From an optimization exercise on the open Yosys and OpenROAD flow, aimed at small area, a short achievable clock period and few clock cycles; shortcuts taken in it are not production practice.
Where RTL was checked, it was by simulation tests only, not by an equivalence proof against the original.
Not every run is shown, and edits may drop behaviour that the tests do not exercise.
For run 2, only the layout was checked, not whether the RTL still works.

==> design.v <==
`timescale 1ns / 1ps
module queens(
	input clk,
	input reset,
	input [4:0] n,
	output reg [31:0] result,
	input [4:0] row_query,
	output [4:0] row_result
    );
	parameter N = 31;
	parameter N2 = 63;
	parameter logN = 4;
	parameter logN2 = 5;
	reg [logN:0] column;  
	reg [logN:0] row [N:0];  
	reg [N:0] Rused;  
	reg [N2:0] D1used;  
	reg [N2:0] D2used;  
	reg finished;
	reg [logN:0] first_solution [N:0];  
	reg first_solution_found;
	wire [logN:0] currow = row[column];
	wire backward_needed = (currow == n) || (column == n);  
	wire [logN2:0] D1_check = currow + column;
	wire [logN2:0] D2_check = n+column-currow;
	wire forward_possible = (~(Rused[currow] || D1used[D1_check] || D2used[D2_check])) && ~backward_needed;
	wire solution_found = (column == n);
	wire [31:0] next_result = solution_found ? result+1 : result;
	wire [logN:0] next_currow = (currow == n) ? 0 : currow + 1;
	wire [logN:0] next_column = forward_possible ? column+1 : (backward_needed ? column-1 : column);
	wire next_finished = backward_needed && (column == 0);  
	wire edit_needed = forward_possible || backward_needed;
	wire [logN:0] edit_column = forward_possible ? column : next_column;  
	wire [logN:0] edit_row = forward_possible ? currow : row[next_column]-1;  
	wire edit_value = forward_possible ? 1 : 0;
	wire [logN:0] R_index = edit_needed ? edit_row : n;  
	wire [logN2:0] D1_index = edit_needed ? (edit_row + edit_column) : N2;  
	wire [logN2:0] D2_index = edit_needed ? (n + edit_column - edit_row) : N2;  
	always @ (posedge clk, posedge reset)
	begin
		if(reset)
		begin
			result <= 0;
			Rused <= 0;
			D1used <= 0;
			D2used <= 0;
			row[0] <= 0; row[1] <= 0; row[2] <= 0; row[3] <= 0; row[4] <= 0; row[5] <= 0; row[6] <= 0; row[7] <= 0;
			row[8] <= 0; row[9] <= 0; row[10] <= 0; row[11] <= 0; row[12] <= 0; row[13] <= 0; row[14] <= 0; row[15] <= 0;
			row[16] <= 0; row[17] <= 0; row[18] <= 0; row[19] <= 0; row[20] <= 0; row[21] <= 0; row[22] <= 0; row[23] <= 0;
			row[24] <= 0; row[25] <= 0; row[26] <= 0; row[27] <= 0; row[28] <= 0; row[29] <= 0; row[30] <= 0; row[31] <= 0;
			first_solution[0] <= 0; first_solution[1] <= 0; first_solution[2] <= 0; first_solution[3] <= 0; first_solution[4] <= 0; first_solution[5] <= 0; first_solution[6] <= 0; first_solution[7] <= 0;
			first_solution[8] <= 0; first_solution[9] <= 0; first_solution[10] <= 0; first_solution[11] <= 0; first_solution[12] <= 0; first_solution[13] <= 0; first_solution[14] <= 0; first_solution[15] <= 0;
			first_solution[16] <= 0; first_solution[17] <= 0; first_solution[18] <= 0; first_solution[19] <= 0; first_solution[20] <= 0; first_solution[21] <= 0; first_solution[22] <= 0; first_solution[23] <= 0;
			first_solution[24] <= 0; first_solution[25] <= 0; first_solution[26] <= 0; first_solution[27] <= 0; first_solution[28] <= 0; first_solution[29] <= 0; first_solution[30] <= 0; first_solution[31] <= 0;
			first_solution_found <= 0;
			column <= 0;
			finished <= 0;
		end
		else
		begin
			if(~finished)
			begin
				result <= next_result;
				row[column] <= next_currow;
				column <= next_column;
				Rused[R_index] <= edit_value;
				D1used[D1_index] <= edit_value;
				D2used[D2_index] <= edit_value;
				finished <= next_finished;
				if(solution_found && ~first_solution_found)
				begin
					first_solution[0] <= row[0]; first_solution[1] <= row[1]; first_solution[2] <= row[2]; first_solution[3] <= row[3];
					first_solution[4] <= row[4]; first_solution[5] <= row[5]; first_solution[6] <= row[6]; first_solution[7] <= row[7];
					first_solution[8] <= row[8]; first_solution[9] <= row[9]; first_solution[10] <= row[10]; first_solution[11] <= row[11];
					first_solution[12] <= row[12]; first_solution[13] <= row[13]; first_solution[14] <= row[14]; first_solution[15] <= row[15];
					first_solution[16] <= row[16]; first_solution[17] <= row[17]; first_solution[18] <= row[18]; first_solution[19] <= row[19];
					first_solution[20] <= row[20]; first_solution[21] <= row[21]; first_solution[22] <= row[22]; first_solution[23] <= row[23];
					first_solution[24] <= row[24]; first_solution[25] <= row[25]; first_solution[26] <= row[26]; first_solution[27] <= row[27];
					first_solution[28] <= row[28]; first_solution[29] <= row[29]; first_solution[30] <= row[30]; first_solution[31] <= row[31];
					first_solution_found <= 1;
				end
			end
		end
	end
	assign row_result = finished ? first_solution[row_query] : row[row_query];
endmodule
`timescale 1ns / 1ps
module queenController(
    input [4:0] n,
    input [1:0] outSel,
    input reset,
    output [7:0] outNum,
    input sysClk,
	 output [31:0] result,
	 input [4:0] row_query,
	 output [4:0] row_result
    );
	wire calcClk = sysClk;
	queens queenSolver(.clk(calcClk), .reset(reset), .n(n), .result(result), .row_query(row_query), .row_result(row_result));
	assign outNum = outSel[1] ? (outSel[0] ? result[31:24] : result[23:16]) : (outSel[0] ? result[15:8] : result[7:0]);
endmodule
==> run.sh <==
#!/bin/bash
# synth_recipe.tcl (not shown) runs the flow's synth.tcl, then flattens the netlist and writes it again
# the make line also repeats each setting of config.mk as NAME=value (left out here)
make -C /OpenROAD-flow-scripts/flow DESIGN_CONFIG=/design/flow/config.mk WORK_HOME=/design/flow/orfs CLKGATE_MAP_FILE= SYNTH_SCRIPT=/design/flow/synth_recipe.tcl finish
==> config.mk <==
export PLATFORM = sky130hd
export DESIGN_NAME = queenController
export DESIGN_NICKNAME = queenController
export VERILOG_FILES = /design/flow/design.v
export SDC_FILE = /design/flow/constraint.sdc
export NUM_CORES = 4
export LEC_CHECK = 0
export CAP_MARGIN = 20
export CORE_MARGIN = 2
export CORE_UTILIZATION = 40
export SLEW_MARGIN = 20
==> constraint.sdc <==
create_clock -name core_clock -period 12.0 [get_ports {sysClk}]
set_input_delay 2.4000 -clock core_clock [delete_from_list [all_inputs] [get_ports {sysClk}]]
set_output_delay 2.4000 -clock core_clock [all_outputs]
set_load 0.01 [all_outputs]
==> run_1/sizing.png <==
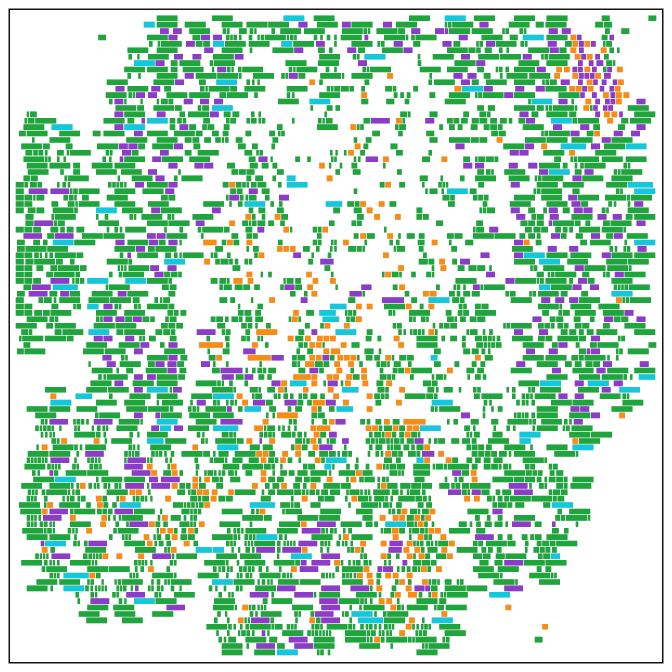
Key: green = x1 and smaller [cells 2528, share 77%]; cyan = x6 and larger [cells 91, share 2.8%]; purple = x2 [cells 354, share 11%]; orange = x3 and x4 [cells 314, share 9.6%]

==> run_1/port_trees.png <==
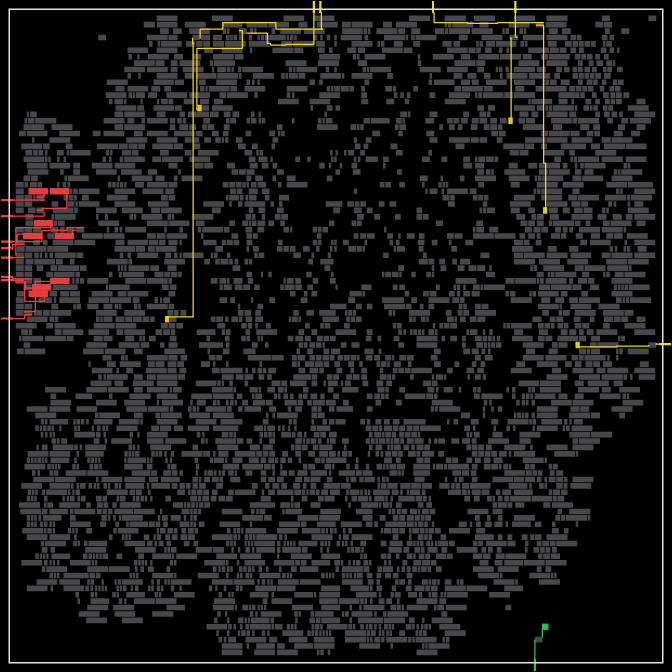
Key: green = `reset` [bits 1, direction input, edge bottom, end cells 1, buffers 1, wire 13.1 um]; red = `outNum` [bits 8, direction output, edge left, end cells 8, buffers 8, wire 247 um]; yellow = `row_result` [bits 5, direction output, edge 4 top, 1 right, end cells 5, buffers 5, wire 520 um]
Top Ports: 59
port buffer count: 58

==> flow_summary.ini, run 1 <==
[outcome]
status = finished clean

[logic_synthesis]
synth_top_area_cell = dfrtp_1
synth-edff-count = 0
ys_ff_latch = 519
synth_cell_types = 101
synth.top_cell.area_share_pct = 43.6
synth_mux_area_share_pct = 14.2
synthTopCellsByCount = 519 x dfrtp_1, 516 x nand2_1, 286 x o21ai_0
synth_area_mm2 = 0.0298
yosysMostFrequentCell = dfrtp_1
synth_top_family_by_area = compound AO/OA/AOI/OAI gates
synth_simple_gate_area_share_pct = 15.9
synth-compound-area-share_pct = 17.5
synthCells = 3010
ys_async_sr_fraction_pct = 100

[drt]
highest_layer = met5
wire_per_inst_um = 31.0
vias = 27500
drt_wl_total_mm = 132
drc = 0
wl_met3_mm = 15.3
viasPerCell = 6.46

[worst_setup_path]
critPathKind = reg2reg
cp.arrival_ns = 12.22
cp-end-kind = register
path_delay_family = simple AND/OR/NAND/NOR gates
crit_path_start_kind = register
cp_num_buf_inv = 8
cp_common_cell = ha_1
r2r_start = queenSolver.column[0]

[final_layout]
drive_above_1_share_pct = 23.1
multi_input_area_mm2 = 0.0159
largest_class = multi-input combinational cells
fillers = 6870
clk_share_pct = 5.67
final.clkbuf_count = 73
seq_area_share_pct = 36.7
final_cell_mix = 515 x nand2_1, 515 x dfrtp_1, 287 x buf_4
antenna_cells = 1

[timing]
report.final.slew_viol_count = 0
hold_slack_ns = 0.476
slew_headroom_pct = 11.0
fin_setup_tns_ns = 0
max_freq_mhz = 85.3
period_share_pct = 97.7
timing.final.ws_setup_ns = 0.276
timing.clock.skew_ns = 0.0368

[place]
dpl.hpwl_mm = 93.5
placed_cell_area_mm2 = 0.0333
post-place-ws_ns = 0.0149

[grt]
gr-usage-all-layers_pct = 33.9
grtUsageMet1_pct = 46.6
antenna_found_initial = 6
busiest_layer = met2
grt_use_met3_pct = 10.1

[floorplan]
num_rows = 100
die_height_um = 277
n_tap_cell = 969
die-area_mm2 = 0.0767
core_mm2 = 0.0741

[clock_tree]
clk_latency_ns = 0.63
clock_path_buffers = 3
path_clk_slew_ns = 0.07
numCtsBuffers = 59

[min_path]
hp-start = queenSolver.D2used[27]
min_path_cells = 2

[run]
max_cap_viol_count = 0
Testbench counts for the RTL of run 1, summed over its fixed seeds: cycles 3,905,824.
==> run_1/class_map.png <==
Fill, decap, tap and diode cells in gray.
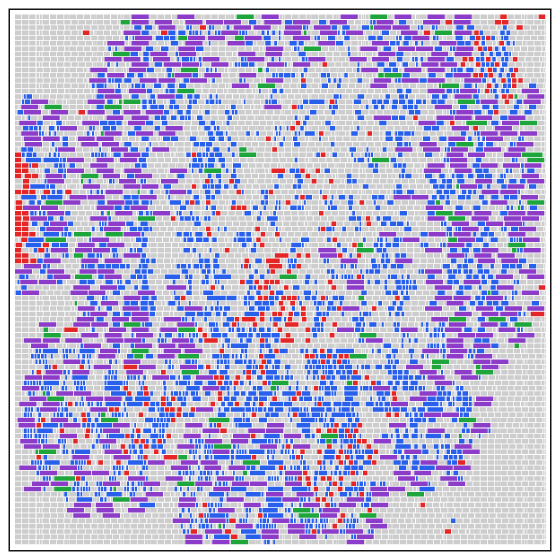
Key: red = remaining buffers and delay cells [cells 358, share of their area 8.7%]; purple = registers [cells 519, share of their area 38%]; blue = remaining logic cells [cells 2302, share of their area 47%]; green = clock drivers and dummy loads [cells 108, share of their area 5.9%]

[run 1: sequential cells by signal, summed over array words and instances (netlist names)]
name                              count
queenSolver.result                   32
queenSolver.first_solution_found      1
queenSolver.column                    5
queenSolver.first_solution          160
queenSolver.row                     160
queenSolver.D1used                   64
queenSolver.D2used                   64
queenSolver.Rused                    32
queenSolver.finished                  1
[run 1: worst max-delay path by stage]
stage                                from                     end  slack (ns)  depth (start not counted)
floorplan           queenSolver.column[2]  queenSolver.D2used[38]       0.001                         56
global placement    queenSolver.column[1]  queenSolver.D2used[50]        0.15                         50
detailed placement                   n[1]  queenSolver.D2used[50]        0.01                         38
CTS                 queenSolver.column[0]  queenSolver.D2used[50]        0.10                         47
global route        queenSolver.column[0]   queenSolver.D2used[1]      0.0005                         48
finish              queenSolver.column[0]   queenSolver.D2used[1]        0.28                         45
[run 1: timing repair]
action                                  in CTS  in global routing
resized for setup                            0                 21
endpoints found under the setup margin       0                127
buffers inserted                             0                  5
==> run 2: changes to the inputs <==
==> design.v (replaced) <==
`timescale 1ns / 1ps
module queens(
	input clk,
	input reset,
	input [4:0] n,
	output reg [31:0] result,
	input [4:0] row_query,
	output [4:0] row_result
    );
	reg [4:0] column;
	reg [4:0] cur;
	reg [4:0] rn;
	reg [4:0] Q [0:30];
	reg [4:0] FS [0:30];
	reg [30:0] Rused;    
	reg [60:0] D1used;   
	reg [61:0] D2used;   
	reg finished;
	reg found;
	integer i;
	wire [4:0] cm1 = column - 5'd1;
	wire [4:0] qa [0:31];
	wire [4:0] fa [0:31];
	genvar g;
	generate for (g = 0; g < 31; g = g + 1) begin : rd
		assign qa[g] = Q[g];
		assign fa[g] = FS[g];
	end endgenerate
	assign qa[31] = 5'd0;
	assign fa[31] = 5'd0;
	wire [4:0] prev = qa[cm1];
	wire sol = (column == n);
	wire exh = (cur == n);
	wire back = sol | exh;
	wire [4:0] er = back ? prev - 5'd1 : cur;
	wire [4:0] ec = back ? cm1 : column;
	wire [5:0] e1 = er + ec;
	wire [5:0] e2 = n + ec - er;
	wire [31:0] r_vec = {1'b0, Rused};
	wire [63:0] d1_vec = {3'b0, D1used};
	wire [63:0] d2_vec = {2'b0, D2used[61:1], 1'b0};
	wire r_bit = r_vec[er];
	wire d1_bit = d1_vec[e1];
	wire d2_bit = d2_vec[e2];
	wire blocked = r_bit | d1_bit | d2_bit;
	wire fwd = ~back & ~blocked;
	wire edit = back | ~blocked;
	always @(posedge clk, posedge reset)
	begin
		if (reset) begin
			result <= 0;
			Rused <= 0;
			D1used <= 0;
			D2used <= 0;
			column <= 0;
			cur <= 0;
			rn <= 0;
			finished <= 0;
			found <= 0;
		end else if (~finished) begin
			if (sol) begin
				result <= result + 1;
				rn <= (rn == n) ? 5'd0 : rn + 5'd1;
				found <= 1'b1;
			end
			if (fwd) begin
				column <= column + 5'd1;
				cur <= 5'd0;
			end else if (back) begin
				column <= cm1;
				cur <= prev;
			end else
				cur <= cur + 5'd1;
			finished <= back & (column == 0);
			for (i = 0; i < 31; i = i + 1) if (edit && er == i) Rused[i] <= ~back;
			for (i = 0; i < 61; i = i + 1) if (edit && e1 == i) D1used[i] <= ~back;
			for (i = 1; i < 62; i = i + 1) if (edit && e2 == i) D2used[i] <= ~back;
		end
	end
	always @(posedge clk)
	begin
		if (~finished) begin
			for (i = 0; i < 31; i = i + 1) begin
				if (fwd && column == i) Q[i] <= cur + 5'd1;
				if (sol && ~found) FS[i] <= Q[i];
			end
		end
	end
	wire [4:0] q_rd = qa[row_query];
	wire [4:0] fs_rd = fa[row_query];
	wire [4:0] live = (row_query < column) ? q_rd :
	                  (row_query == column && ~sol) ? cur :
	                  (row_query == n) ? rn : 5'd0;
	wire [4:0] done = (found && row_query < n) ? fs_rd : 5'd0;
	assign row_result = finished ? done : live;
endmodule
`timescale 1ns / 1ps
module queenController(
    input [4:0] n,
    input [1:0] outSel,
    input reset,
    output [7:0] outNum,
    input sysClk,
    output [31:0] result,
    input [4:0] row_query,
    output [4:0] row_result
    );
	queens queenSolver(.clk(sysClk), .reset(reset), .n(n), .result(result), .row_query(row_query), .row_result(row_result));
	assign outNum = outSel[1] ? (outSel[0] ? result[31:24] : result[23:16]) : (outSel[0] ? result[15:8] : result[7:0]);
endmodule
==> run_2/pinout.png <==
Scale bar: 100 um. Pins as bars across the die edge, other pins in gray.
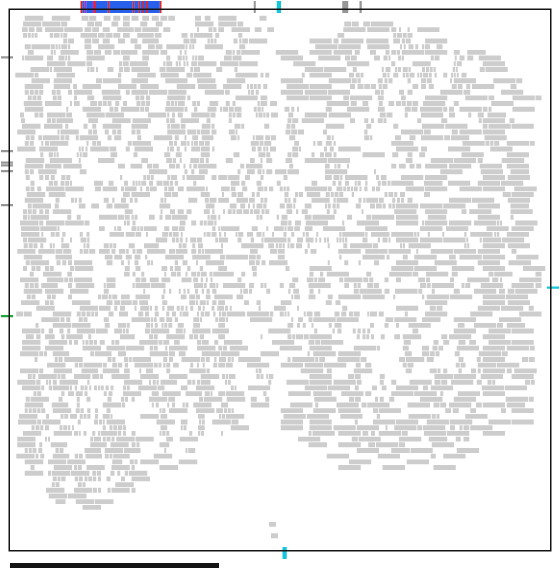
Key: blue = `result` [pins 32, direction output, edge top]; cyan = `row_result` [pins 5, direction output, edge 2 top, 2 bottom, 1 right]; purple = `outSel` [pins 2, direction input, edge top]; green = `reset` [pins 1, direction input, edge left]; red = `outNum` [pins 8, direction output, edge top]
Die W: 258 um
Die Height: 258 um

==> run_2/sizing.png <==
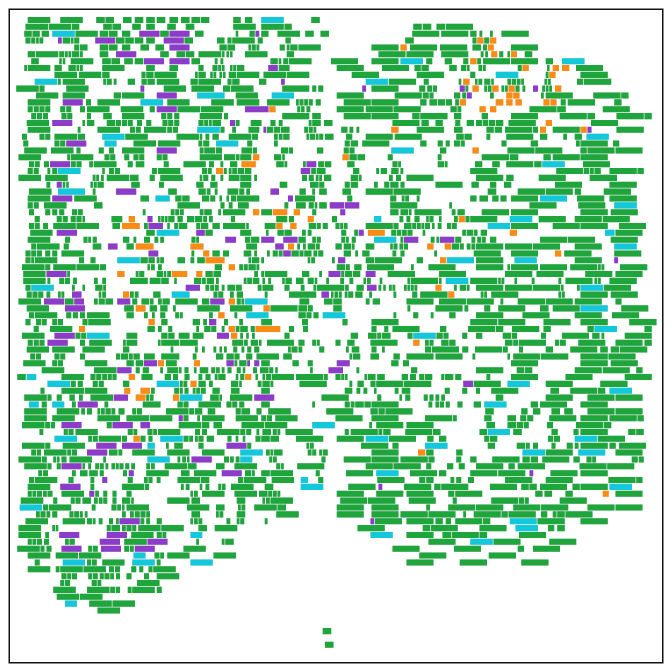
Key: orange = x3 and x4 [cells 85, share 3.7%]; cyan = x6 and larger [cells 80, share 3.5%]; purple = x2 [cells 107, share 4.7%]; green = x1 and smaller [cells 2029, share 88%]
slack of the critical path: 1.38 ns
count of plain and timing-repair buffers: 123

==> run_2/class_map.png <==
Fill, decap, tap and diode cells in gray.
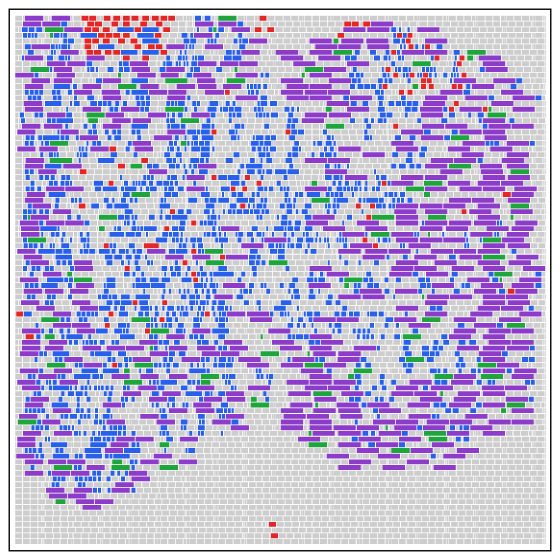
Key: red = remaining buffers and delay cells [cells 123, share of their area 3.8%]; purple = registers [cells 512, share of their area 51%]; blue = remaining logic cells [cells 1561, share of their area 39%]; green = clock drivers and dummy loads [cells 105, share of their area 7.0%]
post-route cell area: 0.0295 mm2
Util after Layout: 45.9%
CORE AREA: 0.0642 mm2
Seq area share: 48.8%
Rows: 93

==> run 2 against run 1 <==
Still clean; register-to-register slack better by 1.1 ns; routed wire length is 27% lower; via count is 23% lower; critical path depth is 17 lower; area after synthesis is 13% lower; worst hold slack better by 0.029 ns; non-clock buffer count is 235 lower; largest cell class is now sequential cells; highest routed layer unchanged.
==> flow_summary.ini, run 2 <==
[drt]
vias = 21200
drc = 0
wire_per_inst_um = 30.6
drtPass1Iterations = 8
viasPerCell = 6.73

[worst_setup_path]
cp-end-kind = register
worstSetupEndpoint = queenSolver.Q[25][3]
cp_common_cell = inv_1
crit_start = queenSolver.column[1]
crit_path_start_kind = register
cp.arrival_ns = 10.87
r2r_start = queenSolver.column[1]

[final_layout]
final.clkbuf_count = 71
largest_class = sequential cells
reg_top3 = queenSolver.FS x155, queenSolver.Q x155
final_cell_mix = 310 x edfxtp_1, 202 x a31oi_1, 201 x dfrtp_1
antenna_cells = 0
fillers = 5855
multi_input_area_mm2 = 0.0108
drive_above_1_share_pct = 11.8

[clock_tree]
clock_path_buffers = 3
numCtsBuffers = 56
clk_latency_ns = 0.63
postCtsSetupBuffers = 0
cts_resized = 0
path_clk_slew_ns = 0.07

[timing]
timing.clock.skew_ns = 0.0360
max_freq_mhz = 94.1
hold_slack_ns = 0.505
slew_headroom_pct = 29.7
report.final.slew_viol_count = 0
fin_setup_tns_ns = 0
finalSetupViolCount = 0

[grt]
antenna_found_initial = 2

[floorplan]
n_tap_cell = 855
die-area_mm2 = 0.0667
io_pins = 59

[run]
max_cap_viol_count = 0

[place]
dpl.hpwl_mm = 67.3
port_buffers = 58
placed_cell_area_mm2 = 0.0275
post-place-ws_ns = 1.52

[logic_synthesis]
synthCells = 2220
synth_area_mm2 = 0.0259
synth_cell_types = 99
synth_top_area_cell = edfxtp_1
ys_ff_latch = 512
yosysMostFrequentCell = edfxtp_1
ys_async_sr_fraction_pct = 39.5
synth-edff-count = 310
synth.top_cell.area_share_pct = 36.0
synthTopCellsByCount = 310 x edfxtp_1, 202 x a31oi_1, 202 x dfrtp_1

[min_path]
hp-start = queenSolver.Q[0][4]
min_path_cells = 0

[outcome]
status = finished clean
==> run 2: metrics by stage <==
| stage | instances | util, % |
|---|---|---|
| 2_1_floorplan | 2220 | - |
| 3_3_place_gp | 3051 | 42.7 |
| 3_5_place_dp | 3051 | 42.7 |
| 4_1_cts | 3156 | 45.8 |
| 5_1_grt | 3156 | 45.9 |
| 6_report | 3156 | 45.9 |
==> run 2: worst max-delay path, delay by kind of cell, from the launching register on <==
family	cells	cell delay, ns
AO/OA/AOI/OAI	8	2.37
adder cells (fa/ha/maj)	4	2.58
buffers and inverters	6	1.39
flip-flops	1	0.63
multiplexers	3	1.01
AND/OR/NAND/NOR	7	2.25
==> run 2: cells by family (layout without fill, tap and decap cells) <==
logic type,count (synthesis),after routing,share of synthesized area [%]
AO/OA/AOI/OAI,723,723,19.4
XOR/XNOR,69,69,2.39
adder cells (fa/ha/maj),38,38,1.98
buffers and inverters,196,277,3.41
flip-flops,512,512,55.5
multiplexers,109,109,6.36
AND/OR/NAND/NOR,573,573,10.9
==> run 2: metal layers <==
layer	GRT usage [%]	share of wire, %
met1	38.9	39
met2	44.7	45
met3	5.07	10
met4	13.2	5.3
met5	0	0.017
==> run 3: changes to the inputs <==
--- a/design.v
+++ b/design.v
@@ -12,9 +12,9 @@
 	reg [4:0] rn;
 	reg [4:0] Q [0:30];
 	reg [4:0] FS [0:30];
-	reg [30:0] Rused;    
-	reg [60:0] D1used;   
-	reg [61:0] D2used;   
+	reg [30:0] Rused;
+	reg [60:0] A;
+	reg [60:0] B;
 	reg finished;
 	reg found;
 	integer i;
@@ -32,26 +32,25 @@
 	wire sol = (column == n);
 	wire exh = (cur == n);
 	wire back = sol | exh;
-	wire [4:0] er = back ? prev - 5'd1 : cur;
-	wire [4:0] ec = back ? cm1 : column;
-	wire [5:0] e1 = er + ec;
-	wire [5:0] e2 = n + ec - er;
-	wire [31:0] r_vec = {1'b0, Rused};
-	wire [63:0] d1_vec = {3'b0, D1used};
-	wire [63:0] d2_vec = {2'b0, D2used[61:1], 1'b0};
-	wire r_bit = r_vec[er];
-	wire d1_bit = d1_vec[e1];
-	wire d2_bit = d2_vec[e2];
-	wire blocked = r_bit | d1_bit | d2_bit;
+	wire [30:0] occ = Rused | {1'b0, A[60:31]} | {B[29:0], 1'b0};
+	wire [31:0] occ_vec = {1'b0, occ};
+	wire [4:0] pr = prev - 5'd1;
+	reg [30:0] S, C;
+	always @* begin
+		for (i = 0; i < 31; i = i + 1) begin
+			S[i] = (cur == i);
+			C[i] = (pr == i);
+		end
+	end
+	wire blocked = occ_vec[cur];
 	wire fwd = ~back & ~blocked;
-	wire edit = back | ~blocked;
 	always @(posedge clk, posedge reset)
 	begin
 		if (reset) begin
 			result <= 0;
 			Rused <= 0;
-			D1used <= 0;
-			D2used <= 0;
+			A <= 0;
+			B <= 0;
 			column <= 0;
 			cur <= 0;
 			rn <= 0;
@@ -72,9 +71,15 @@
 			end else
 				cur <= cur + 5'd1;
 			finished <= back & (column == 0);
-			for (i = 0; i < 31; i = i + 1) if (edit && er == i) Rused[i] <= ~back;
-			for (i = 0; i < 61; i = i + 1) if (edit && e1 == i) D1used[i] <= ~back;
-			for (i = 1; i < 62; i = i + 1) if (edit && e2 == i) D2used[i] <= ~back;
+			if (fwd) begin
+				Rused <= Rused | S;
+				A <= {1'b0, A[60:1]} | {S, 30'd0};
+				B <= {B[59:0], 1'b0} | {30'd0, S};
+			end else if (back) begin
+				Rused <= Rused & ~C;
+				A <= {A[59:0], 1'b0} & ~{C[29:0], 31'd0};
+				B <= {1'b0, B[60:1]} & ~{31'd0, C[30:1]};
+			end
 		end
 	end
 	always @(posedge clk)
--- a/config.mk
+++ b/config.mk
@@ -8,4 +8,5 @@
 export CAP_MARGIN = 20
 export CORE_MARGIN = 2
 export CORE_UTILIZATION = 40
+export SETUP_SLACK_MARGIN = 5
 export SLEW_MARGIN = 20
==> run_3/sizing.png <==
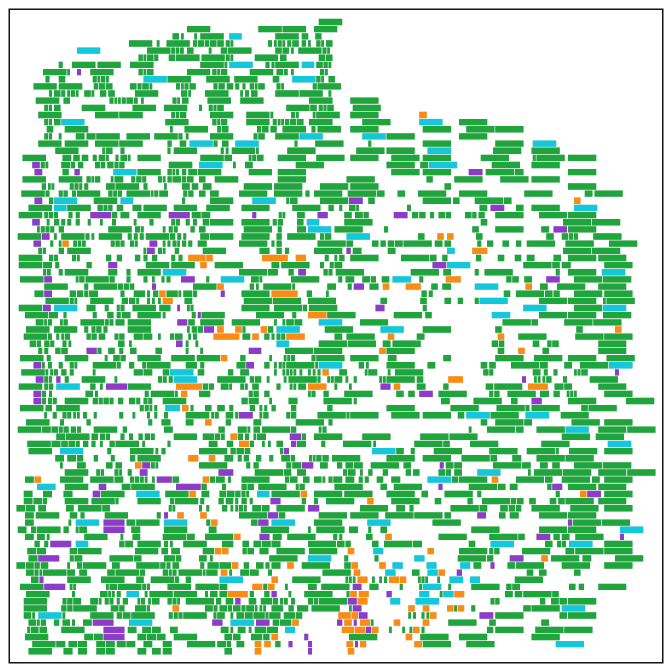
Area Growth Syn to Fin: 16.8%
count of plain and timing-repair buffers: 139
slack of the critical path: 4.97 ns
post-route cell area: 0.0278 mm2

==> run_3/port_trees.png <==
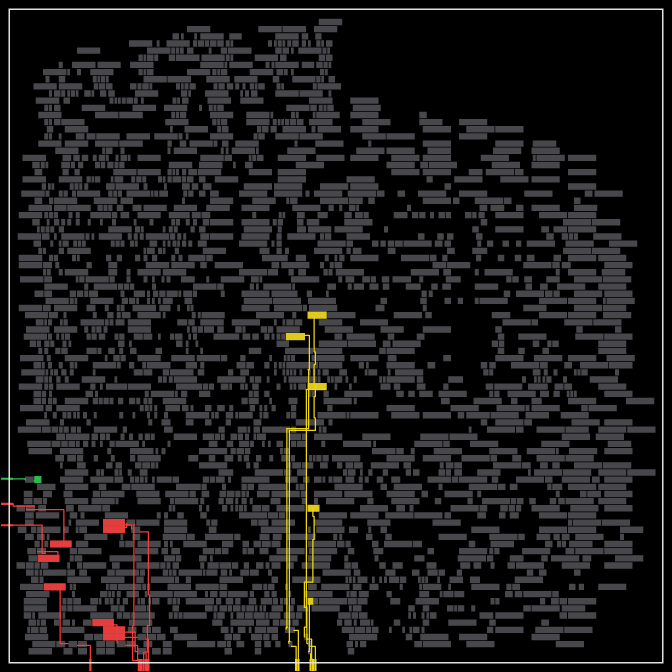
Key: red = `outNum` [bits 8, direction output, edge 6 bottom, 2 left, end cells 8, buffers 8, wire 282 um]; green = `reset` [bits 1, direction input, edge left, end cells 1, buffers 1, wire 6.30 um]; yellow = `row_result` [bits 5, direction output, edge bottom, end cells 5, buffers 5, wire 481 um]

==> run_3/class_map.png <==
Fill, decap, tap and diode cells in gray.
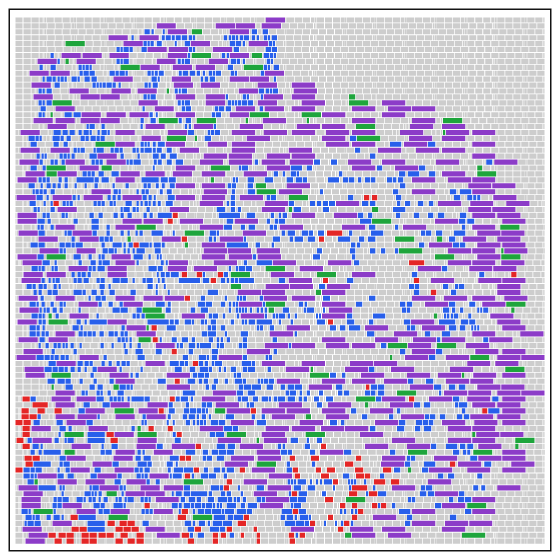
Key: red = remaining buffers and delay cells [cells 139, share of their area 4.7%]; purple = registers [cells 512, share of their area 53%]; green = clock drivers and dummy loads [cells 107, share of their area 7.0%]; blue = remaining logic cells [cells 1390, share of their area 35%]

==> run 3 against run 2 <==
Worst hold slack worse by 0.050 ns; clock skew grew 0.0048 ns; critical path type is now in2out; utilization increased by 1.3 points.
==> flow_summary.ini, run 3 <==
[outcome]
status = finished clean

[final_layout]
final_cell_mix = 310 x edfxtp_1, 201 x dfrtp_1, 165 x nand2_1
antenna_cells = 0
fin_cells = 2921

[grt]
gr-usage-all-layers_pct = 29.1
antenna_found_initial = 1

[timing]
max_freq_mhz = 142
report.final.slew_viol_count = 0
timing.clock.skew_ns = 0.0408
slew_headroom_pct = 29.3
fin_setup_tns_ns = 0
finalSetupViolCount = 0
hold_slack_ns = 0.455

[clock_tree]
clk_latency_ns = 0.63
path_clk_slew_ns = 0.06
clock_path_buffers = 3
postCtsSetupBuffers = 15
numCtsBuffers = 57

[drt]
viasPerCell = 6.56
drtPass1Iterations = 8
wire_per_inst_um = 30.6
drt_wl_total_mm = 89.3

[min_path]
min_path_cells = 0

[place]
port_buffers = 58
post-place-ws_ns = 3.78
dpl.hpwl_mm = 60.8
placed_cell_area_mm2 = 0.0255
placed_cells = 2795

[logic_synthesis]
synth-edff-count = 310
synthTopCellsByCount = 310 x edfxtp_1, 202 x dfrtp_1, 166 x nand2_1
synth.top_cell.area_share_pct = 39.1
synth_cell_types = 83
synth_area_mm2 = 0.0238
synthCells = 2016
yosysMostFrequentCell = edfxtp_1
ys_ff_latch = 512

[run]
max_cap_viol_count = 0

[floorplan]
die_x_um = 248
io_pins = 59
die-area_mm2 = 0.0615

[worst_setup_path]
crit_path_start_kind = input pin
cp.arrival_ns = 4.63
cp-end-kind = output pin
critPathKind = in2out
worstSetupEndpoint = row_result[4]
r2r_start = queenSolver.column[1]
Testbench counts for the RTL of run 3, summed over its fixed seeds: cycles 3,905,824.
==> run 3: cell families (layout without fill, tap and decap cells) <==
logic type | Yosys count | in the layout | synth area share (%)
mux | 43 | 43 | 2.46
fa+ha+maj | 24 | 24 | 1.26
buf+inv | 142 | 274 | 2.39
simple gates | 549 | 549 | 10.9
xor+xnor | 55 | 55 | 2.10
flops | 512 | 512 | 60.3
compound gates | 691 | 691 | 20.6
==> run 3: cell type report <==
type	instances	area [um2]
clock buffers	76	1610
multi-input cells	1362	9250
clock inverters	31	263
well taps	773	967
fillers	5278	31100
inverters	28	109
flip-flops and latches	512	14400
repair buffers	139	1250
==> run 3: per-layer routing <==
metal	vias to the layer above	routed length (um)	share of wire [%]	track usage (%)
li1	8106	-	-	-
met1	9775	37300	42	41.1
met2	1092	39700	45	44.2
met3	190	8630	9.7	6.25
met4	0	3630	4.1	10.5
met5	-	0	0	0
==> run 4: changes to the inputs <==
--- a/config.mk
+++ b/config.mk
@@ -8,5 +8,7 @@
 export CAP_MARGIN = 20
 export CORE_MARGIN = 2
 export CORE_UTILIZATION = 40
+export CTS_CLUSTER_DIAMETER = 80
+export CTS_CLUSTER_SIZE = 35
 export SETUP_SLACK_MARGIN = 5
 export SLEW_MARGIN = 20
==> run_4/class_map.png <==
Fill, decap, tap and diode cells in gray.
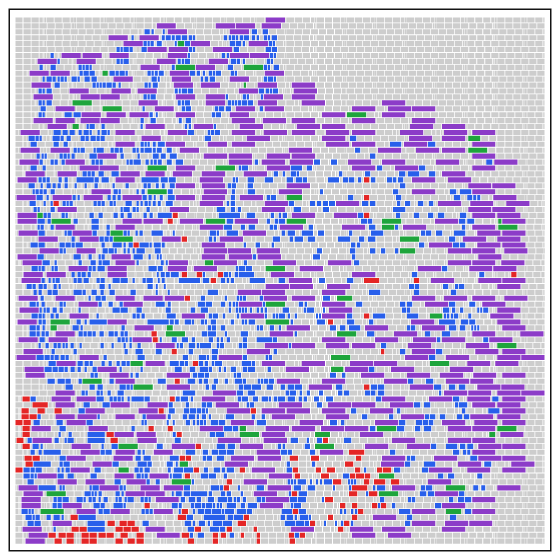
Seq area share: 52.8%
Util after Layout: 46.2%

==> run_4/pinout.png <==
Scale bar: 50 um. Pins as bars across the die edge, other pins in gray.
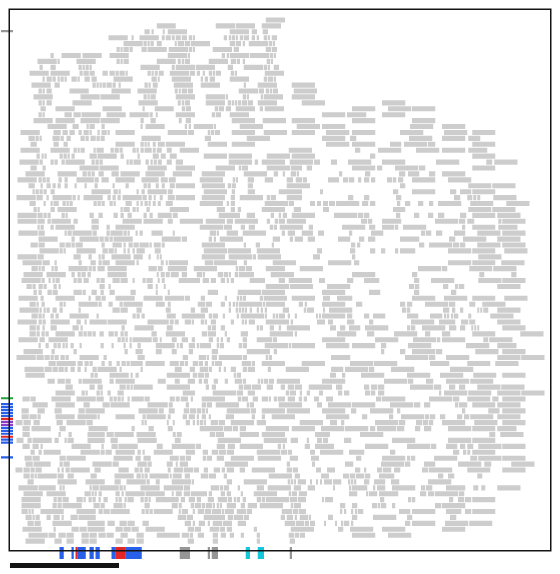
Die W: 248 um
Die Height: 248 um

==> run_4/congestion_map.png <==
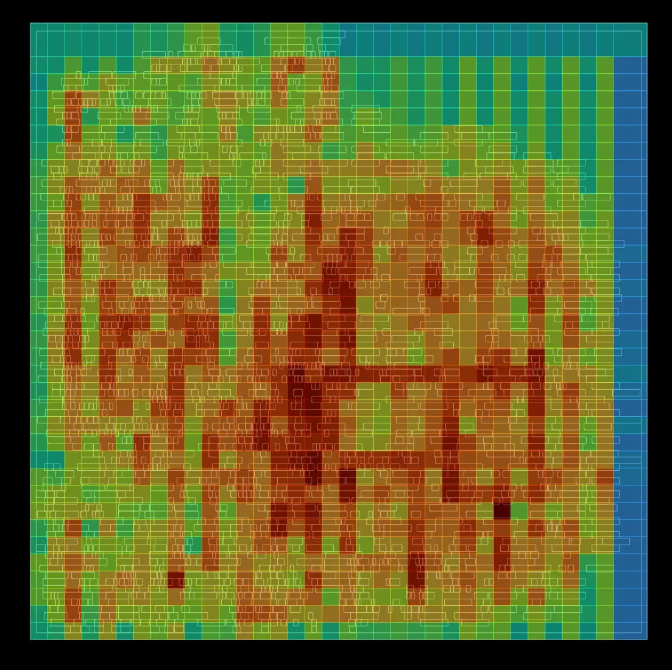
Overall Global Routing Usage: 29.0%
met2 GRT Util: 44.3%
GRT busiest layer: met2
M3 GR Usage: 5.90%
GR Util met1: 41.1%

==> run 4 against run 3 <==
Routed wire length is 0.59% lower; largest cell class unchanged; synthesized cell count unchanged; register-to-register slack improved by 0.08 ns; still clean; count of clock-buffer cells in the layout is 39 lower; utilization fell by 1.0 points; non-clock buffer count unchanged.
==> flow_summary.ini, run 4 <==
[outcome]
status = finished clean

[logic_synthesis]
synth-compound-area-share_pct = 20.6
yosysMostFrequentCell = edfxtp_1
ys_ff_latch = 512
synth_area_mm2 = 0.0238
synth-edff-count = 310
synth_cell_types = 83
synthCells = 2016
synth_simple_gate_area_share_pct = 10.9

[clock_tree]
cts_resized = 114
postCtsSetupBuffers = 9
path_clk_slew_ns = 0.10
clock_path_buffers = 3
numCtsBuffers = 34

[timing]
finalSetupViolCount = 0
report.final.slew_viol_count = 0
max_freq_mhz = 143
slew_headroom_pct = 30.8

[final_layout]
syn_to_final_growth_pct = 14.3
final_area_mm2 = 0.0272
reg_top3 = queenSolver.FS x155, queenSolver.Q x155
fillers = 5308

[drt]
drt_wl_total_mm = 88.8
wl_met3_mm = 8.67
drc = 0
wl_met2_mm = 40.0
vias = 19000
wire_per_inst_um = 30.9

[min_path]
min_path_cells = 0
hp-start = queenSolver.Q[8][4]

[grt]
antenna_found_initial = 2

[place]
post-place-ws_ns = 3.78
port_buffers = 58
placed_cell_area_mm2 = 0.0255
placed_cells = 2795

[floorplan]
die-area_mm2 = 0.0615
num_rows = 89

[run]
max_cap_viol_count = 0

[worst_setup_path]
crit_path_start_kind = input pin
[run 4: cell counts after synthesis]
No cell type changed its count.
[run 4: critical path: cells and delay by family]
kind                   cells  cell delay (ns)
and+or+nand+nor            4             0.83
AOI/OAI and AO/OA          4             0.76
buffers and inverters      4             0.57
[run 4: worst max-delay path by stage]
stage                 start            end  slack (ns)  depth (start not counted)
6_report       row_query[0]  row_result[1]        5.02                         12
4_1_cts                n[2]  row_result[1]        5.03                         10
2_1_floorplan  row_query[1]  row_result[3]        5.36                         10
5_1_grt        row_query[2]  row_result[4]        4.97                         12
3_5_place_dp   row_query[3]  row_result[1]        3.78                          9
3_3_place_gp   row_query[1]  row_result[0]        3.85                         10
[run 4: cell families (layout without fill, tap and decap cells)]
logic type                 Yosys count  count (layout)
adders and majority gates           24              24
muxes                               43              43
buffers and inverters              142             229
xor gates and xnor gates            55              55
AOI/OAI and AO/OA                  691             691
and+or+nand+nor                    549             549
DFF                                512             512
[run 4: layout make-up]
cell class	count	area share, %
sequential	512	52.8
multi-input combinational	1362	34.0
timing repair buffer	139	4.61
tap	773	3.55
clock buffer	37	3.28
clock inverter	25	1.37
inverter	28	0.409
==> run 5: changes to the inputs <==
--- a/design.v
+++ b/design.v
@@ -18,31 +18,28 @@
 	reg finished;
 	reg found;
 	integer i;
+	genvar g;
+	wire [154:0] q_flat, fs_flat;
+	generate for (g = 0; g < 31; g = g + 1) begin : fl
+		assign q_flat[5*g +: 5] = Q[g];
+		assign fs_flat[5*g +: 5] = FS[g];
+	end endgenerate
+	wire [31:0] col_oh, cur_oh, rq_oh, prev_oh;
+	queens_dec dec_col(.s(column), .oh(col_oh));
+	queens_dec dec_cur(.s(cur), .oh(cur_oh));
+	queens_dec dec_rq(.s(row_query), .oh(rq_oh));
 	wire [4:0] cm1 = column - 5'd1;
-	wire [4:0] qa [0:31];
-	wire [4:0] fa [0:31];
-	genvar g;
-	generate for (g = 0; g < 31; g = g + 1) begin : rd
-		assign qa[g] = Q[g];
-		assign fa[g] = FS[g];
-	end endgenerate
-	assign qa[31] = 5'd0;
-	assign fa[31] = 5'd0;
-	wire [4:0] prev = qa[cm1];
+	wire [4:0] prev;
+	queens_sel5 sel_prev(.oh(col_oh[31:1]), .d(q_flat), .y(prev));
+	queens_dec dec_prev(.s(prev), .oh(prev_oh));
 	wire sol = (column == n);
 	wire exh = (cur == n);
 	wire back = sol | exh;
 	wire [30:0] occ = Rused | {1'b0, A[60:31]} | {B[29:0], 1'b0};
-	wire [31:0] occ_vec = {1'b0, occ};
-	wire [4:0] pr = prev - 5'd1;
-	reg [30:0] S, C;
-	always @* begin
-		for (i = 0; i < 31; i = i + 1) begin
-			S[i] = (cur == i);
-			C[i] = (pr == i);
-		end
-	end
-	wire blocked = occ_vec[cur];
+	wire [30:0] S = cur_oh[30:0];
+	wire [30:0] C = prev_oh[31:1];    
+	wire blocked;
+	queens_sel1 sel_occ(.oh(S), .d(occ), .y(blocked));
 	wire fwd = ~back & ~blocked;
 	always @(posedge clk, posedge reset)
 	begin
@@ -86,18 +83,46 @@
 	begin
 		if (~finished) begin
 			for (i = 0; i < 31; i = i + 1) begin
-				if (fwd && column == i) Q[i] <= cur + 5'd1;
+				if (fwd && col_oh[i]) Q[i] <= cur + 5'd1;
 				if (sol && ~found) FS[i] <= Q[i];
 			end
 		end
 	end
-	wire [4:0] q_rd = qa[row_query];
-	wire [4:0] fs_rd = fa[row_query];
+	wire [4:0] q_rd, fs_rd;
+	queens_sel5 sel_q(.oh(rq_oh[30:0]), .d(q_flat), .y(q_rd));
+	queens_sel5 sel_fs(.oh(rq_oh[30:0]), .d(fs_flat), .y(fs_rd));
 	wire [4:0] live = (row_query < column) ? q_rd :
 	                  (row_query == column && ~sol) ? cur :
 	                  (row_query == n) ? rn : 5'd0;
 	wire [4:0] done = (found && row_query < n) ? fs_rd : 5'd0;
 	assign row_result = finished ? done : live;
+endmodule
+module queens_dec(
+	input [4:0] s,
+	output [31:0] oh
+    );
+	genvar g;
+	generate for (g = 0; g < 32; g = g + 1) begin : d
+		assign oh[g] = (s == g);
+	end endgenerate
+endmodule
+module queens_sel5(
+	input [30:0] oh,
+	input [154:0] d,
+	output reg [4:0] y
+    );
+	integer i;
+	always @* begin
+		y = 5'd0;
+		for (i = 0; i < 31; i = i + 1) y = y | ({5{oh[i]}} & d[5*i +: 5]);
+	end
+endmodule
+module queens_sel1(
+	input [30:0] oh,
+	input [30:0] d,
+	output y
+    );
+	assign y = |(oh & d);
 endmodule
 `timescale 1ns / 1ps
 module queenController(
--- a/config.mk
+++ b/config.mk
@@ -12,3 +12,4 @@
 export CTS_CLUSTER_SIZE = 35
 export SETUP_SLACK_MARGIN = 5
 export SLEW_MARGIN = 20
+export SYNTH_HIERARCHICAL = 1
==> run_5/sizing.png <==
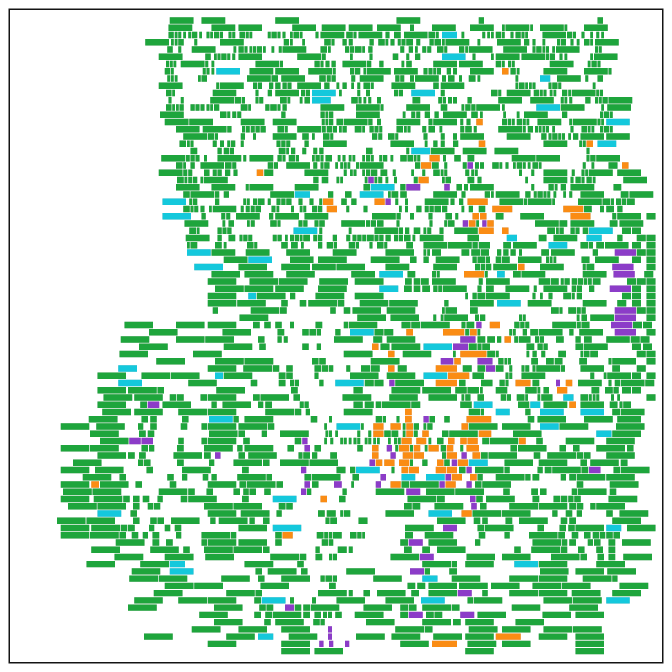
Key: orange = x3 and x4 [cells 88, share 4.2%]; purple = x2 [cells 62, share 3.0%]; cyan = x6 and larger [cells 63, share 3.0%]; green = x1 and smaller [cells 1858, share 90%]

==> run_5/congestion_map.png <==
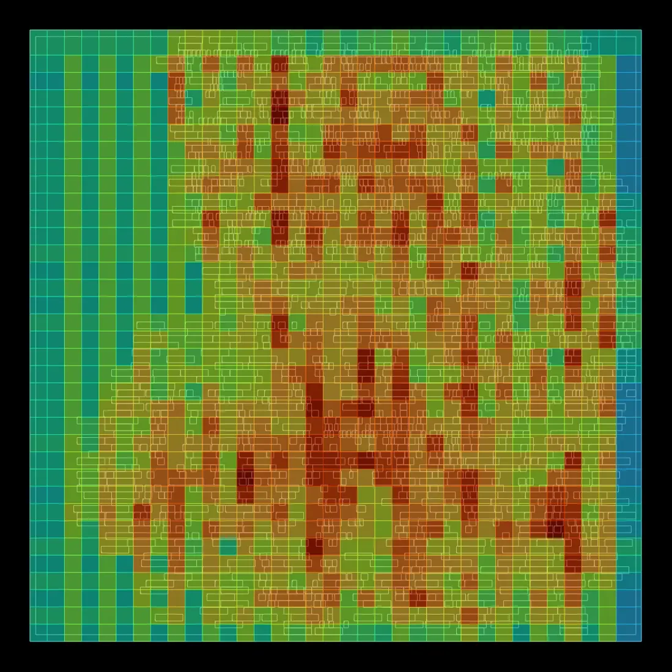
met2 GRT Util: 33.8%
Overall Global Routing Usage: 22.3%
M3 GR Usage: 3.63%
GR Util met1: 33.7%

==> run_5/pinout.png <==
Scale bar: 50 um. Pins as bars across the die edge, other pins in gray.
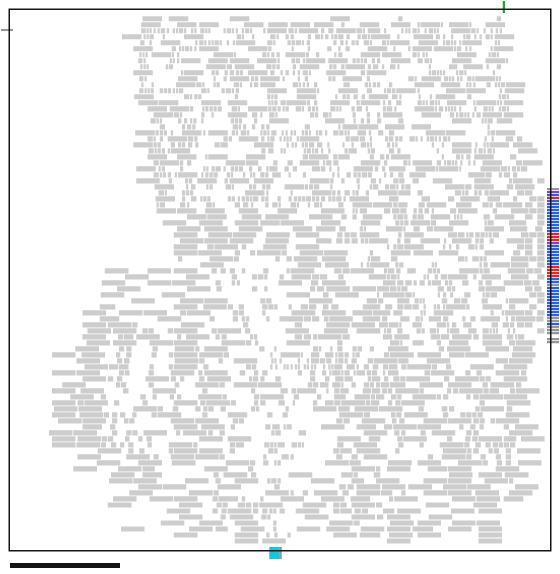
Key: red = `outNum` [pins 8, direction output, edge right]; green = `reset` [pins 1, direction input, edge top]; blue = `result` [pins 32, direction output, edge right]; purple = `outSel` [pins 2, direction input, edge right]; cyan = `row_result` [pins 5, direction output, edge bottom]
Die W: 245 um
Die Height: 245 um

==> run 5 against run 4 <==
Still clean on timing, DRC and antenna; die area shrank 2.7%; utilization is 0.51 points lower; routed wire length down 24%; clock skew is 0.019 ns lower; register-to-register slack improved by 0.89 ns; count of clock-buffer cells in the layout down 6; worst hold slack better by 0.0042 ns; first-iteration DRC count fell by 11%; design area down 3.5%; critical path type unchanged; largest cell class unchanged; highest routed layer unchanged.
==> flow_summary.ini, run 5 <==
[clock_tree]
numCtsBuffers = 30
clock_path_buffers = 3
path_clk_slew_ns = 0.11
tritoncts = done
clk_latency_ns = 0.64

[final_layout]
register_area_mm2 = 0.0144
final_cell_mix = 310 x edfxtp_1, 217 x nand2_1, 202 x dfrtp_1
post-route-util_pct = 45.7
multi_input_area_mm2 = 0.00860
syn_to_final_growth_pct = 13.4
fillers = 5227
reg_top3 = queenSolver.FS x155, queenSolver.Q x155
drive_above_1_share_pct = 10.3
fin_cells = 2837
final_area_mm2 = 0.0263

[worst_setup_path]
cp-end-kind = output pin
crit_start = row_query[0]
r2r_start = queenSolver.cur[4]
worstPathRequired_ns = 9.60
path_delay_family = simple AND/OR/NAND/NOR gates
worstSetupEndpoint = row_result[0]
critPathKind = in2out
cp.arrival_ns = 4.60
worst-path-stages = 9
crit_path_start_kind = input pin
cp_num_buf_inv = 2
cp_cell_sequence = buf_8 -> or3b_4 -> nor2_4 -> a222oi_1 -> nand3_1 -> or4_4 -> mux2i_1 -> o21ai_1 -> buf_2

[drt]
highest_layer = met5
wl_met2_mm = 30.2
vias = 17300
drtPass1Iterations = 8
wl_met1_mm = 30.8
wire_per_inst_um = 23.9
viasPerCell = 6.11
first_iter_violations = 2303
drt_wl_total_mm = 67.7
wl_met3_mm = 5.38
drc = 0

[grt]
antenna_found_initial = 4
busiest_layer = met2
grt_max_degree = 99

[timing]
period_share_pct = 58.3
hold_viol_final = 0
finalSetupViolCount = 0
hold_slack_ns = 0.483
fin_setup_tns_ns = 0
max_freq_mhz = 143
report.final.slew_viol_count = 0
timing.final.ws_setup_ns = 5.00
slew_headroom_pct = 27.4
timing.clock.skew_ns = 0.0472
worst_slew_pin_slew_ns = 1.09

[floorplan]
io_pins = 59
die-area_mm2 = 0.0599
num_rows = 88
core_mm2 = 0.0575

[place]
placed_cells = 2757
port_buffers = 58
dpl.hpwl_mm = 47.5
post-place-ws_ns = 3.75
placed_cell_area_mm2 = 0.0245

[logic_synthesis]
synth_area_mm2 = 0.0232
synthCells = 2001
yosysWarnings = 10

[min_path]
min_path_cells = 0
hold_path.class = reg2reg

[run]
max_cap_viol_count = 0

[outcome]
status = finished clean
Testbench counts for the RTL of run 5, summed over its fixed seeds: cycles 3,905,824.
run 5: cell types whose count changed in the layout (fill, tap and decap cells not counted), sizes merged, moves of 36 or more:
cell   previous run  this run
nand2           166       218
nor2            138       201
buf              89        47
a221o            37         1
a31oi            22        65
a22oi           142       192
o21ai           136        21
o31ai             3        62
run 5: layout make-up:
type	count	area share, %
sequential	512	54.7
multi-input combinational	1352	32.7
tap	765	3.64
timing repair buffer	99	3.45
clock buffer	31	2.95
clock inverter	25	1.78
inverter	52	0.762
antenna	1	0.00952
run 5: timing repair:
action,CTS,global route
resized for setup,121,30
setup buffers,16,4
cloned,1,1
setup endpoints to repair,5,5
pin swaps,13,14
run 5: how the worst min path moves through the flow:
stage / start / end
global placement: queenSolver.Q[6][1] / queenSolver.FS[6][1]
detailed placement: queenSolver.Q[17][3] / queenSolver.FS[17][3]
global route: queenSolver.Q[17][2] / queenSolver.FS[17][2]
CTS: queenSolver.Q[23][3] / queenSolver.FS[23][3]
finish: queenSolver.Q[23][3] / queenSolver.FS[23][3]
floorplan: queenSolver.Q[13][3] / queenSolver.FS[13][3]
==> run 6: changes to the inputs <==
--- a/design.v
+++ b/design.v
@@ -24,10 +24,17 @@
 		assign q_flat[5*g +: 5] = Q[g];
 		assign fs_flat[5*g +: 5] = FS[g];
 	end endgenerate
-	wire [31:0] col_oh, cur_oh, rq_oh, prev_oh;
+	wire [31:0] col_oh, cur_oh, prev_oh;
 	queens_dec dec_col(.s(column), .oh(col_oh));
 	queens_dec dec_cur(.s(cur), .oh(cur_oh));
-	queens_dec dec_rq(.s(row_query), .oh(rq_oh));
+	wire [3:0] rq_lo;
+	wire [7:0] rq_hi;
+	generate for (g = 0; g < 4; g = g + 1) begin : plo
+		assign rq_lo[g] = (row_query[1:0] == g);
+	end endgenerate
+	generate for (g = 0; g < 8; g = g + 1) begin : phi
+		assign rq_hi[g] = (row_query[4:2] == g);
+	end endgenerate
 	wire [4:0] cm1 = column - 5'd1;
 	wire [4:0] prev;
 	queens_sel5 sel_prev(.oh(col_oh[31:1]), .d(q_flat), .y(prev));
@@ -89,13 +96,18 @@
 		end
 	end
 	wire [4:0] q_rd, fs_rd;
-	queens_sel5 sel_q(.oh(rq_oh[30:0]), .d(q_flat), .y(q_rd));
-	queens_sel5 sel_fs(.oh(rq_oh[30:0]), .d(fs_flat), .y(fs_rd));
-	wire [4:0] live = (row_query < column) ? q_rd :
-	                  (row_query == column && ~sol) ? cur :
-	                  (row_query == n) ? rn : 5'd0;
-	wire [4:0] done = (found && row_query < n) ? fs_rd : 5'd0;
-	assign row_result = finished ? done : live;
+	queens_rd31 rd_q(.lo(rq_lo), .hi(rq_hi), .d(q_flat), .y(q_rd));
+	queens_rd31 rd_fs(.lo(rq_lo), .hi(rq_hi), .d(fs_flat), .y(fs_rd));
+	wire g_q = ~finished & (row_query < column);
+	wire g_f = finished & found & (row_query < n);
+	wire g_c = ~finished & ~sol & (row_query == column);
+	wire g_r = ~finished & (row_query == n);
+	generate for (g = 0; g < 5; g = g + 1) begin : ob
+		wire x0, x1;
+		queens_a22oi o0(.a0(g_q), .b0(q_rd[g]), .a1(g_f), .b1(fs_rd[g]), .y(x0));
+		queens_a22oi o1(.a0(g_c), .b0(cur[g]), .a1(g_r), .b1(rn[g]), .y(x1));
+		queens_nand2 o2(.a(x0), .b(x1), .y(row_result[g]));
+	end endgenerate
 endmodule
 module queens_dec(
 	input [4:0] s,
@@ -105,6 +117,51 @@
 	generate for (g = 0; g < 32; g = g + 1) begin : d
 		assign oh[g] = (s == g);
 	end endgenerate
+endmodule
+module queens_rd31(
+	input [3:0] lo,
+	input [7:0] hi,
+	input [154:0] d,
+	output [4:0] y
+    );
+	genvar b, k, j;
+	wire [159:0] dx = {5'd0, d};
+	generate for (b = 0; b < 5; b = b + 1) begin : bt
+		wire [3:0] grp;
+		for (k = 0; k < 4; k = k + 1) begin : q
+			wire [7:0] dk;
+			for (j = 0; j < 8; j = j + 1) begin : e
+				assign dk[j] = dx[5*(4*j+k) + b];
+			end
+			queens_sel8 u(.oh(hi), .d(dk), .y(grp[k]));
+		end
+		queens_sel4 u4(.oh(lo), .d(grp), .y(y[b]));
+	end endgenerate
+endmodule
+module queens_sel4(input [3:0] oh, input [3:0] d, output y);
+	wire p0 = ~((oh[0] & d[0]) | (oh[1] & d[1]));
+	wire p1 = ~((oh[2] & d[2]) | (oh[3] & d[3]));
+	assign y = ~(p0 & p1);
+endmodule
+module queens_sel8(input [7:0] oh, input [7:0] d, output y);
+	wire [3:0] p;
+	assign p[0] = ~((oh[0] & d[0]) | (oh[1] & d[1]));
+	assign p[1] = ~((oh[2] & d[2]) | (oh[3] & d[3]));
+	assign p[2] = ~((oh[4] & d[4]) | (oh[5] & d[5]));
+	assign p[3] = ~((oh[6] & d[6]) | (oh[7] & d[7]));
+	assign y = ~(p[0] & p[1] & p[2] & p[3]);
+endmodule
+module queens_a22oi(input a0, input b0, input a1, input b1, output y);
+	assign y = ~((a0 & b0) | (a1 & b1));
+endmodule
+module queens_nand4(input a, input b, input c, input d, output y);
+	assign y = ~(a & b & c & d);
+endmodule
+module queens_nand2(input a, input b, output y);
+	assign y = ~(a & b);
+endmodule
+module queens_nor2(input a, input b, output y);
+	assign y = ~(a | b);
 endmodule
 module queens_sel5(
 	input [30:0] oh,
--- a/config.mk
+++ b/config.mk
@@ -8,8 +8,8 @@
 export CAP_MARGIN = 20
 export CORE_MARGIN = 2
 export CORE_UTILIZATION = 40
-export CTS_CLUSTER_DIAMETER = 80
-export CTS_CLUSTER_SIZE = 35
+export CTS_CLUSTER_DIAMETER = 70
+export CTS_CLUSTER_SIZE = 30
 export SETUP_SLACK_MARGIN = 5
 export SLEW_MARGIN = 20
 export SYNTH_HIERARCHICAL = 1
==> run_6/sizing.png <==
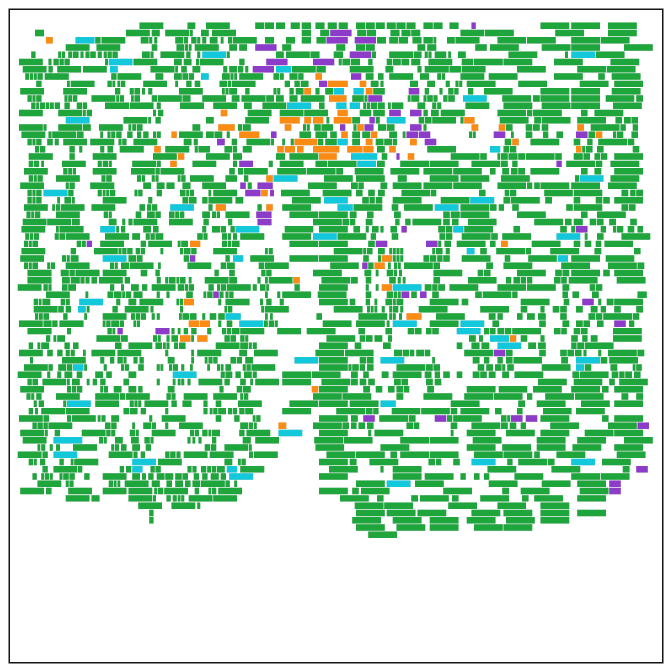
Key: orange = x3 and x4 [cells 61, share 3.1%]; green = x1 and smaller [cells 1785, share 91%]; cyan = x6 and larger [cells 64, share 3.3%]; purple = x2 [cells 58, share 2.9%]
count of plain and timing-repair buffers: 96
slack of the critical path: 5.02 ns
post-route cell area: 0.0259 mm2
Area Growth Syn to Fin: 12.5%

==> run_6/congestion_map.png <==
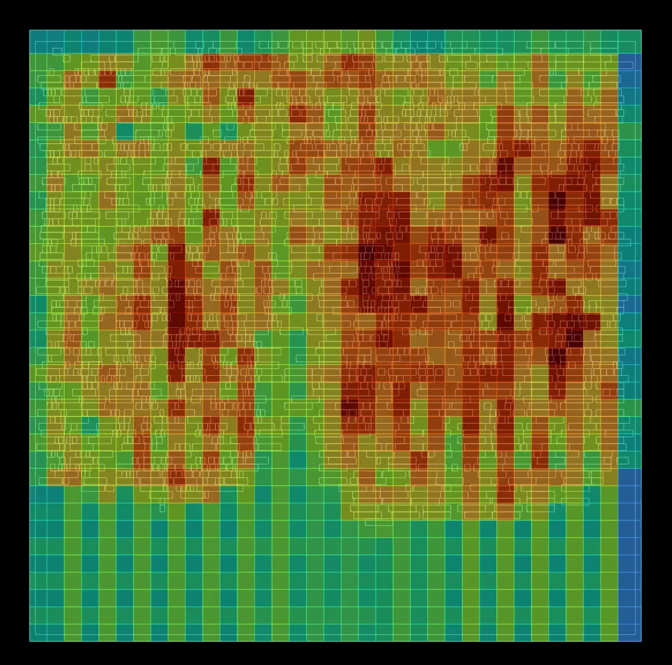
met2 GRT Util: 38.4%
GR Util met1: 32.8%
Overall Global Routing Usage: 23.8%

==> run_6/class_map.png <==
Fill, decap, tap and diode cells in gray.
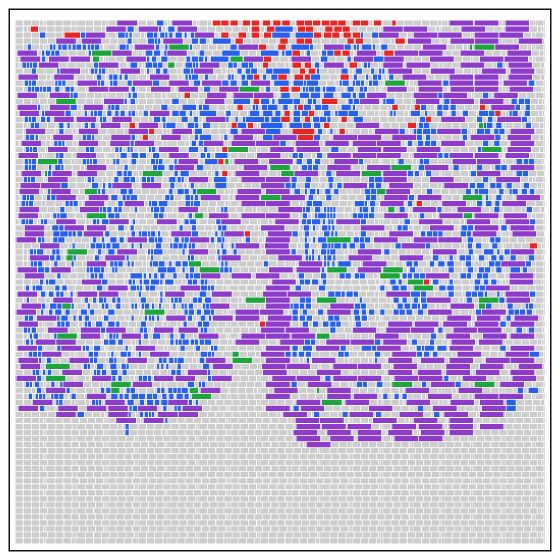
Key: purple = registers [cells 512, share of their area 58%]; red = remaining buffers and delay cells [cells 96, share of their area 3.8%]; green = clock drivers and dummy loads [cells 60, share of their area 4.7%]; blue = remaining logic cells [cells 1300, share of their area 34%]
Seq area share: 55.5%
Rows: 87

==> run 6 against run 5 <==
Still clean on timing, DRC and antenna; register-to-register slack better by 0.08 ns; area after synthesis down 0.66%; synthesized cell count down 5.9%; non-clock buffer count down 3; first-iteration DRC count down 8.8%; count of clock-buffer cells in the layout up 7; flip-flop and latch count unchanged; critical path depth down 2; die area down 0.65%.
==> flow_summary.ini, run 6 <==
[floorplan]
core_mm2 = 0.0566
initial_core_util_pct = 40.7
die_height_um = 244
die_x_um = 244
die-area_mm2 = 0.0595
io_pins = 59

[timing]
hold_slack_ns = 0.489
report.final.slew_viol_count = 0
fin_setup_tns_ns = 0
finalSetupViolCount = 0
hold_viol_final = 0
timing.clock.skew_ns = 0.0289
period_share_pct = 58.1
slew_headroom_pct = 28.4

[worst_setup_path]
path_delay_family = simple AND/OR/NAND/NOR gates
cp-end-kind = output pin
worstPathRequired_ns = 9.60
worst-path-stages = 7
cp.arrival_ns = 4.58
reg2reg_depth = 10
cp_num_buf_inv = 2
cp_cell_sequence = clkdlybuf4s15_1 -> nor2b_2 -> a22oi_1 -> nand2_1 -> a22oi_2 -> nand2_1 -> clkdlybuf4s15_1

[drt]
first_iter_violations = 2100
drtPass1Iterations = 6
drt_wl_total_mm = 72.6
vias = 17500
viasPerCell = 6.41
drc = 0
wire_per_inst_um = 26.6

[final_layout]
final_cell_mix = 310 x edfxtp_1, 243 x a22oi_1, 225 x nor2_1
fin_cells = 2724
reg_top3 = queenSolver.FS x155, queenSolver.Q x155
antenna_cells = 0
fillers = 5175
drive_above_1_share_pct = 9.30
post-route-util_pct = 45.8

[clock_tree]
clkSinkCount = 512
path_clk_slew_ns = 0.11
clock_path_buffers = 3
clk_latency_ns = 0.57
tritoncts = done
numCtsBuffers = 34

[place]
post-place-ws_ns = 3.69
port_buffers = 58
placed_cell_area_mm2 = 0.0244
placed_cells = 2651
dpl.hpwl_mm = 48.2

[logic_synthesis]
synthCells = 1883
yosysWarnings = 10

[run]
max_cap_viol_count = 0

[outcome]
status = finished clean

[grt]
grt_max_degree = 179
antenna_found_initial = 0

[min_path]
hold_path.class = reg2reg
min_path_cells = 0
Testbench counts for the RTL of run 6, summed over its fixed seeds: cycles 3,905,824.
-- run 6: final cells by class --
type	instances	area [um2]	share of cell area, %
tap	756	946	3.65
inverter	18	73.8	0.285
multi-input combinational	1282	8400	32.4
timing repair buffer	96	936	3.61
clock buffer	38	887	3.43
clock inverter	22	293	1.13
sequential	512	14400	55.5
-- run 6: worst paths after layout --
path                                            from                    end
worst max-delay path                    row_query[0]          row_result[3]
worst min-delay path            queenSolver.Q[23][1]  queenSolver.FS[23][1]
worst max register to register    queenSolver.cur[3]      queenSolver.A[53]
worst min register to register  queenSolver.Q[23][1]  queenSolver.FS[23][1]
max in group asynchronous                      reset      queenSolver.A[48]
min in group asynchronous                      reset       queenSolver.A[2]
-- run 6: timing repair --
item / in CTS / in global routing
hold endpoints to repair: 0 / 0
gates resized for setup: 55 / 16
pin swaps: 2 / 3
endpoints found under the setup margin: 5 / 5
cloned: 2 / 1
buffers inserted: 3 / 7
-- run 6: per-layer routing --
layer	GRT usage (%)	wire, um	vias to the layer above
li1	-	-	7514
met1	32.8	29100	8811
met2	38.4	34200	934
met3	3.13	6250	199
met4	9.09	3080	0
met5	0	0	-
==> run 7: changes to the inputs <==
==> flow/run.sh (new file) <==
#!/bin/bash
set -euo pipefail
cd "$(dirname "${BASH_SOURCE[0]}")/.."
bash standard.sh SETUP_SLACK_MARGIN=6 finish > standard_flow.log 2>&1
==> standard.sh (new file) <==
#!/bin/bash
# synth_recipe.tcl (not shown) runs the flow's synth.tcl, then flattens the netlist and writes it again
# the make line also repeats each setting of config.mk as NAME=value (left out here)
make -C /OpenROAD-flow-scripts/flow DESIGN_CONFIG=/design/flow/config.mk WORK_HOME=/design/flow/orfs CLKGATE_MAP_FILE= SYNTH_SCRIPT=/design/flow/synth_recipe.tcl "${@:-finish}"
--- a/config.mk
+++ b/config.mk
@@ -10,6 +10,5 @@
 export CORE_UTILIZATION = 40
 export CTS_CLUSTER_DIAMETER = 70
 export CTS_CLUSTER_SIZE = 30
-export SETUP_SLACK_MARGIN = 5
 export SLEW_MARGIN = 20
 export SYNTH_HIERARCHICAL = 1
removed: run.sh
==> run_7/sizing.png <==
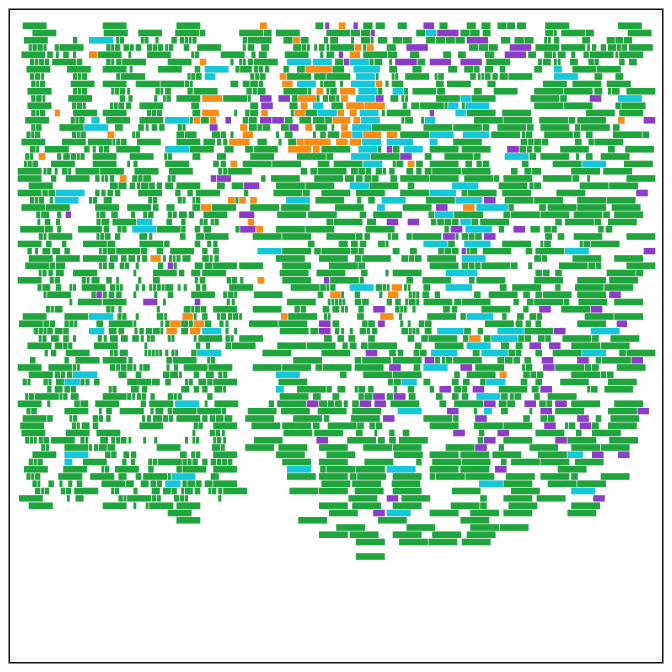
Key: orange = x3 and x4 [cells 71, share 3.6%]; green = x1 and smaller [cells 1727, share 86%]; cyan = x6 and larger [cells 100, share 5.0%]; purple = x2 [cells 101, share 5.1%]
Area Growth Syn to Fin: 17.1%
post-route cell area: 0.0270 mm2

==> run_7/port_trees.png <==
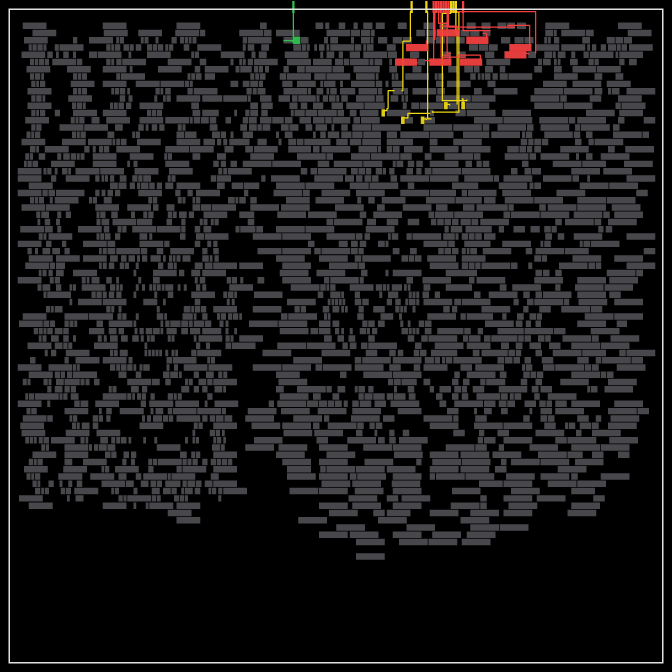

==> run_7/pinout.png <==
Scale bar: 50 um. Pins as bars across the die edge, other pins in gray.
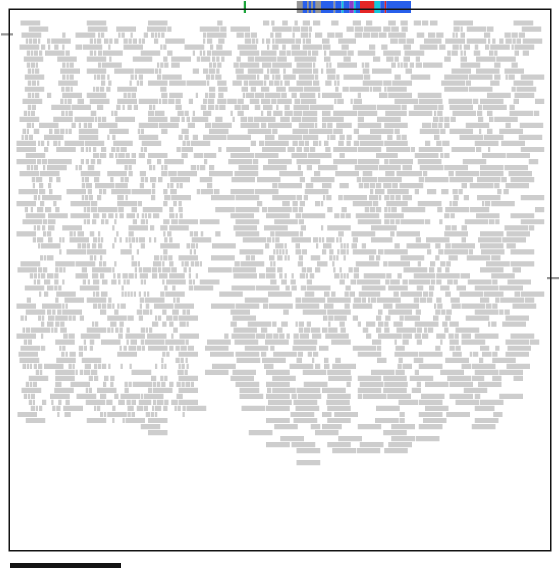
Die W: 244 um
Die Height: 244 um

==> run 7 against run 6 <==
Still clean on timing, DRC and antenna; via count rose by 3.5%; final cell count grew 1.2%; clock skew shrank 0.0085 ns; area after synthesis did not move; non-clock buffer count is 30 higher; global-route usage grew 2.2 points; synthesized cell count is the same; first-iteration DRC count grew 23%; worst setup slack better by 0.39 ns; die area unchanged; critical path type unchanged; critical endpoint is now row_result[1].
==> flow_summary.ini, run 7 <==
[timing]
fin_setup_tns_ns = 0
slew_headroom_pct = 20.2
worst_slew_pin_slew_ns = 1.19
timing.clock.skew_ns = 0.0204
period_share_pct = 54.9
hold_slack_ns = 0.494
finalSetupViolCount = 0
report.final.slew_viol_count = 0
max_freq_mhz = 152
hold_viol_final = 0
timing.final.ws_setup_ns = 5.42

[clock_tree]
clock_path_buffers = 3
tritoncts = done
path_clk_slew_ns = 0.09
clk_latency_ns = 0.59
clkSinkCount = 512
numCtsBuffers = 34
cts_root_buffer = clkbuf_16

[worst_setup_path]
path_delay_family = compound AO/OA/AOI/OAI gates
cp_cell_sequence = buf_16 -> nor3b_4 -> buf_12 -> buf_16 -> a22oi_2 -> nand4_1 -> a22oi_2 -> nand2_1 -> a22oi_2 -> nand2_1 -> buf_6
cp-end-kind = output pin
critical_path.slowest_cell = a22oi_2
cp_num_buf_inv = 4
worstPathRequired_ns = 9.60
critPathKind = in2out
critical-path-max-stage-delay_ns = 0.30
worstPathMaxFanout = 6
crit_path_start_kind = input pin
cp.arrival_ns = 4.18
cp_common_cell = a22oi_2

[place]
dpl.hpwl_mm = 48.8
port_buffers = 58
post-place-ws_ns = 3.97
placed_cell_area_mm2 = 0.0244
placed_cells = 2649

[drt]
drc = 0
drt_wl_total_mm = 79.2
wl_met3_mm = 8.24
vias = 18100
viasPerCell = 6.56
wl_met2_mm = 35.8
drtPass1Iterations = 8
highest_layer = met5
wl_met1_mm = 30.9
wire_per_inst_um = 28.7
first_iter_violations = 2593

[outcome]
status = finished clean

[floorplan]
initial_core_util_pct = 40.7
core_mm2 = 0.0566
die-area_mm2 = 0.0595
num_rows = 87
io_pins = 59

[grt]
gr-usage-all-layers_pct = 26.0
grtUsageMet1_pct = 34.7
grt.overflow.total = 0
busiest_layer = met2
grtUsageMet2_pct = 40.1
grt_use_met3_pct = 6.33
grt_max_degree = 105
antenna_found_initial = 1

[final_layout]
final_cell_mix = 310 x edfxtp_1, 225 x nor2_1, 202 x dfrtp_1
fin_cells = 2756
drive_above_1_share_pct = 13.6
post-route-util_pct = 47.6
reg_top3 = queenSolver.FS x155, queenSolver.Q x155

[logic_synthesis]
synthCells = 1883
yosysWarnings = 10
avgSynthCellArea_um2 = 12.2
synth_area_mm2 = 0.0230

[run]
max_cap_viol_count = 0

[min_path]
hold_path.class = reg2reg
## run 7: repair_timing
item                                    in CTS  in global routing
pin swaps                                   32                 35
setup buffers                               20                  3
gates cloned                                17                  4
endpoints found under the hold margin        0                  0
hold buffers                                 0                  0
endpoints found under the setup margin      89                  6
resized for setup                          193                 22
## run 7: worst paths after layout
kind,from,end,cells past startpoint
setup / recovery,row_query[2],row_result[1],11
hold / removal,queenSolver.Q[12][0],queenSolver.FS[12][0],0
setup reg to reg,queenSolver.cur[2],queenSolver.Q[14][0],8
hold reg to reg,queenSolver.Q[12][0],queenSolver.FS[12][0],0
max in group asynchronous,reset,queenSolver.A[2],4
min in group asynchronous,reset,queenSolver.result[28],2
## run 7: cell type report
| class | count | area [um2] |
|---|---|---|
| Fill cell | 5042 | 29600 |
| Sequential cell | 512 | 14400 |
| Multi-Input combinational cell | 1282 | 8660 |
| Timing Repair Buffer | 126 | 1670 |
| Tap cell | 756 | 946 |
| Clock buffer | 36 | 880 |
| Clock inverter | 25 | 360 |
| Inverter | 18 | 73.8 |
| Antenna cell | 1 | 2.50 |
==> run 8: changes to the inputs <==
--- a/design.v
+++ b/design.v
@@ -95,18 +95,18 @@
 			end
 		end
 	end
-	wire [4:0] q_rd, fs_rd;
-	queens_rd31 rd_q(.lo(rq_lo), .hi(rq_hi), .d(q_flat), .y(q_rd));
-	queens_rd31 rd_fs(.lo(rq_lo), .hi(rq_hi), .d(fs_flat), .y(fs_rd));
 	wire g_q = ~finished & (row_query < column);
 	wire g_f = finished & found & (row_query < n);
 	wire g_c = ~finished & ~sol & (row_query == column);
 	wire g_r = ~finished & (row_query == n);
+	wire [3:0] lo_q = rq_lo & {4{g_q}};
+	wire [3:0] lo_f = rq_lo & {4{g_f}};
+	wire [9:0] q_pn, f_pn;
+	queens_rd31 rd_q(.lo(lo_q), .hi(rq_hi), .d(q_flat), .pn(q_pn));
+	queens_rd31 rd_fs(.lo(lo_f), .hi(rq_hi), .d(fs_flat), .pn(f_pn));
+	wire [4:0] cr = ({5{g_c}} & cur) | ({5{g_r}} & rn);
 	generate for (g = 0; g < 5; g = g + 1) begin : ob
-		wire x0, x1;
-		queens_a22oi o0(.a0(g_q), .b0(q_rd[g]), .a1(g_f), .b1(fs_rd[g]), .y(x0));
-		queens_a22oi o1(.a0(g_c), .b0(cur[g]), .a1(g_r), .b1(rn[g]), .y(x1));
-		queens_nand2 o2(.a(x0), .b(x1), .y(row_result[g]));
+		queens_rdout o(.pn({q_pn[2*g +: 2], f_pn[2*g +: 2]}), .cr(cr[g]), .y(row_result[g]));
 	end endgenerate
 endmodule
 module queens_dec(
@@ -122,7 +122,7 @@
 	input [3:0] lo,
 	input [7:0] hi,
 	input [154:0] d,
-	output [4:0] y
+	output [9:0] pn
     );
 	genvar b, k, j;
 	wire [159:0] dx = {5'd0, d};
@@ -135,8 +135,12 @@
 			end
 			queens_sel8 u(.oh(hi), .d(dk), .y(grp[k]));
 		end
-		queens_sel4 u4(.oh(lo), .d(grp), .y(y[b]));
-	end endgenerate
+		queens_a22oi u0(.a0(lo[0]), .b0(grp[0]), .a1(lo[1]), .b1(grp[1]), .y(pn[2*b]));
+		queens_a22oi u1(.a0(lo[2]), .b0(grp[2]), .a1(lo[3]), .b1(grp[3]), .y(pn[2*b+1]));
+	end endgenerate
+endmodule
+module queens_rdout(input [3:0] pn, input cr, output y);
+	assign y = ~(&pn) | cr;
 endmodule
 module queens_sel4(input [3:0] oh, input [3:0] d, output y);
 	wire p0 = ~((oh[0] & d[0]) | (oh[1] & d[1]));
==> run_8/congestion_map.png <==
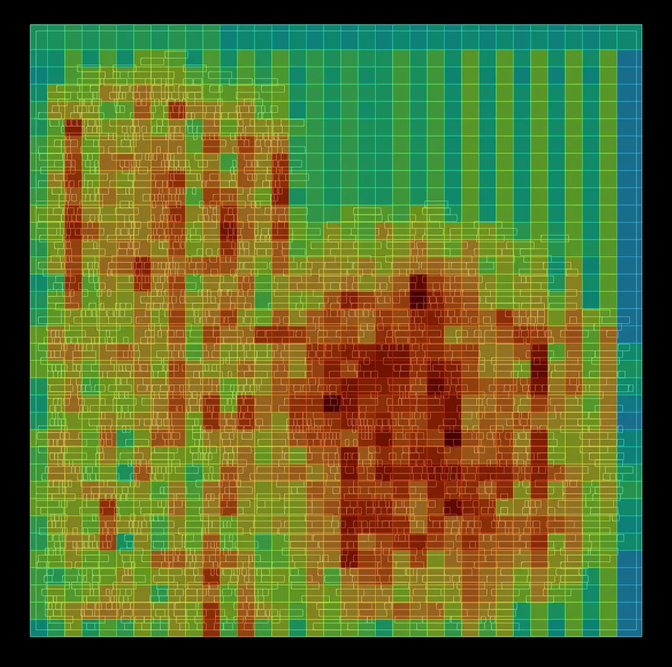
met2 GRT Util: 37.8%
Util after Layout: 45.8%
Overall Global Routing Usage: 24.4%

==> run_8/pinout.png <==
Scale bar: 50 um. Pins as bars across the die edge, other pins in gray.
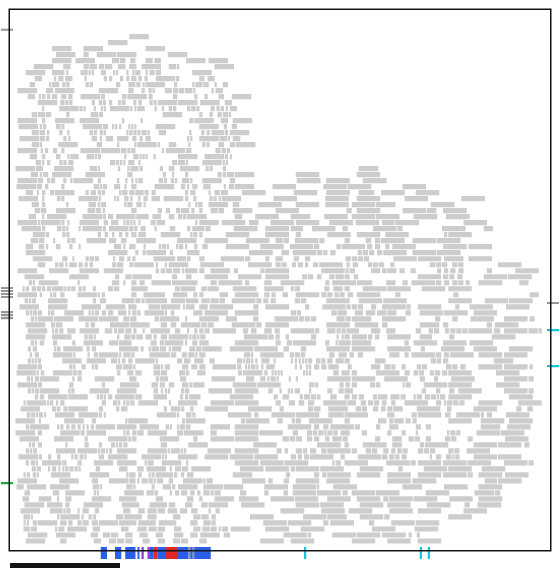
Key: blue = `result` [pins 32, direction output, edge bottom]; cyan = `row_result` [pins 5, direction output, edge 3 bottom, 2 right]; red = `outNum` [pins 8, direction output, edge bottom]; green = `reset` [pins 1, direction input, edge left]; purple = `outSel` [pins 2, direction input, edge bottom]
All pins by edge: 47 bottom, 9 left, 3 right.
Die Height: 245 um
Die W: 245 um

==> run_8/sizing.png <==
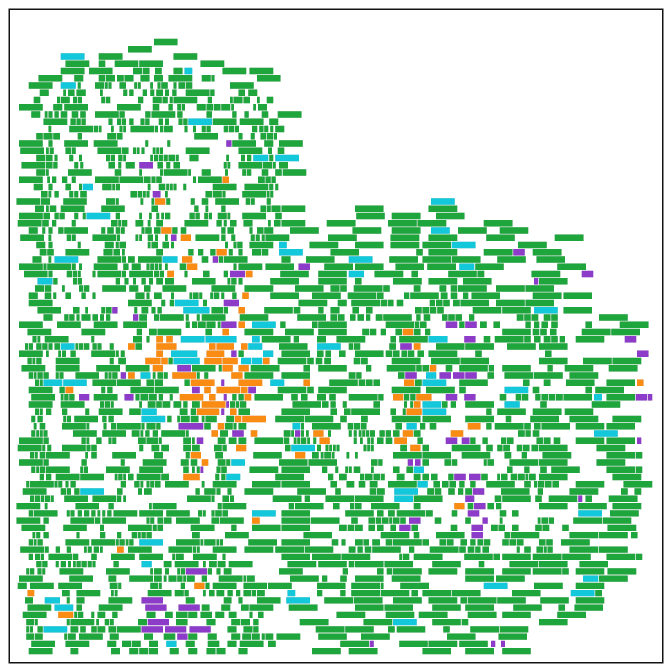
Key: cyan = x6 and larger [cells 73, share 3.7%]; purple = x2 [cells 73, share 3.7%]; green = x1 and smaller [cells 1762, share 89%]; orange = x3 and x4 [cells 78, share 3.9%]

==> run 8 against run 7 <==
Worst hold slack better by 0.013 ns; via count shrank 1.9%; die area grew 0.57%; worst setup slack worse by 0.10 ns; count of clock-buffer cells in the layout fell by 4; final cell count is 0.18% lower; first-iteration DRC count rose by 1.0%; largest cell class unchanged.
==> flow_summary.ini, run 8 <==
[outcome]
status = finished clean

[final_layout]
register_area_mm2 = 0.0144
antenna_cells = 0
final_cell_mix = 310 x edfxtp_1, 231 x nor2_1, 227 x a22oi_1
fin_cells = 2751
clk_share_pct = 4.20
multi_input_gates = 1298
final_area_mm2 = 0.0263
syn_to_final_growth_pct = 13.8
seq_area_share_pct = 54.5
reg_top3 = queenSolver.FS x155, queenSolver.Q x155
final.clkbuf_count = 32
multi_input_area_mm2 = 0.00878
largest_class = sequential cells

[drt]
first_iter_violations = 2620
drtPass1Iterations = 6
wl_met1_mm = 30.0
wire_per_inst_um = 26.8
vias = 17700
drt_wl_total_mm = 73.7
wl_met3_mm = 7.65
drc = 0

[logic_synthesis]
avgSynthCellArea_um2 = 12.2
yosysWarnings = 10
synth_area_mm2 = 0.0232

[worst_setup_path]
r2r_start = queenSolver.cur[4]
worstPathRequired_ns = 9.60
cp_cell_sequence = buf_8 -> ha_2 -> nand4_1 -> o211ai_1 -> buf_4 -> buf_4 -> nor2_4 -> a22oi_2 -> nand4_1 -> buf_2
critical_path.slowest_cell = ha_2
critical-path-max-stage-delay_ns = 0.31
rr_endpoint = queenSolver.Q[0][3]
cp_num_buf_inv = 4
reg2reg_depth = 11
cp.arrival_ns = 4.28
cp-end-kind = output pin

[min_path]
min_path_cells = 0
hp-start = queenSolver.Q[22][4]
whs_endpoint = queenSolver.FS[22][4]

[timing]
slew_headroom_pct = 27.1
timing.clock.skew_ns = 0.0206
report.final.slew_viol_count = 0
timing.final.ws_setup_ns = 5.32

[grt]
grt_max_degree = 174
grt.overflow.total = 0
antenna_found_initial = 3

[clock_tree]
clkSinkCount = 512
tritoncts = done
cts_root_buffer = clkbuf_16
clk_latency_ns = 0.63
path_clk_slew_ns = 0.10

[floorplan]
n_tap_cell = 765
core_mm2 = 0.0575

[place]
post-place-ws_ns = 3.79
Testbench counts for the RTL of run 8, summed over its fixed seeds: cycles 3,905,824.
==> run 8: per-layer routing <==
| metal | up-vias | GRT usage [%] |
|---|---|---|
| li1 | 7628 | - |
| met1 | 8913 | 34.0 |
| met2 | 985 | 37.8 |
| met3 | 192 | 5.76 |
| met4 | 0 | 7.55 |
| met5 | - | 0 |
==> run 8: worst max path at each step <==
stage | cells past startpoint | to | from | slack [ns]
after floorplan | 6 | row_result[0] | row_query[4] | 5.72
after CTS | 9 | row_result[0] | row_query[2] | 5.42
after detailed placement | 10 | row_result[0] | row_query[2] | 3.79
after global placement | 10 | row_result[0] | row_query[2] | 3.80
after global routing | 10 | row_result[0] | row_query[1] | 5.29
final | 10 | row_result[0] | row_query[1] | 5.32
==> run 8: timing repair <==
action	4_1_cts	5_1_grt
pin swaps	26	18
gates cloned	5	0
setup endpoints to repair	13	11
setup buffers	16	1
resized for setup	163	11
==> run 9: changes to the inputs <==
--- a/config.mk
+++ b/config.mk
@@ -7,7 +7,7 @@
 export LEC_CHECK = 0
 export CAP_MARGIN = 20
 export CORE_MARGIN = 2
-export CORE_UTILIZATION = 40
+export CORE_UTILIZATION = 65
 export CTS_CLUSTER_DIAMETER = 70
 export CTS_CLUSTER_SIZE = 30
 export SLEW_MARGIN = 20
==> run_9/congestion_map.png <==
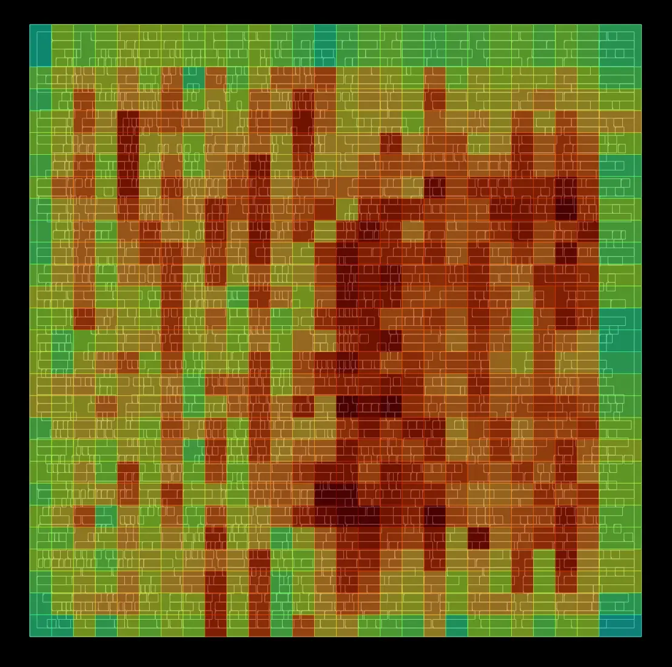
Util after Layout: 73.1%
Overall Global Routing Usage: 36.2%
met2 GRT Util: 60.5%

==> run_9/pinout.png <==
Scale bar: 50 um. Pins as bars across the die edge, other pins in gray.
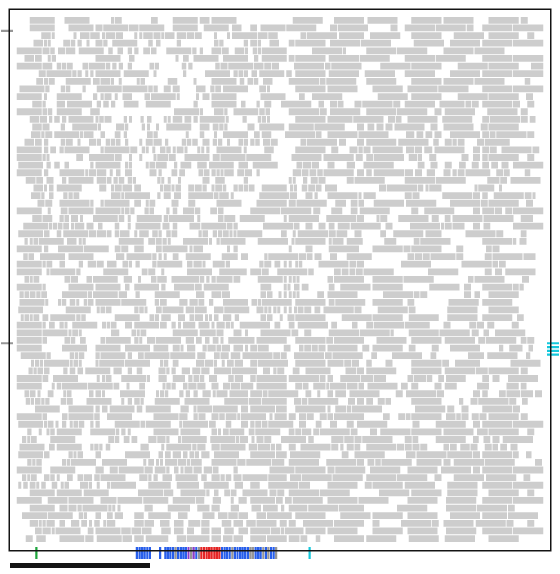
Die W: 193 um
Die Height: 193 um

==> run_9/class_map.png <==
Fill, decap, tap and diode cells in gray.
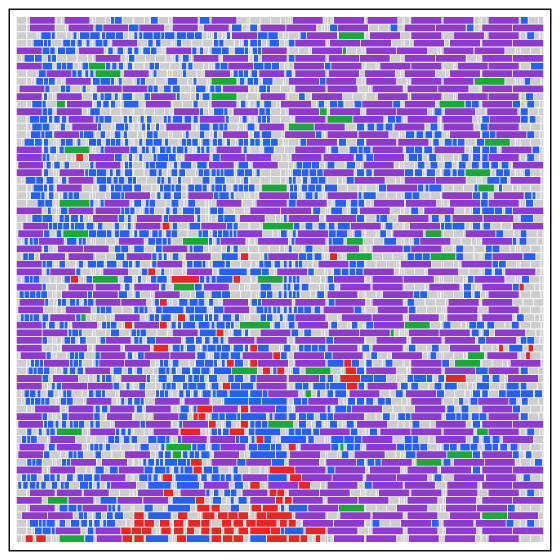
Key: purple = registers [cells 512, share of their area 57%]; green = clock drivers and dummy loads [cells 49, share of their area 4.1%]; red = remaining buffers and delay cells [cells 102, share of their area 4.2%]; blue = remaining logic cells [cells 1312, share of their area 35%]

==> run 9 against run 8 <==
Still clean on timing, DRC and antenna; worst setup slack worse by 0.13 ns; routed wire length fell by 8.9%; flip-flop and latch count unchanged; utilization is 27 points higher; critical endpoint is now row_result[3].
==> flow_summary.ini, run 9 <==
[worst_setup_path]
regToRegSetupSlack_ns = 7.48
cp_num_buf_inv = 4
crit_start = row_query[1]
worstPathRequired_ns = 9.60
rr_endpoint = queenSolver.Q[16][2]
cp.arrival_ns = 4.41
r2r_start = queenSolver.cur[3]
path_delay_family = buffers and inverters
critical_path.slowest_cell = o211ai_1
crit_path_start_kind = input pin
critical-path-max-stage-delay_ns = 0.32
cp-end-kind = output pin
worstSetupEndpoint = row_result[3]
reg2reg_depth = 11
critPathKind = in2out
cp_common_cell = nand4_1
worst-path-stages = 11
worstPathMaxFanout = 7
cp_cell_sequence = buf_8 -> ha_4 -> nand4_1 -> o211ai_1 -> buf_4 -> nor3_4 -> buf_12 -> a22oi_2 -> nor2b_1 -> nand4_1 -> buf_2

[floorplan]
core_mm2 = 0.0353
num_rows = 69
initial_core_util_pct = 65.6
io_pins = 59
die-area_mm2 = 0.0371

[grt]
antenna_found_initial = 2
grt_pass1_vias = 16900
grt.overflow.total = 0
grt_pass1_wl_mm = 101
grt_max_degree = 93

[logic_synthesis]
synth_area_mm2 = 0.0232
yosysWarnings = 10
synthCells = 1901
avgSynthCellArea_um2 = 12.2

[final_layout]
antenna_cells = 0
multi_input_area_mm2 = 0.00870
fin_cells = 2436
register_area_mm2 = 0.0144
fillers = 2373
drive_above_1_share_pct = 10.2
reg_top3 = queenSolver.FS x155, queenSolver.Q x155
syn_to_final_growth_pct = 11.4
final_cell_mix = 310 x edfxtp_1, 232 x a22oi_1, 231 x nor2_1
final_common_cell = edfxtp_1
final_area_mm2 = 0.0258
nNetsFinal = 1984

[timing]
report.final.slew_viol_count = 0
worst_slew_pin_slew_ns = 1.13
max_freq_mhz = 147
timing.clock.skew_ns = 0.0289
fin_crit_ns = 6.81
fin_setup_tns_ns = 0
rsz0062_at_grt = yes
hold_slack_ns = 0.486
slew_headroom_pct = 24.3
timing.final.ws_setup_ns = 5.19
period_share_pct = 56.8
finalSetupViolCount = 0
hold_viol_final = 0

[drt]
wl_met3_mm = 5.92
vias = 17700
wire_per_inst_um = 27.6
highest_layer = met5
drc = 0
wl_met1_mm = 24.6
drt_wl_total_mm = 67.2
drtPass1Iterations = 7
postRouteAntennaNets = 0
wl_met2_mm = 32.6
first_iter_violations = 2526
viasPerCell = 7.25

[outcome]
status = finished clean

[min_path]
hp-start = queenSolver.Q[11][1]
whs_endpoint = queenSolver.FS[11][1]
min_path_cells = 0
hold_path.class = reg2reg

[place]
dpl.hpwl_mm = 44.6
placed_cell_area_mm2 = 0.0243
post-place-ws_ns = 3.71
placed_cells = 2367
finalWeightedCongestion = 0.962
port_buffers = 58

[clock_tree]
clock_path_buffers = 3
cts_root_buffer = clkbuf_16
htree_levels = 1
clk_latency_ns = 0.60
numCtsBuffers = 27
clkSinkCount = 512
path_clk_slew_ns = 0.10
cts_hold_buf = 0
tritoncts = done

[run]
max_cap_viol_count = 0
[run 9: timing repair]
action / 4_1_cts / 5_1_grt
setup buffers: 13 / 5
gates cloned: 0 / 2
setup endpoints to repair: 13 / 8
endpoints found under the hold margin: 0 / 0
gates resized for setup: 146 / 16
pin swaps: 16 / 8
[run 9: worst reg2reg max path, cell delays in order, from the launching register on]
cell and delay [ns]:
dfrtp_1 0.74, or3_1 0.29, nor2_1 0.12, a22o_1 0.27, a221oi_2 0.18, nand3_1 0.11, or4_2 0.73, inv_1 0.23
nand2_1 0.19, nor3_4 0.16, buf_4 0.58, and2_1 0.57
[run 9: area by class of cell]
| type | instances | share of cell area, % |
|---|---|---|
| sequential | 512 | 55.7 |
| multi-input combinational | 1294 | 33.7 |
| timing repair buffer | 102 | 4.07 |
| clock buffer | 31 | 2.84 |
| tap | 461 | 2.24 |
| clock inverter | 18 | 1.13 |
| inverter | 18 | 0.315 |
[run 9: per-layer routing]
metal | GRT usage, % | vias up
li1 | - | 7623
met1 | 46.7 | 8693
met2 | 60.5 | 1099
met3 | 5.18 | 254
met4 | 17.9 | 2
met5 | 0 | -
==> run 10: changes to the inputs <==
==> flow/run.sh (replaced) <==
#!/bin/bash
# Layout flow: the standard layout (standard.sh, all ORFS steps from the
# standard synthesis to the final DEF) with two settings changed:
#  - every port still gets its buffer, but placement inserts buf_1 there
#    (repair upsizes it where timing needs it).
# The clock, the constraints and every step are the standard flow's.
set -euo pipefail
cd "$(dirname "${BASH_SOURCE[0]}")/.."
bash standard.sh SETUP_SLACK_MARGIN=6 "BUFFER_PORTS_ARGS=-buffer_cell sky130_fd_sc_hd__buf_1" finish > standard_flow.log 2>&1
--- a/config.mk
+++ b/config.mk
@@ -7,7 +7,7 @@
 export LEC_CHECK = 0
 export CAP_MARGIN = 20
 export CORE_MARGIN = 2
-export CORE_UTILIZATION = 65
+export CORE_UTILIZATION = 40
 export CTS_CLUSTER_DIAMETER = 70
 export CTS_CLUSTER_SIZE = 30
 export SLEW_MARGIN = 20
==> run_10/sizing.png <==
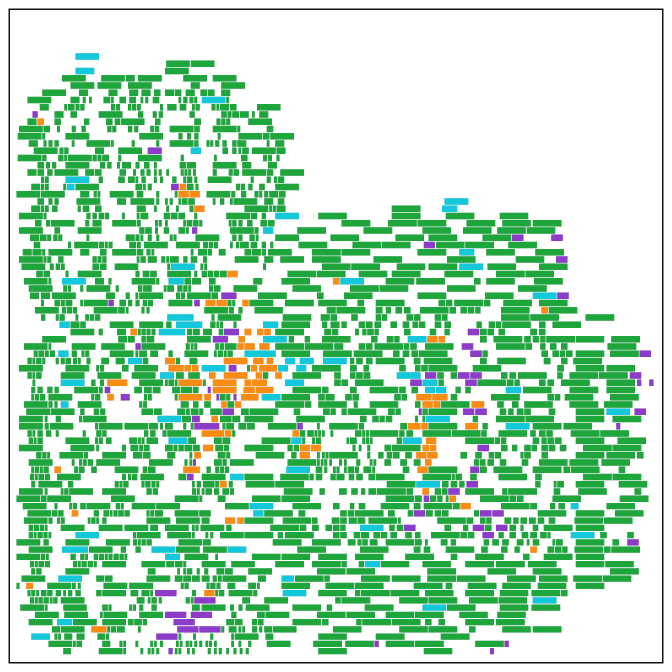
Key: cyan = x6 and larger [cells 71, share 3.6%]; orange = x3 and x4 [cells 85, share 4.3%]; purple = x2 [cells 69, share 3.5%]; green = x1 and smaller [cells 1762, share 89%]

==> run_10/pinout.png <==
Scale bar: 50 um. Pins as bars across the die edge, other pins in gray.
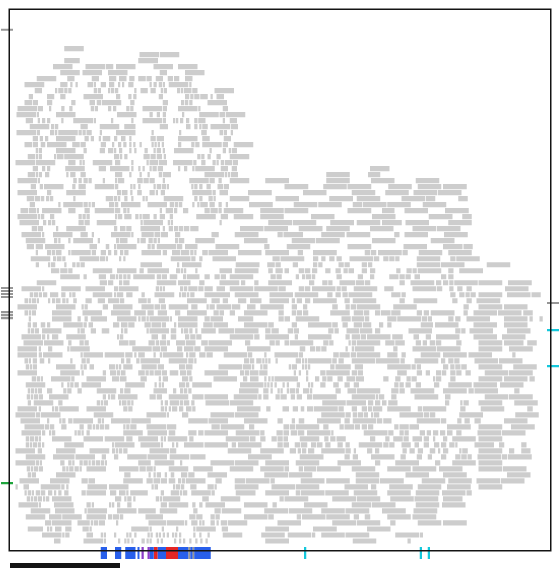
Key: purple = `outSel` [pins 2, direction input, edge bottom]; cyan = `row_result` [pins 5, direction output, edge 3 bottom, 2 right]; red = `outNum` [pins 8, direction output, edge bottom]; green = `reset` [pins 1, direction input, edge left]; blue = `result` [pins 32, direction output, edge bottom]
All pins by edge: 47 bottom, 9 left, 3 right.

==> run_10/port_trees.png <==
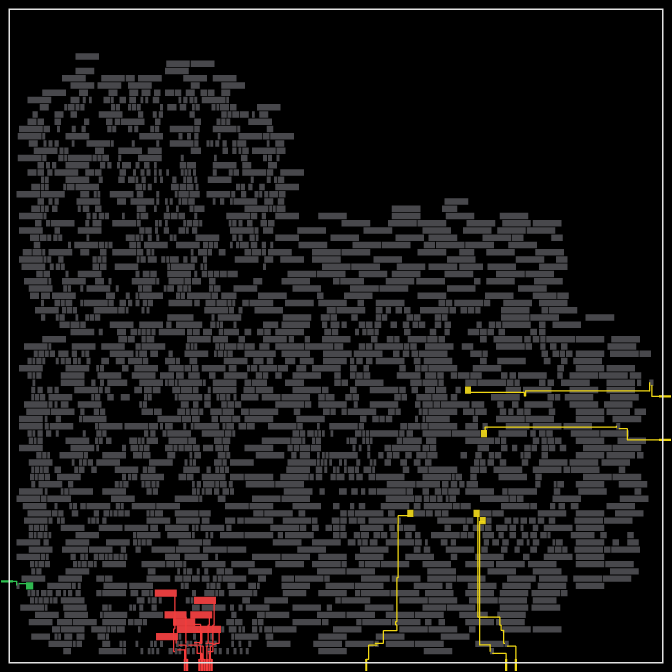
Key: yellow = `row_result` [bits 5, direction output, edge 3 bottom, 2 right, end cells 5, buffers 5, wire 355 um]; red = `outNum` [bits 8, direction output, edge bottom, end cells 8, buffers 8, wire 153 um]; green = `reset` [bits 1, direction input, edge left, end cells 1, buffers 1, wire 6.70 um]

==> run 10 against run 9 <==
Register-to-register slack got worse by 0.41 ns; non-clock buffer count rose by 3; design area increased by 1.1%; still clean; sequential share of layout area decreased by 0.62 points; maximum frequency is 2.4% higher; worst hold slack gained 0.012 ns; largest cell class unchanged; count of clock-buffer cells in the layout unchanged; critical path type unchanged.
==> flow_summary.ini, run 10 <==
[outcome]
status = finished clean

[min_path]
hold_path.class = reg2reg

[final_layout]
fin_cells = 2752
nNetsFinal = 1993
signal_buffer_area_fraction_pct = 3.13
register_area_mm2 = 0.0144
final_cell_mix = 310 x edfxtp_1, 231 x nor2_1, 224 x a22oi_1
largest_class = sequential cells
post-route-util_pct = 45.4
signal_buffers = 105
multi_input_area_share_pct = 33.6
final_common_cell = edfxtp_1
fillers = 5219
antenna_cells = 0
seq_cell_count = 512
seq_area_share_pct = 55.1
reg_top3 = queenSolver.FS x155, queenSolver.Q x155
multi_input_gates = 1297

[logic_synthesis]
synthCells = 1901
yosysWarnings = 10
avgSynthCellArea_um2 = 12.2
synth_area_mm2 = 0.0232

[floorplan]
core_mm2 = 0.0575
die_height_um = 245
n_tap_cell = 765

[timing]
max_freq_mhz = 150
slew_headroom_pct = 27.2
rsz0062_at_grt = yes
fin_crit_ns = 6.66
timing.clock.skew_ns = 0.0314
timing.final.ws_setup_ns = 5.34

[grt]
grt.overflow.total = 0
grt_max_degree = 189
grt_pass1_vias = 17000

[clock_tree]
clkSinkCount = 512
tritoncts = done
cts_hold_buf = 0
path_clk_slew_ns = 0.10
numCtsBuffers = 30
cts_root_buffer = clkbuf_16
clk_latency_ns = 0.64

[worst_setup_path]
crit_path_start_kind = input pin
worstPathRequired_ns = 9.60
cp-end-kind = output pin
regToRegSetupSlack_ns = 7.07
critical-path-max-stage-delay_ns = 0.22
cp.arrival_ns = 4.26
cp_cell_sequence = buf_6 -> ha_1 -> a21oi_2 -> nor2b_1 -> o21ai_0 -> o211ai_1 -> buf_4 -> buf_4 -> nor2_4 -> a22oi_2 -> nand4_1 -> buf_2
path_delay_family = buffers and inverters
cp_num_buf_inv = 4
critical_path.slowest_cell = ha_1

[place]
post-place-ws_ns = 4.45
placed_cells = 2671

[drt]
drtPass1Iterations = 7
first_iter_violations = 2656
drt_wl_total_mm = 72.8
drc = 0
postRouteAntennaNets = 0
run 10: changes by cell type in the layout (fill, tap and decap cells not counted), moves of 4 or more:
cell             delta
dlygate4sd2_1       -5
inv_2               +4
clkdlybuf4s50_1    -33
a22oi_1             -8
a22oi_2             +8
inv_4               -4
buf_1              +43
inv_8               +4
run 10: per-layer routing:
layer	part of all wire, %	global-route usage [%]
met4	3.7	7.14
met1	40	33.0
met5	0.018	0
met3	11	5.39
met2	46	36.9
run 10: repair_timing:
item,CTS,global route
resized for setup,106,1
setup endpoints to repair,13,5
gates cloned,4,0
pin swaps,24,7
setup buffers,21,0
run 10: final timing paths:
kind                                    endpoint  cells past startpoint                  from
setup / recovery                   row_result[4]                     12          row_query[1]
hold / removal             queenSolver.FS[21][1]                      0  queenSolver.Q[21][1]
setup reg to reg               queenSolver.A[43]                     10    queenSolver.cur[3]
hold reg to reg            queenSolver.FS[21][1]                      0  queenSolver.Q[21][1]
max in group asynchronous       queenSolver.B[7]                      4                 reset
min in group asynchronous      queenSolver.A[14]                      2                 reset
==> run 11: changes to the inputs <==
--- a/config.mk
+++ b/config.mk
@@ -7,7 +7,7 @@
 export LEC_CHECK = 0
 export CAP_MARGIN = 20
 export CORE_MARGIN = 2
-export CORE_UTILIZATION = 40
+export CORE_UTILIZATION = 65
 export CTS_CLUSTER_DIAMETER = 70
 export CTS_CLUSTER_SIZE = 30
 export SLEW_MARGIN = 20
==> run_11/class_map.png <==
Fill, decap, tap and diode cells in gray.
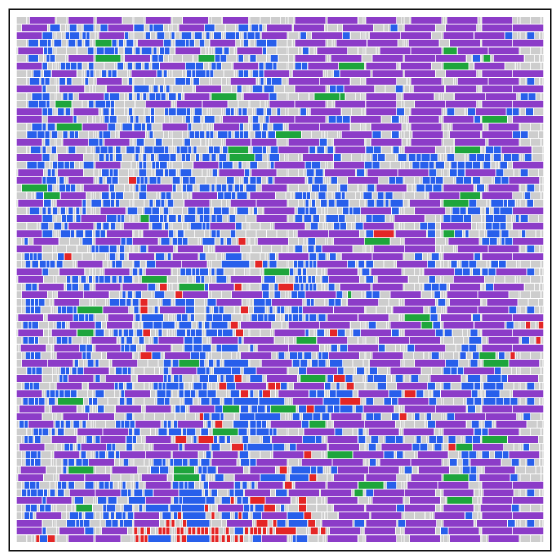
post-route cell area: 0.0254 mm2
Seq area share: 56.6%
Rows: 69

==> run_11/pinout.png <==
Scale bar: 50 um. Pins as bars across the die edge, other pins in gray.
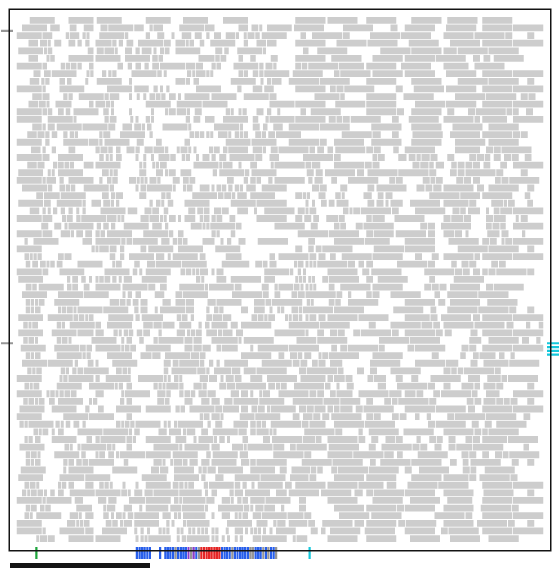

==> run_11/port_trees.png <==
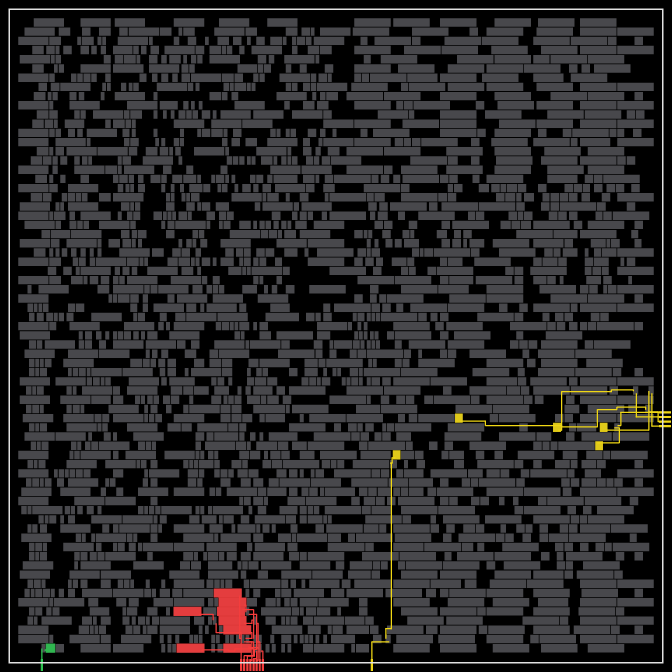
Key: yellow = `row_result` [bits 5, direction output, edge 4 right, 1 bottom, end cells 5, buffers 5, wire 250 um]; red = `outNum` [bits 8, direction output, edge bottom, end cells 8, buffers 8, wire 142 um]; green = `reset` [bits 1, direction input, edge bottom, end cells 1, buffers 1, wire 4.40 um]

==> run 11 against run 10 <==
Still clean on timing, DRC and antenna; clock skew hardly changed; routed wire length decreased by 8.0%; worst hold slack worse by 0.023 ns; via count is 0.80% lower; non-clock buffer count fell by 8; critical path depth grew 2; first-iteration DRC count shrank 14%; worst setup slack lost 0.044 ns; critical path type unchanged; critical endpoint is now row_result[0].
==> flow_summary.ini, run 11 <==
[grt]
grt.overflow.total = 0
gr-usage-all-layers_pct = 36.3
grt_pass1_wl_mm = 101
grt_max_degree = 97
grt_pass1_vias = 16900
antenna_found_initial = 1

[final_layout]
final_cell_mix = 310 x edfxtp_1, 233 x a22oi_1, 231 x nor2_1
fin_cells = 2436
post-route-util_pct = 71.9
final_common_cell = edfxtp_1
fillers = 2451
drive_above_1_share_pct = 10.1
nNetsFinal = 1981
syn_to_final_growth_pct = 9.71

[clock_tree]
postCtsSetupBuffers = 10
clkSinkCount = 512
cts_resized = 59
numCtsBuffers = 29
cts_root_buffer = clkbuf_16
clk_latency_ns = 0.61
htree_levels = 1
tritoncts = done
clock_path_buffers = 3
path_clk_slew_ns = 0.12

[timing]
slew_headroom_pct = 27.4
timing.final.ws_setup_ns = 5.30
fin_setup_tns_ns = 0
period_share_pct = 55.8
max_freq_mhz = 149
report.final.slew_viol_count = 0
timing.clock.skew_ns = 0.0310
hold_viol_final = 0
rsz0062_at_grt = yes

[logic_synthesis]
synth_area_mm2 = 0.0232
avgSynthCellArea_um2 = 12.2
synthCells = 1901
yosysWarnings = 10

[worst_setup_path]
critPathKind = in2out
rr_endpoint = queenSolver.A[50]
cp-end-kind = output pin
r2r_start = queenSolver.cur[2]
cp.arrival_ns = 4.30
cp_num_buf_inv = 5
cp_cell_sequence = buf_8 -> inv_4 -> ha_4 -> a21oi_2 -> nor2b_1 -> o21ai_1 -> o211ai_1 -> buf_4 -> nor3_4 -> buf_4 -> a22oi_2 -> nor2b_2 -> nand4_1 -> buf_2
reg2reg_depth = 8
worst-path-stages = 14
crit_start = n[2]
critical-path-max-stage-delay_ns = 0.24
critical_path.slowest_cell = nor3_4
regToRegSetupSlack_ns = 7.23
worstPathRequired_ns = 9.60
cp_common_cell = buf_4
worstSetupEndpoint = row_result[0]
path_delay_family = buffers and inverters

[drt]
drtPass1Iterations = 7
first_iter_violations = 2279
postRouteAntennaNets = 0
drc = 0
drt_wl_total_mm = 67.0
wire_per_inst_um = 27.5
viasPerCell = 7.27
vias = 17700

[floorplan]
die_height_um = 193
io_pins = 59
core_mm2 = 0.0353
die-area_mm2 = 0.0371

[place]
port_buffers = 58
post-place-ws_ns = 4.39
finalWeightedCongestion = 0.960
dpl.hpwl_mm = 44.3
placed_cell_area_mm2 = 0.0239

[min_path]
min_path_cells = 0
hold_path.class = reg2reg

[run]
max_cap_viol_count = 0

[outcome]
status = finished clean
-- run 11: worst min path at each step --
| stage | from | end | slack, ns |
|---|---|---|---|
| after CTS | queenSolver.Q[24][3] | queenSolver.FS[24][3] | 0.48 |
| after global routing | queenSolver.Q[24][3] | queenSolver.FS[24][3] | 0.50 |
| after global placement | queenSolver.Q[16][0] | queenSolver.FS[16][0] | 0.46 |
| after floorplan | queenSolver.Q[13][3] | queenSolver.FS[13][3] | 0.45 |
| final | queenSolver.Q[24][3] | queenSolver.FS[24][3] | 0.48 |
| after detailed placement | queenSolver.Q[16][0] | queenSolver.FS[16][0] | 0.47 |
-- run 11: per-layer routing --
| layer | track usage [%] | share of wire [%] |
|---|---|---|
| met1 | 48.4 | 37 |
| met2 | 57.4 | 47 |
| met3 | 5.67 | 9.8 |
| met4 | 20.1 | 6.4 |
| met5 | 0 | 0 |
-- run 11: cell type report --
class	instances	area [um2]	share of cell area, %
sequential	512	14400	56.6
inverter	18	73.8	0.291
timing repair buffer	97	636	2.50
tap	461	577	2.27
clock inverter	21	315	1.24
multi-input combinational	1294	8660	34.1
clock buffer	32	768	3.02
antenna	1	2.50	0.00985
==> run 12: changes to the inputs <==
--- a/design.v
+++ b/design.v
@@ -142,11 +142,6 @@
 module queens_rdout(input [3:0] pn, input cr, output y);
 	assign y = ~(&pn) | cr;
 endmodule
-module queens_sel4(input [3:0] oh, input [3:0] d, output y);
-	wire p0 = ~((oh[0] & d[0]) | (oh[1] & d[1]));
-	wire p1 = ~((oh[2] & d[2]) | (oh[3] & d[3]));
-	assign y = ~(p0 & p1);
-endmodule
 module queens_sel8(input [7:0] oh, input [7:0] d, output y);
 	wire [3:0] p;
 	assign p[0] = ~((oh[0] & d[0]) | (oh[1] & d[1]));
@@ -157,15 +152,6 @@
 endmodule
 module queens_a22oi(input a0, input b0, input a1, input b1, output y);
 	assign y = ~((a0 & b0) | (a1 & b1));
-endmodule
-module queens_nand4(input a, input b, input c, input d, output y);
-	assign y = ~(a & b & c & d);
-endmodule
-module queens_nand2(input a, input b, output y);
-	assign y = ~(a & b);
-endmodule
-module queens_nor2(input a, input b, output y);
-	assign y = ~(a | b);
 endmodule
 module queens_sel5(
 	input [30:0] oh,
==> run_12/sizing.png <==
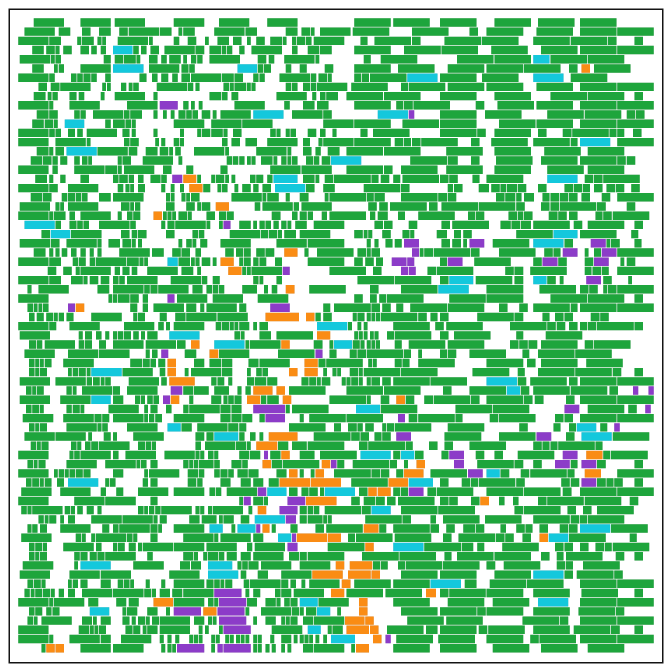
Key: orange = x3 and x4 [cells 73, share 3.7%]; cyan = x6 and larger [cells 62, share 3.1%]; purple = x2 [cells 64, share 3.2%]; green = x1 and smaller [cells 1775, share 90%]

==> run_12/congestion_map.png <==
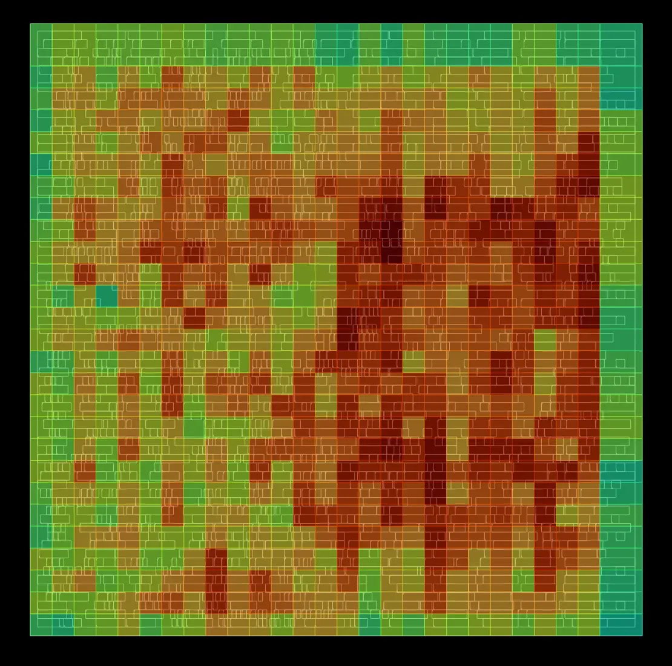
Util after Layout: 71.9%
met2 GRT Util: 57.4%
Avg WL per Cell: 27.5 um

==> run 12 against run 11 <==
Still clean on timing, DRC and antenna; global-route usage unchanged; area after synthesis unchanged; die area unchanged; worst setup slack unchanged; non-clock buffer count unchanged; design area unchanged; synthesized cell count unchanged; critical endpoint unchanged; highest routed layer unchanged.
==> flow_summary.ini, run 12 <==
[final_layout]
final_area_mm2 = 0.0254
fillers = 2451
drive_above_1_share_pct = 10.1
seq_area_share_pct = 56.6
register_area_mm2 = 0.0144
antenna_cells = 1
reg_top3 = queenSolver.FS x155, queenSolver.Q x155
n_all_inverters = 18
signal_buffers = 97
final.clkbuf_count = 32
final_cell_mix = 310 x edfxtp_1, 233 x a22oi_1, 231 x nor2_1
seq_cell_count = 512
syn_to_final_growth_pct = 9.71
multi_input_gates = 1294
fin_cells = 2436
final_common_cell = edfxtp_1
multi_input_area_mm2 = 0.00866

[floorplan]
core_mm2 = 0.0353
die_x_um = 193
die-area_mm2 = 0.0371
initial_core_util_pct = 65.6
io_pins = 59
die_height_um = 193
n_tap_cell = 461
num_rows = 69

[place]
post-place-ws_ns = 4.39
port_buffers = 58
placed_cells = 2368
finalWeightedCongestion = 0.960

[min_path]
hold_path.class = reg2reg
hp-start = queenSolver.Q[24][3]

[clock_tree]
cts_hold_buf = 0
path_clk_slew_ns = 0.12
htree_levels = 1
clk_latency_ns = 0.61
clkSinkCount = 512
postCtsSetupBuffers = 10
cts_resized = 59
clock_path_buffers = 3

[worst_setup_path]
cp_common_cell = buf_4
cp_cell_sequence = buf_8 -> inv_4 -> ha_4 -> a21oi_2 -> nor2b_1 -> o21ai_1 -> o211ai_1 -> buf_4 -> nor3_4 -> buf_4 -> a22oi_2 -> nor2b_2 -> nand4_1 -> buf_2
cp-end-kind = output pin
worstPathRequired_ns = 9.60
worstPathMaxFanout = 4
cp_num_buf_inv = 5
critical-path-max-stage-delay_ns = 0.24
crit_start = n[2]
crit_path_start_kind = input pin
critical_path.slowest_cell = nor3_4

[logic_synthesis]
avgSynthCellArea_um2 = 12.2
synth_area_mm2 = 0.0232
yosysWarnings = 10
synthCells = 1901

[timing]
fin_crit_ns = 6.70
slew_headroom_pct = 27.4
timing.clock.skew_ns = 0.0310
report.final.slew_viol_count = 0
finalSetupViolCount = 0
rsz0062_at_grt = yes
hold_slack_ns = 0.476
worst_slew_pin_slew_ns = 1.09
period_share_pct = 55.8
timing.final.ws_setup_ns = 5.30
fin_setup_tns_ns = 0
hold_viol_final = 0

[drt]
vias = 17700
drt_wl_total_mm = 67.0
viasPerCell = 7.27
drc = 0
postRouteAntennaNets = 0

[grt]
antenna_found_initial = 1
grt_pass1_wl_mm = 101
grt_max_degree = 97
grt_pass1_vias = 16900
gr-usage-all-layers_pct = 36.3

[run]
max_cap_viol_count = 0

[outcome]
status = finished clean
Testbench counts for the RTL of run 12, summed over its fixed seeds: cycles 3,905,824.
run 12: path summary, 6_finish.rpt:
| path | slack [ns] | endpoint | depth (start not counted) |
|---|---|---|---|
| max in group asynchronous | 7.68 | queenSolver.B[17] | 5 |
| min | 0.48 | queenSolver.FS[24][3] | 0 |
| max reg2reg | 7.23 | queenSolver.A[50] | 8 |
| max | 5.30 | row_result[0] | 14 |
| min reg2reg | 0.48 | queenSolver.FS[24][3] | 0 |
| min in group asynchronous | 2.03 | queenSolver.B[46] | 3 |
run 12: per-layer routing:
| layer | GRT usage (%) | vias to the layer above | part of all wire (%) |
|---|---|---|---|
| li1 | - | 7604 | - |
| met1 | 48.4 | 8741 | 37 |
| met3 | 5.67 | 274 | 9.8 |
| met4 | 20.1 | 0 | 6.4 |
| met2 | 57.4 | 1080 | 47 |
| met5 | 0 | - | 0 |

==> notes/layouts.md <==
Pictures saved along the way, in no particular order.

Nets reached from selected ports.
panel A
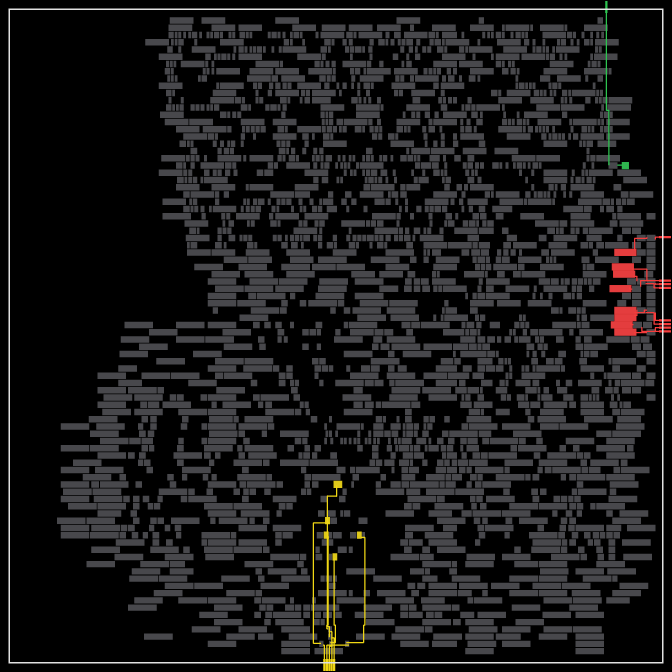
panel B
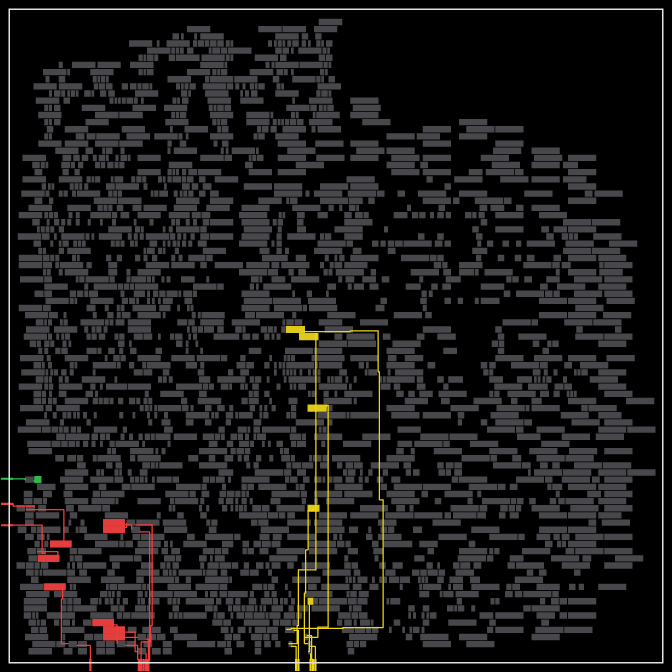
panel C
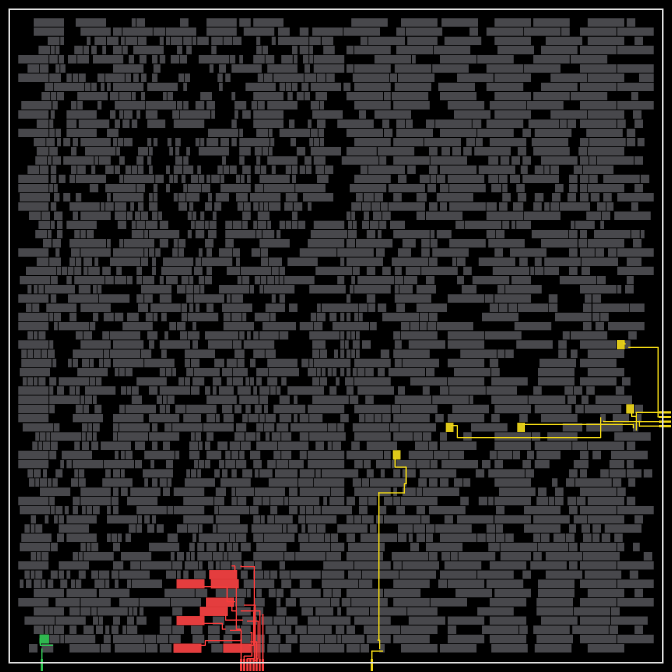
panel D
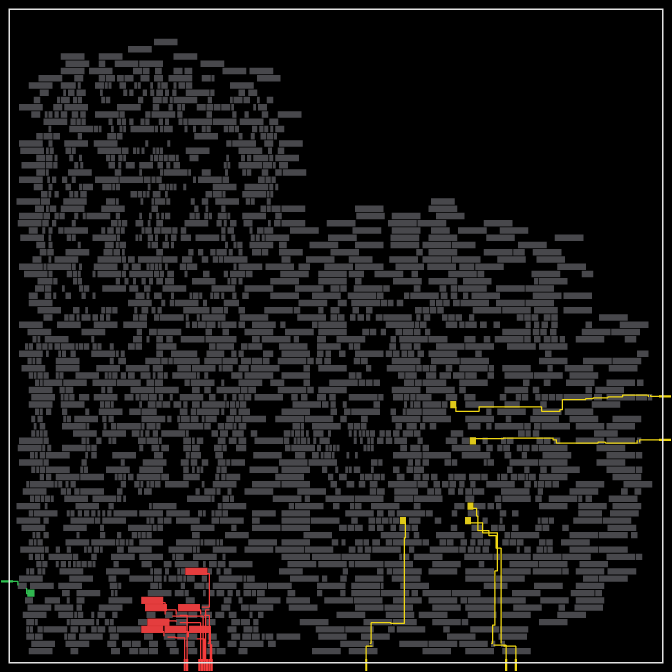
panel E
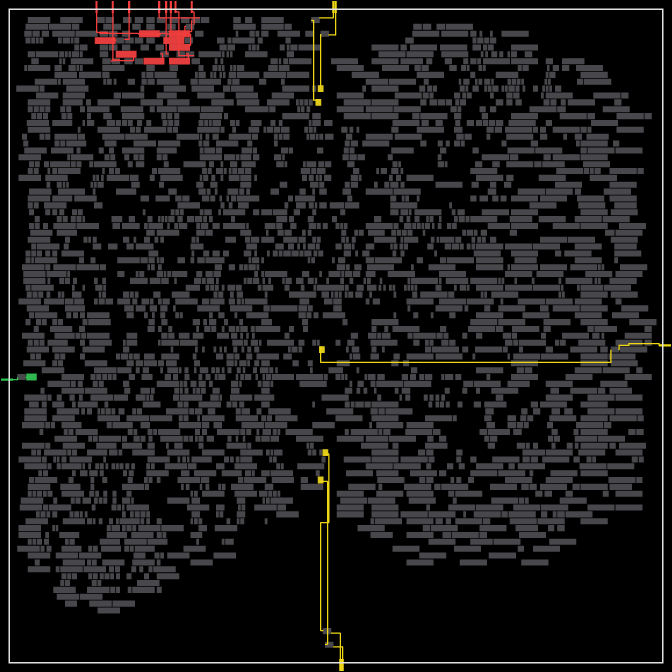
panel F
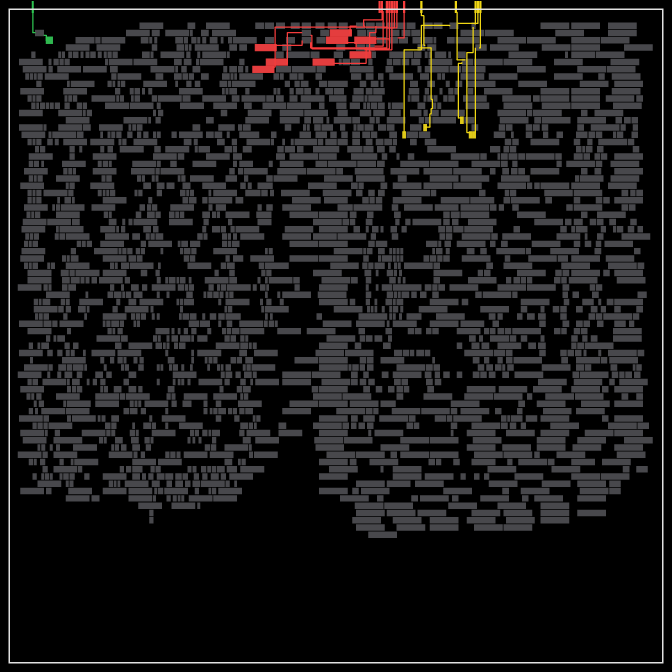
Run 4 is panel B.
Run 8 is panel D.
Run 9 is panel C.
Run 2 is panel E.
Run 5 is panel A.
Run 6 is panel F.


==> notes/layouts.md <==
Pictures saved along the way, in no particular order.

Pin map.
shot_01.png
Scale bar: 50 um. Pins as bars across the die edge, other pins in gray.
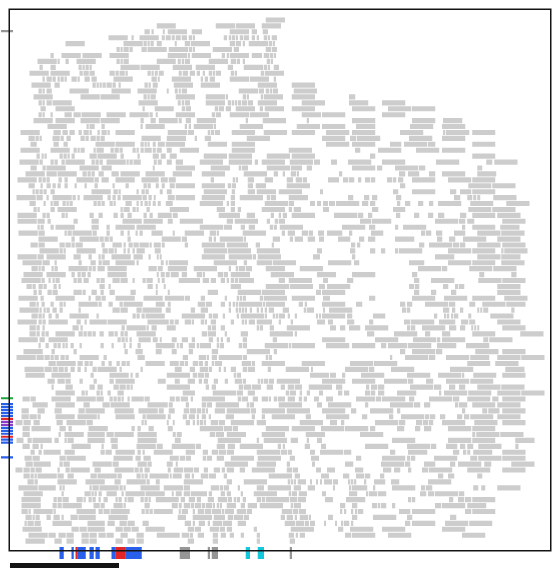
shot_02.png
Scale bar: 50 um. Pins as bars across the die edge, other pins in gray.
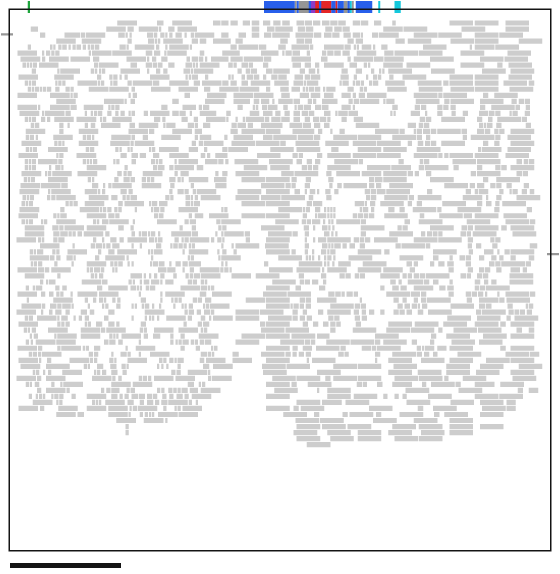
shot_03.png
Scale bar: 100 um. Pins as bars across the die edge, other pins in gray.
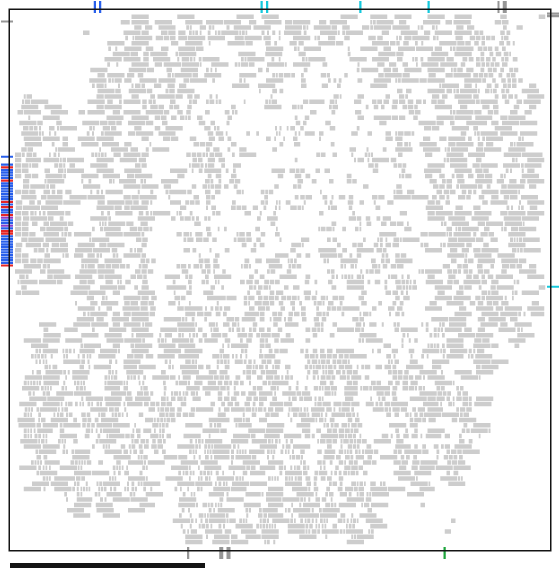
Run 3 is shot_01.png.
Run 6 is shot_02.png.
Run 1 is shot_03.png.
Of these, largest die: shot_03.png

Key to shot_01.png:
Key: blue = `result` [pins 32, direction output, edge 21 bottom, 11 left]; red = `outNum` [pins 8, direction output, edge 6 bottom, 2 left]; cyan = `row_result` [pins 5, direction output, edge bottom]; green = `reset` [pins 1, direction input, edge left]; purple = `outSel` [pins 2, direction input, edge left]
All pins by edge: 42 bottom, 17 left.

## re-timing with driven ports
In the flow no input, the clock included, has a driving cell. The finished layouts below were timed again as built, in two steps.
Step 1: set_driving_cell puts a clkbuf_16 on sysClk and a buf_2 on each other input, an assumption about the parent block.
Step 2 also shifts input and output timing later by t, the mid clock arrival at the registers, as if the neighbouring blocks saw the same clock.
a / b / c = ideal ports / drivers / drivers and shift; a / b = the first two.
| run | t, ns | slack for setup (ns) | worst register clock-pin slew, ns |
|---|---|---|---|
| run 1 | 0.682 | 0.276 / 0.276 / 0.012 | 0.07 / 0.07 |
| run 2 | 0.676 | 1.377 / 1.377 / 1.377 | 0.07 / 0.07 |
| run 3 | 0.675 | 4.966 / 4.946 / 4.946 | 0.07 / 0.07 |
| run 4 | 0.647 | 5.025 / 5.000 / 5.000 | 0.11 / 0.11 |
| run 5 | 0.679 | 5.004 / 4.908 / 4.908 | 0.12 / 0.12 |
| run 6 | 0.615 | 5.024 / 4.998 / 4.998 | 0.11 / 0.11 |
| run 7 | 0.641 | 5.417 / 5.255 / 5.255 | 0.10 / 0.10 |
| run 8 | 0.683 | 5.317 / 5.176 / 5.176 | 0.11 / 0.11 |
| run 9 | 0.645 | 5.186 / 5.104 / 5.104 | 0.11 / 0.11 |
| run 10 | 0.679 | 5.342 / 5.212 / 5.212 | 0.10 / 0.10 |
| run 11 | 0.653 | 5.299 / 5.230 / 5.230 | 0.12 / 0.12 |
| run 12 | 0.653 | 5.299 / 5.230 / 5.230 | 0.12 / 0.12 |
After both steps setup and hold are still met in every run listed. For run 1, which loses most, drivers alone change the setup slack by 0.000 ns; drivers and shift together by -0.264 ns.
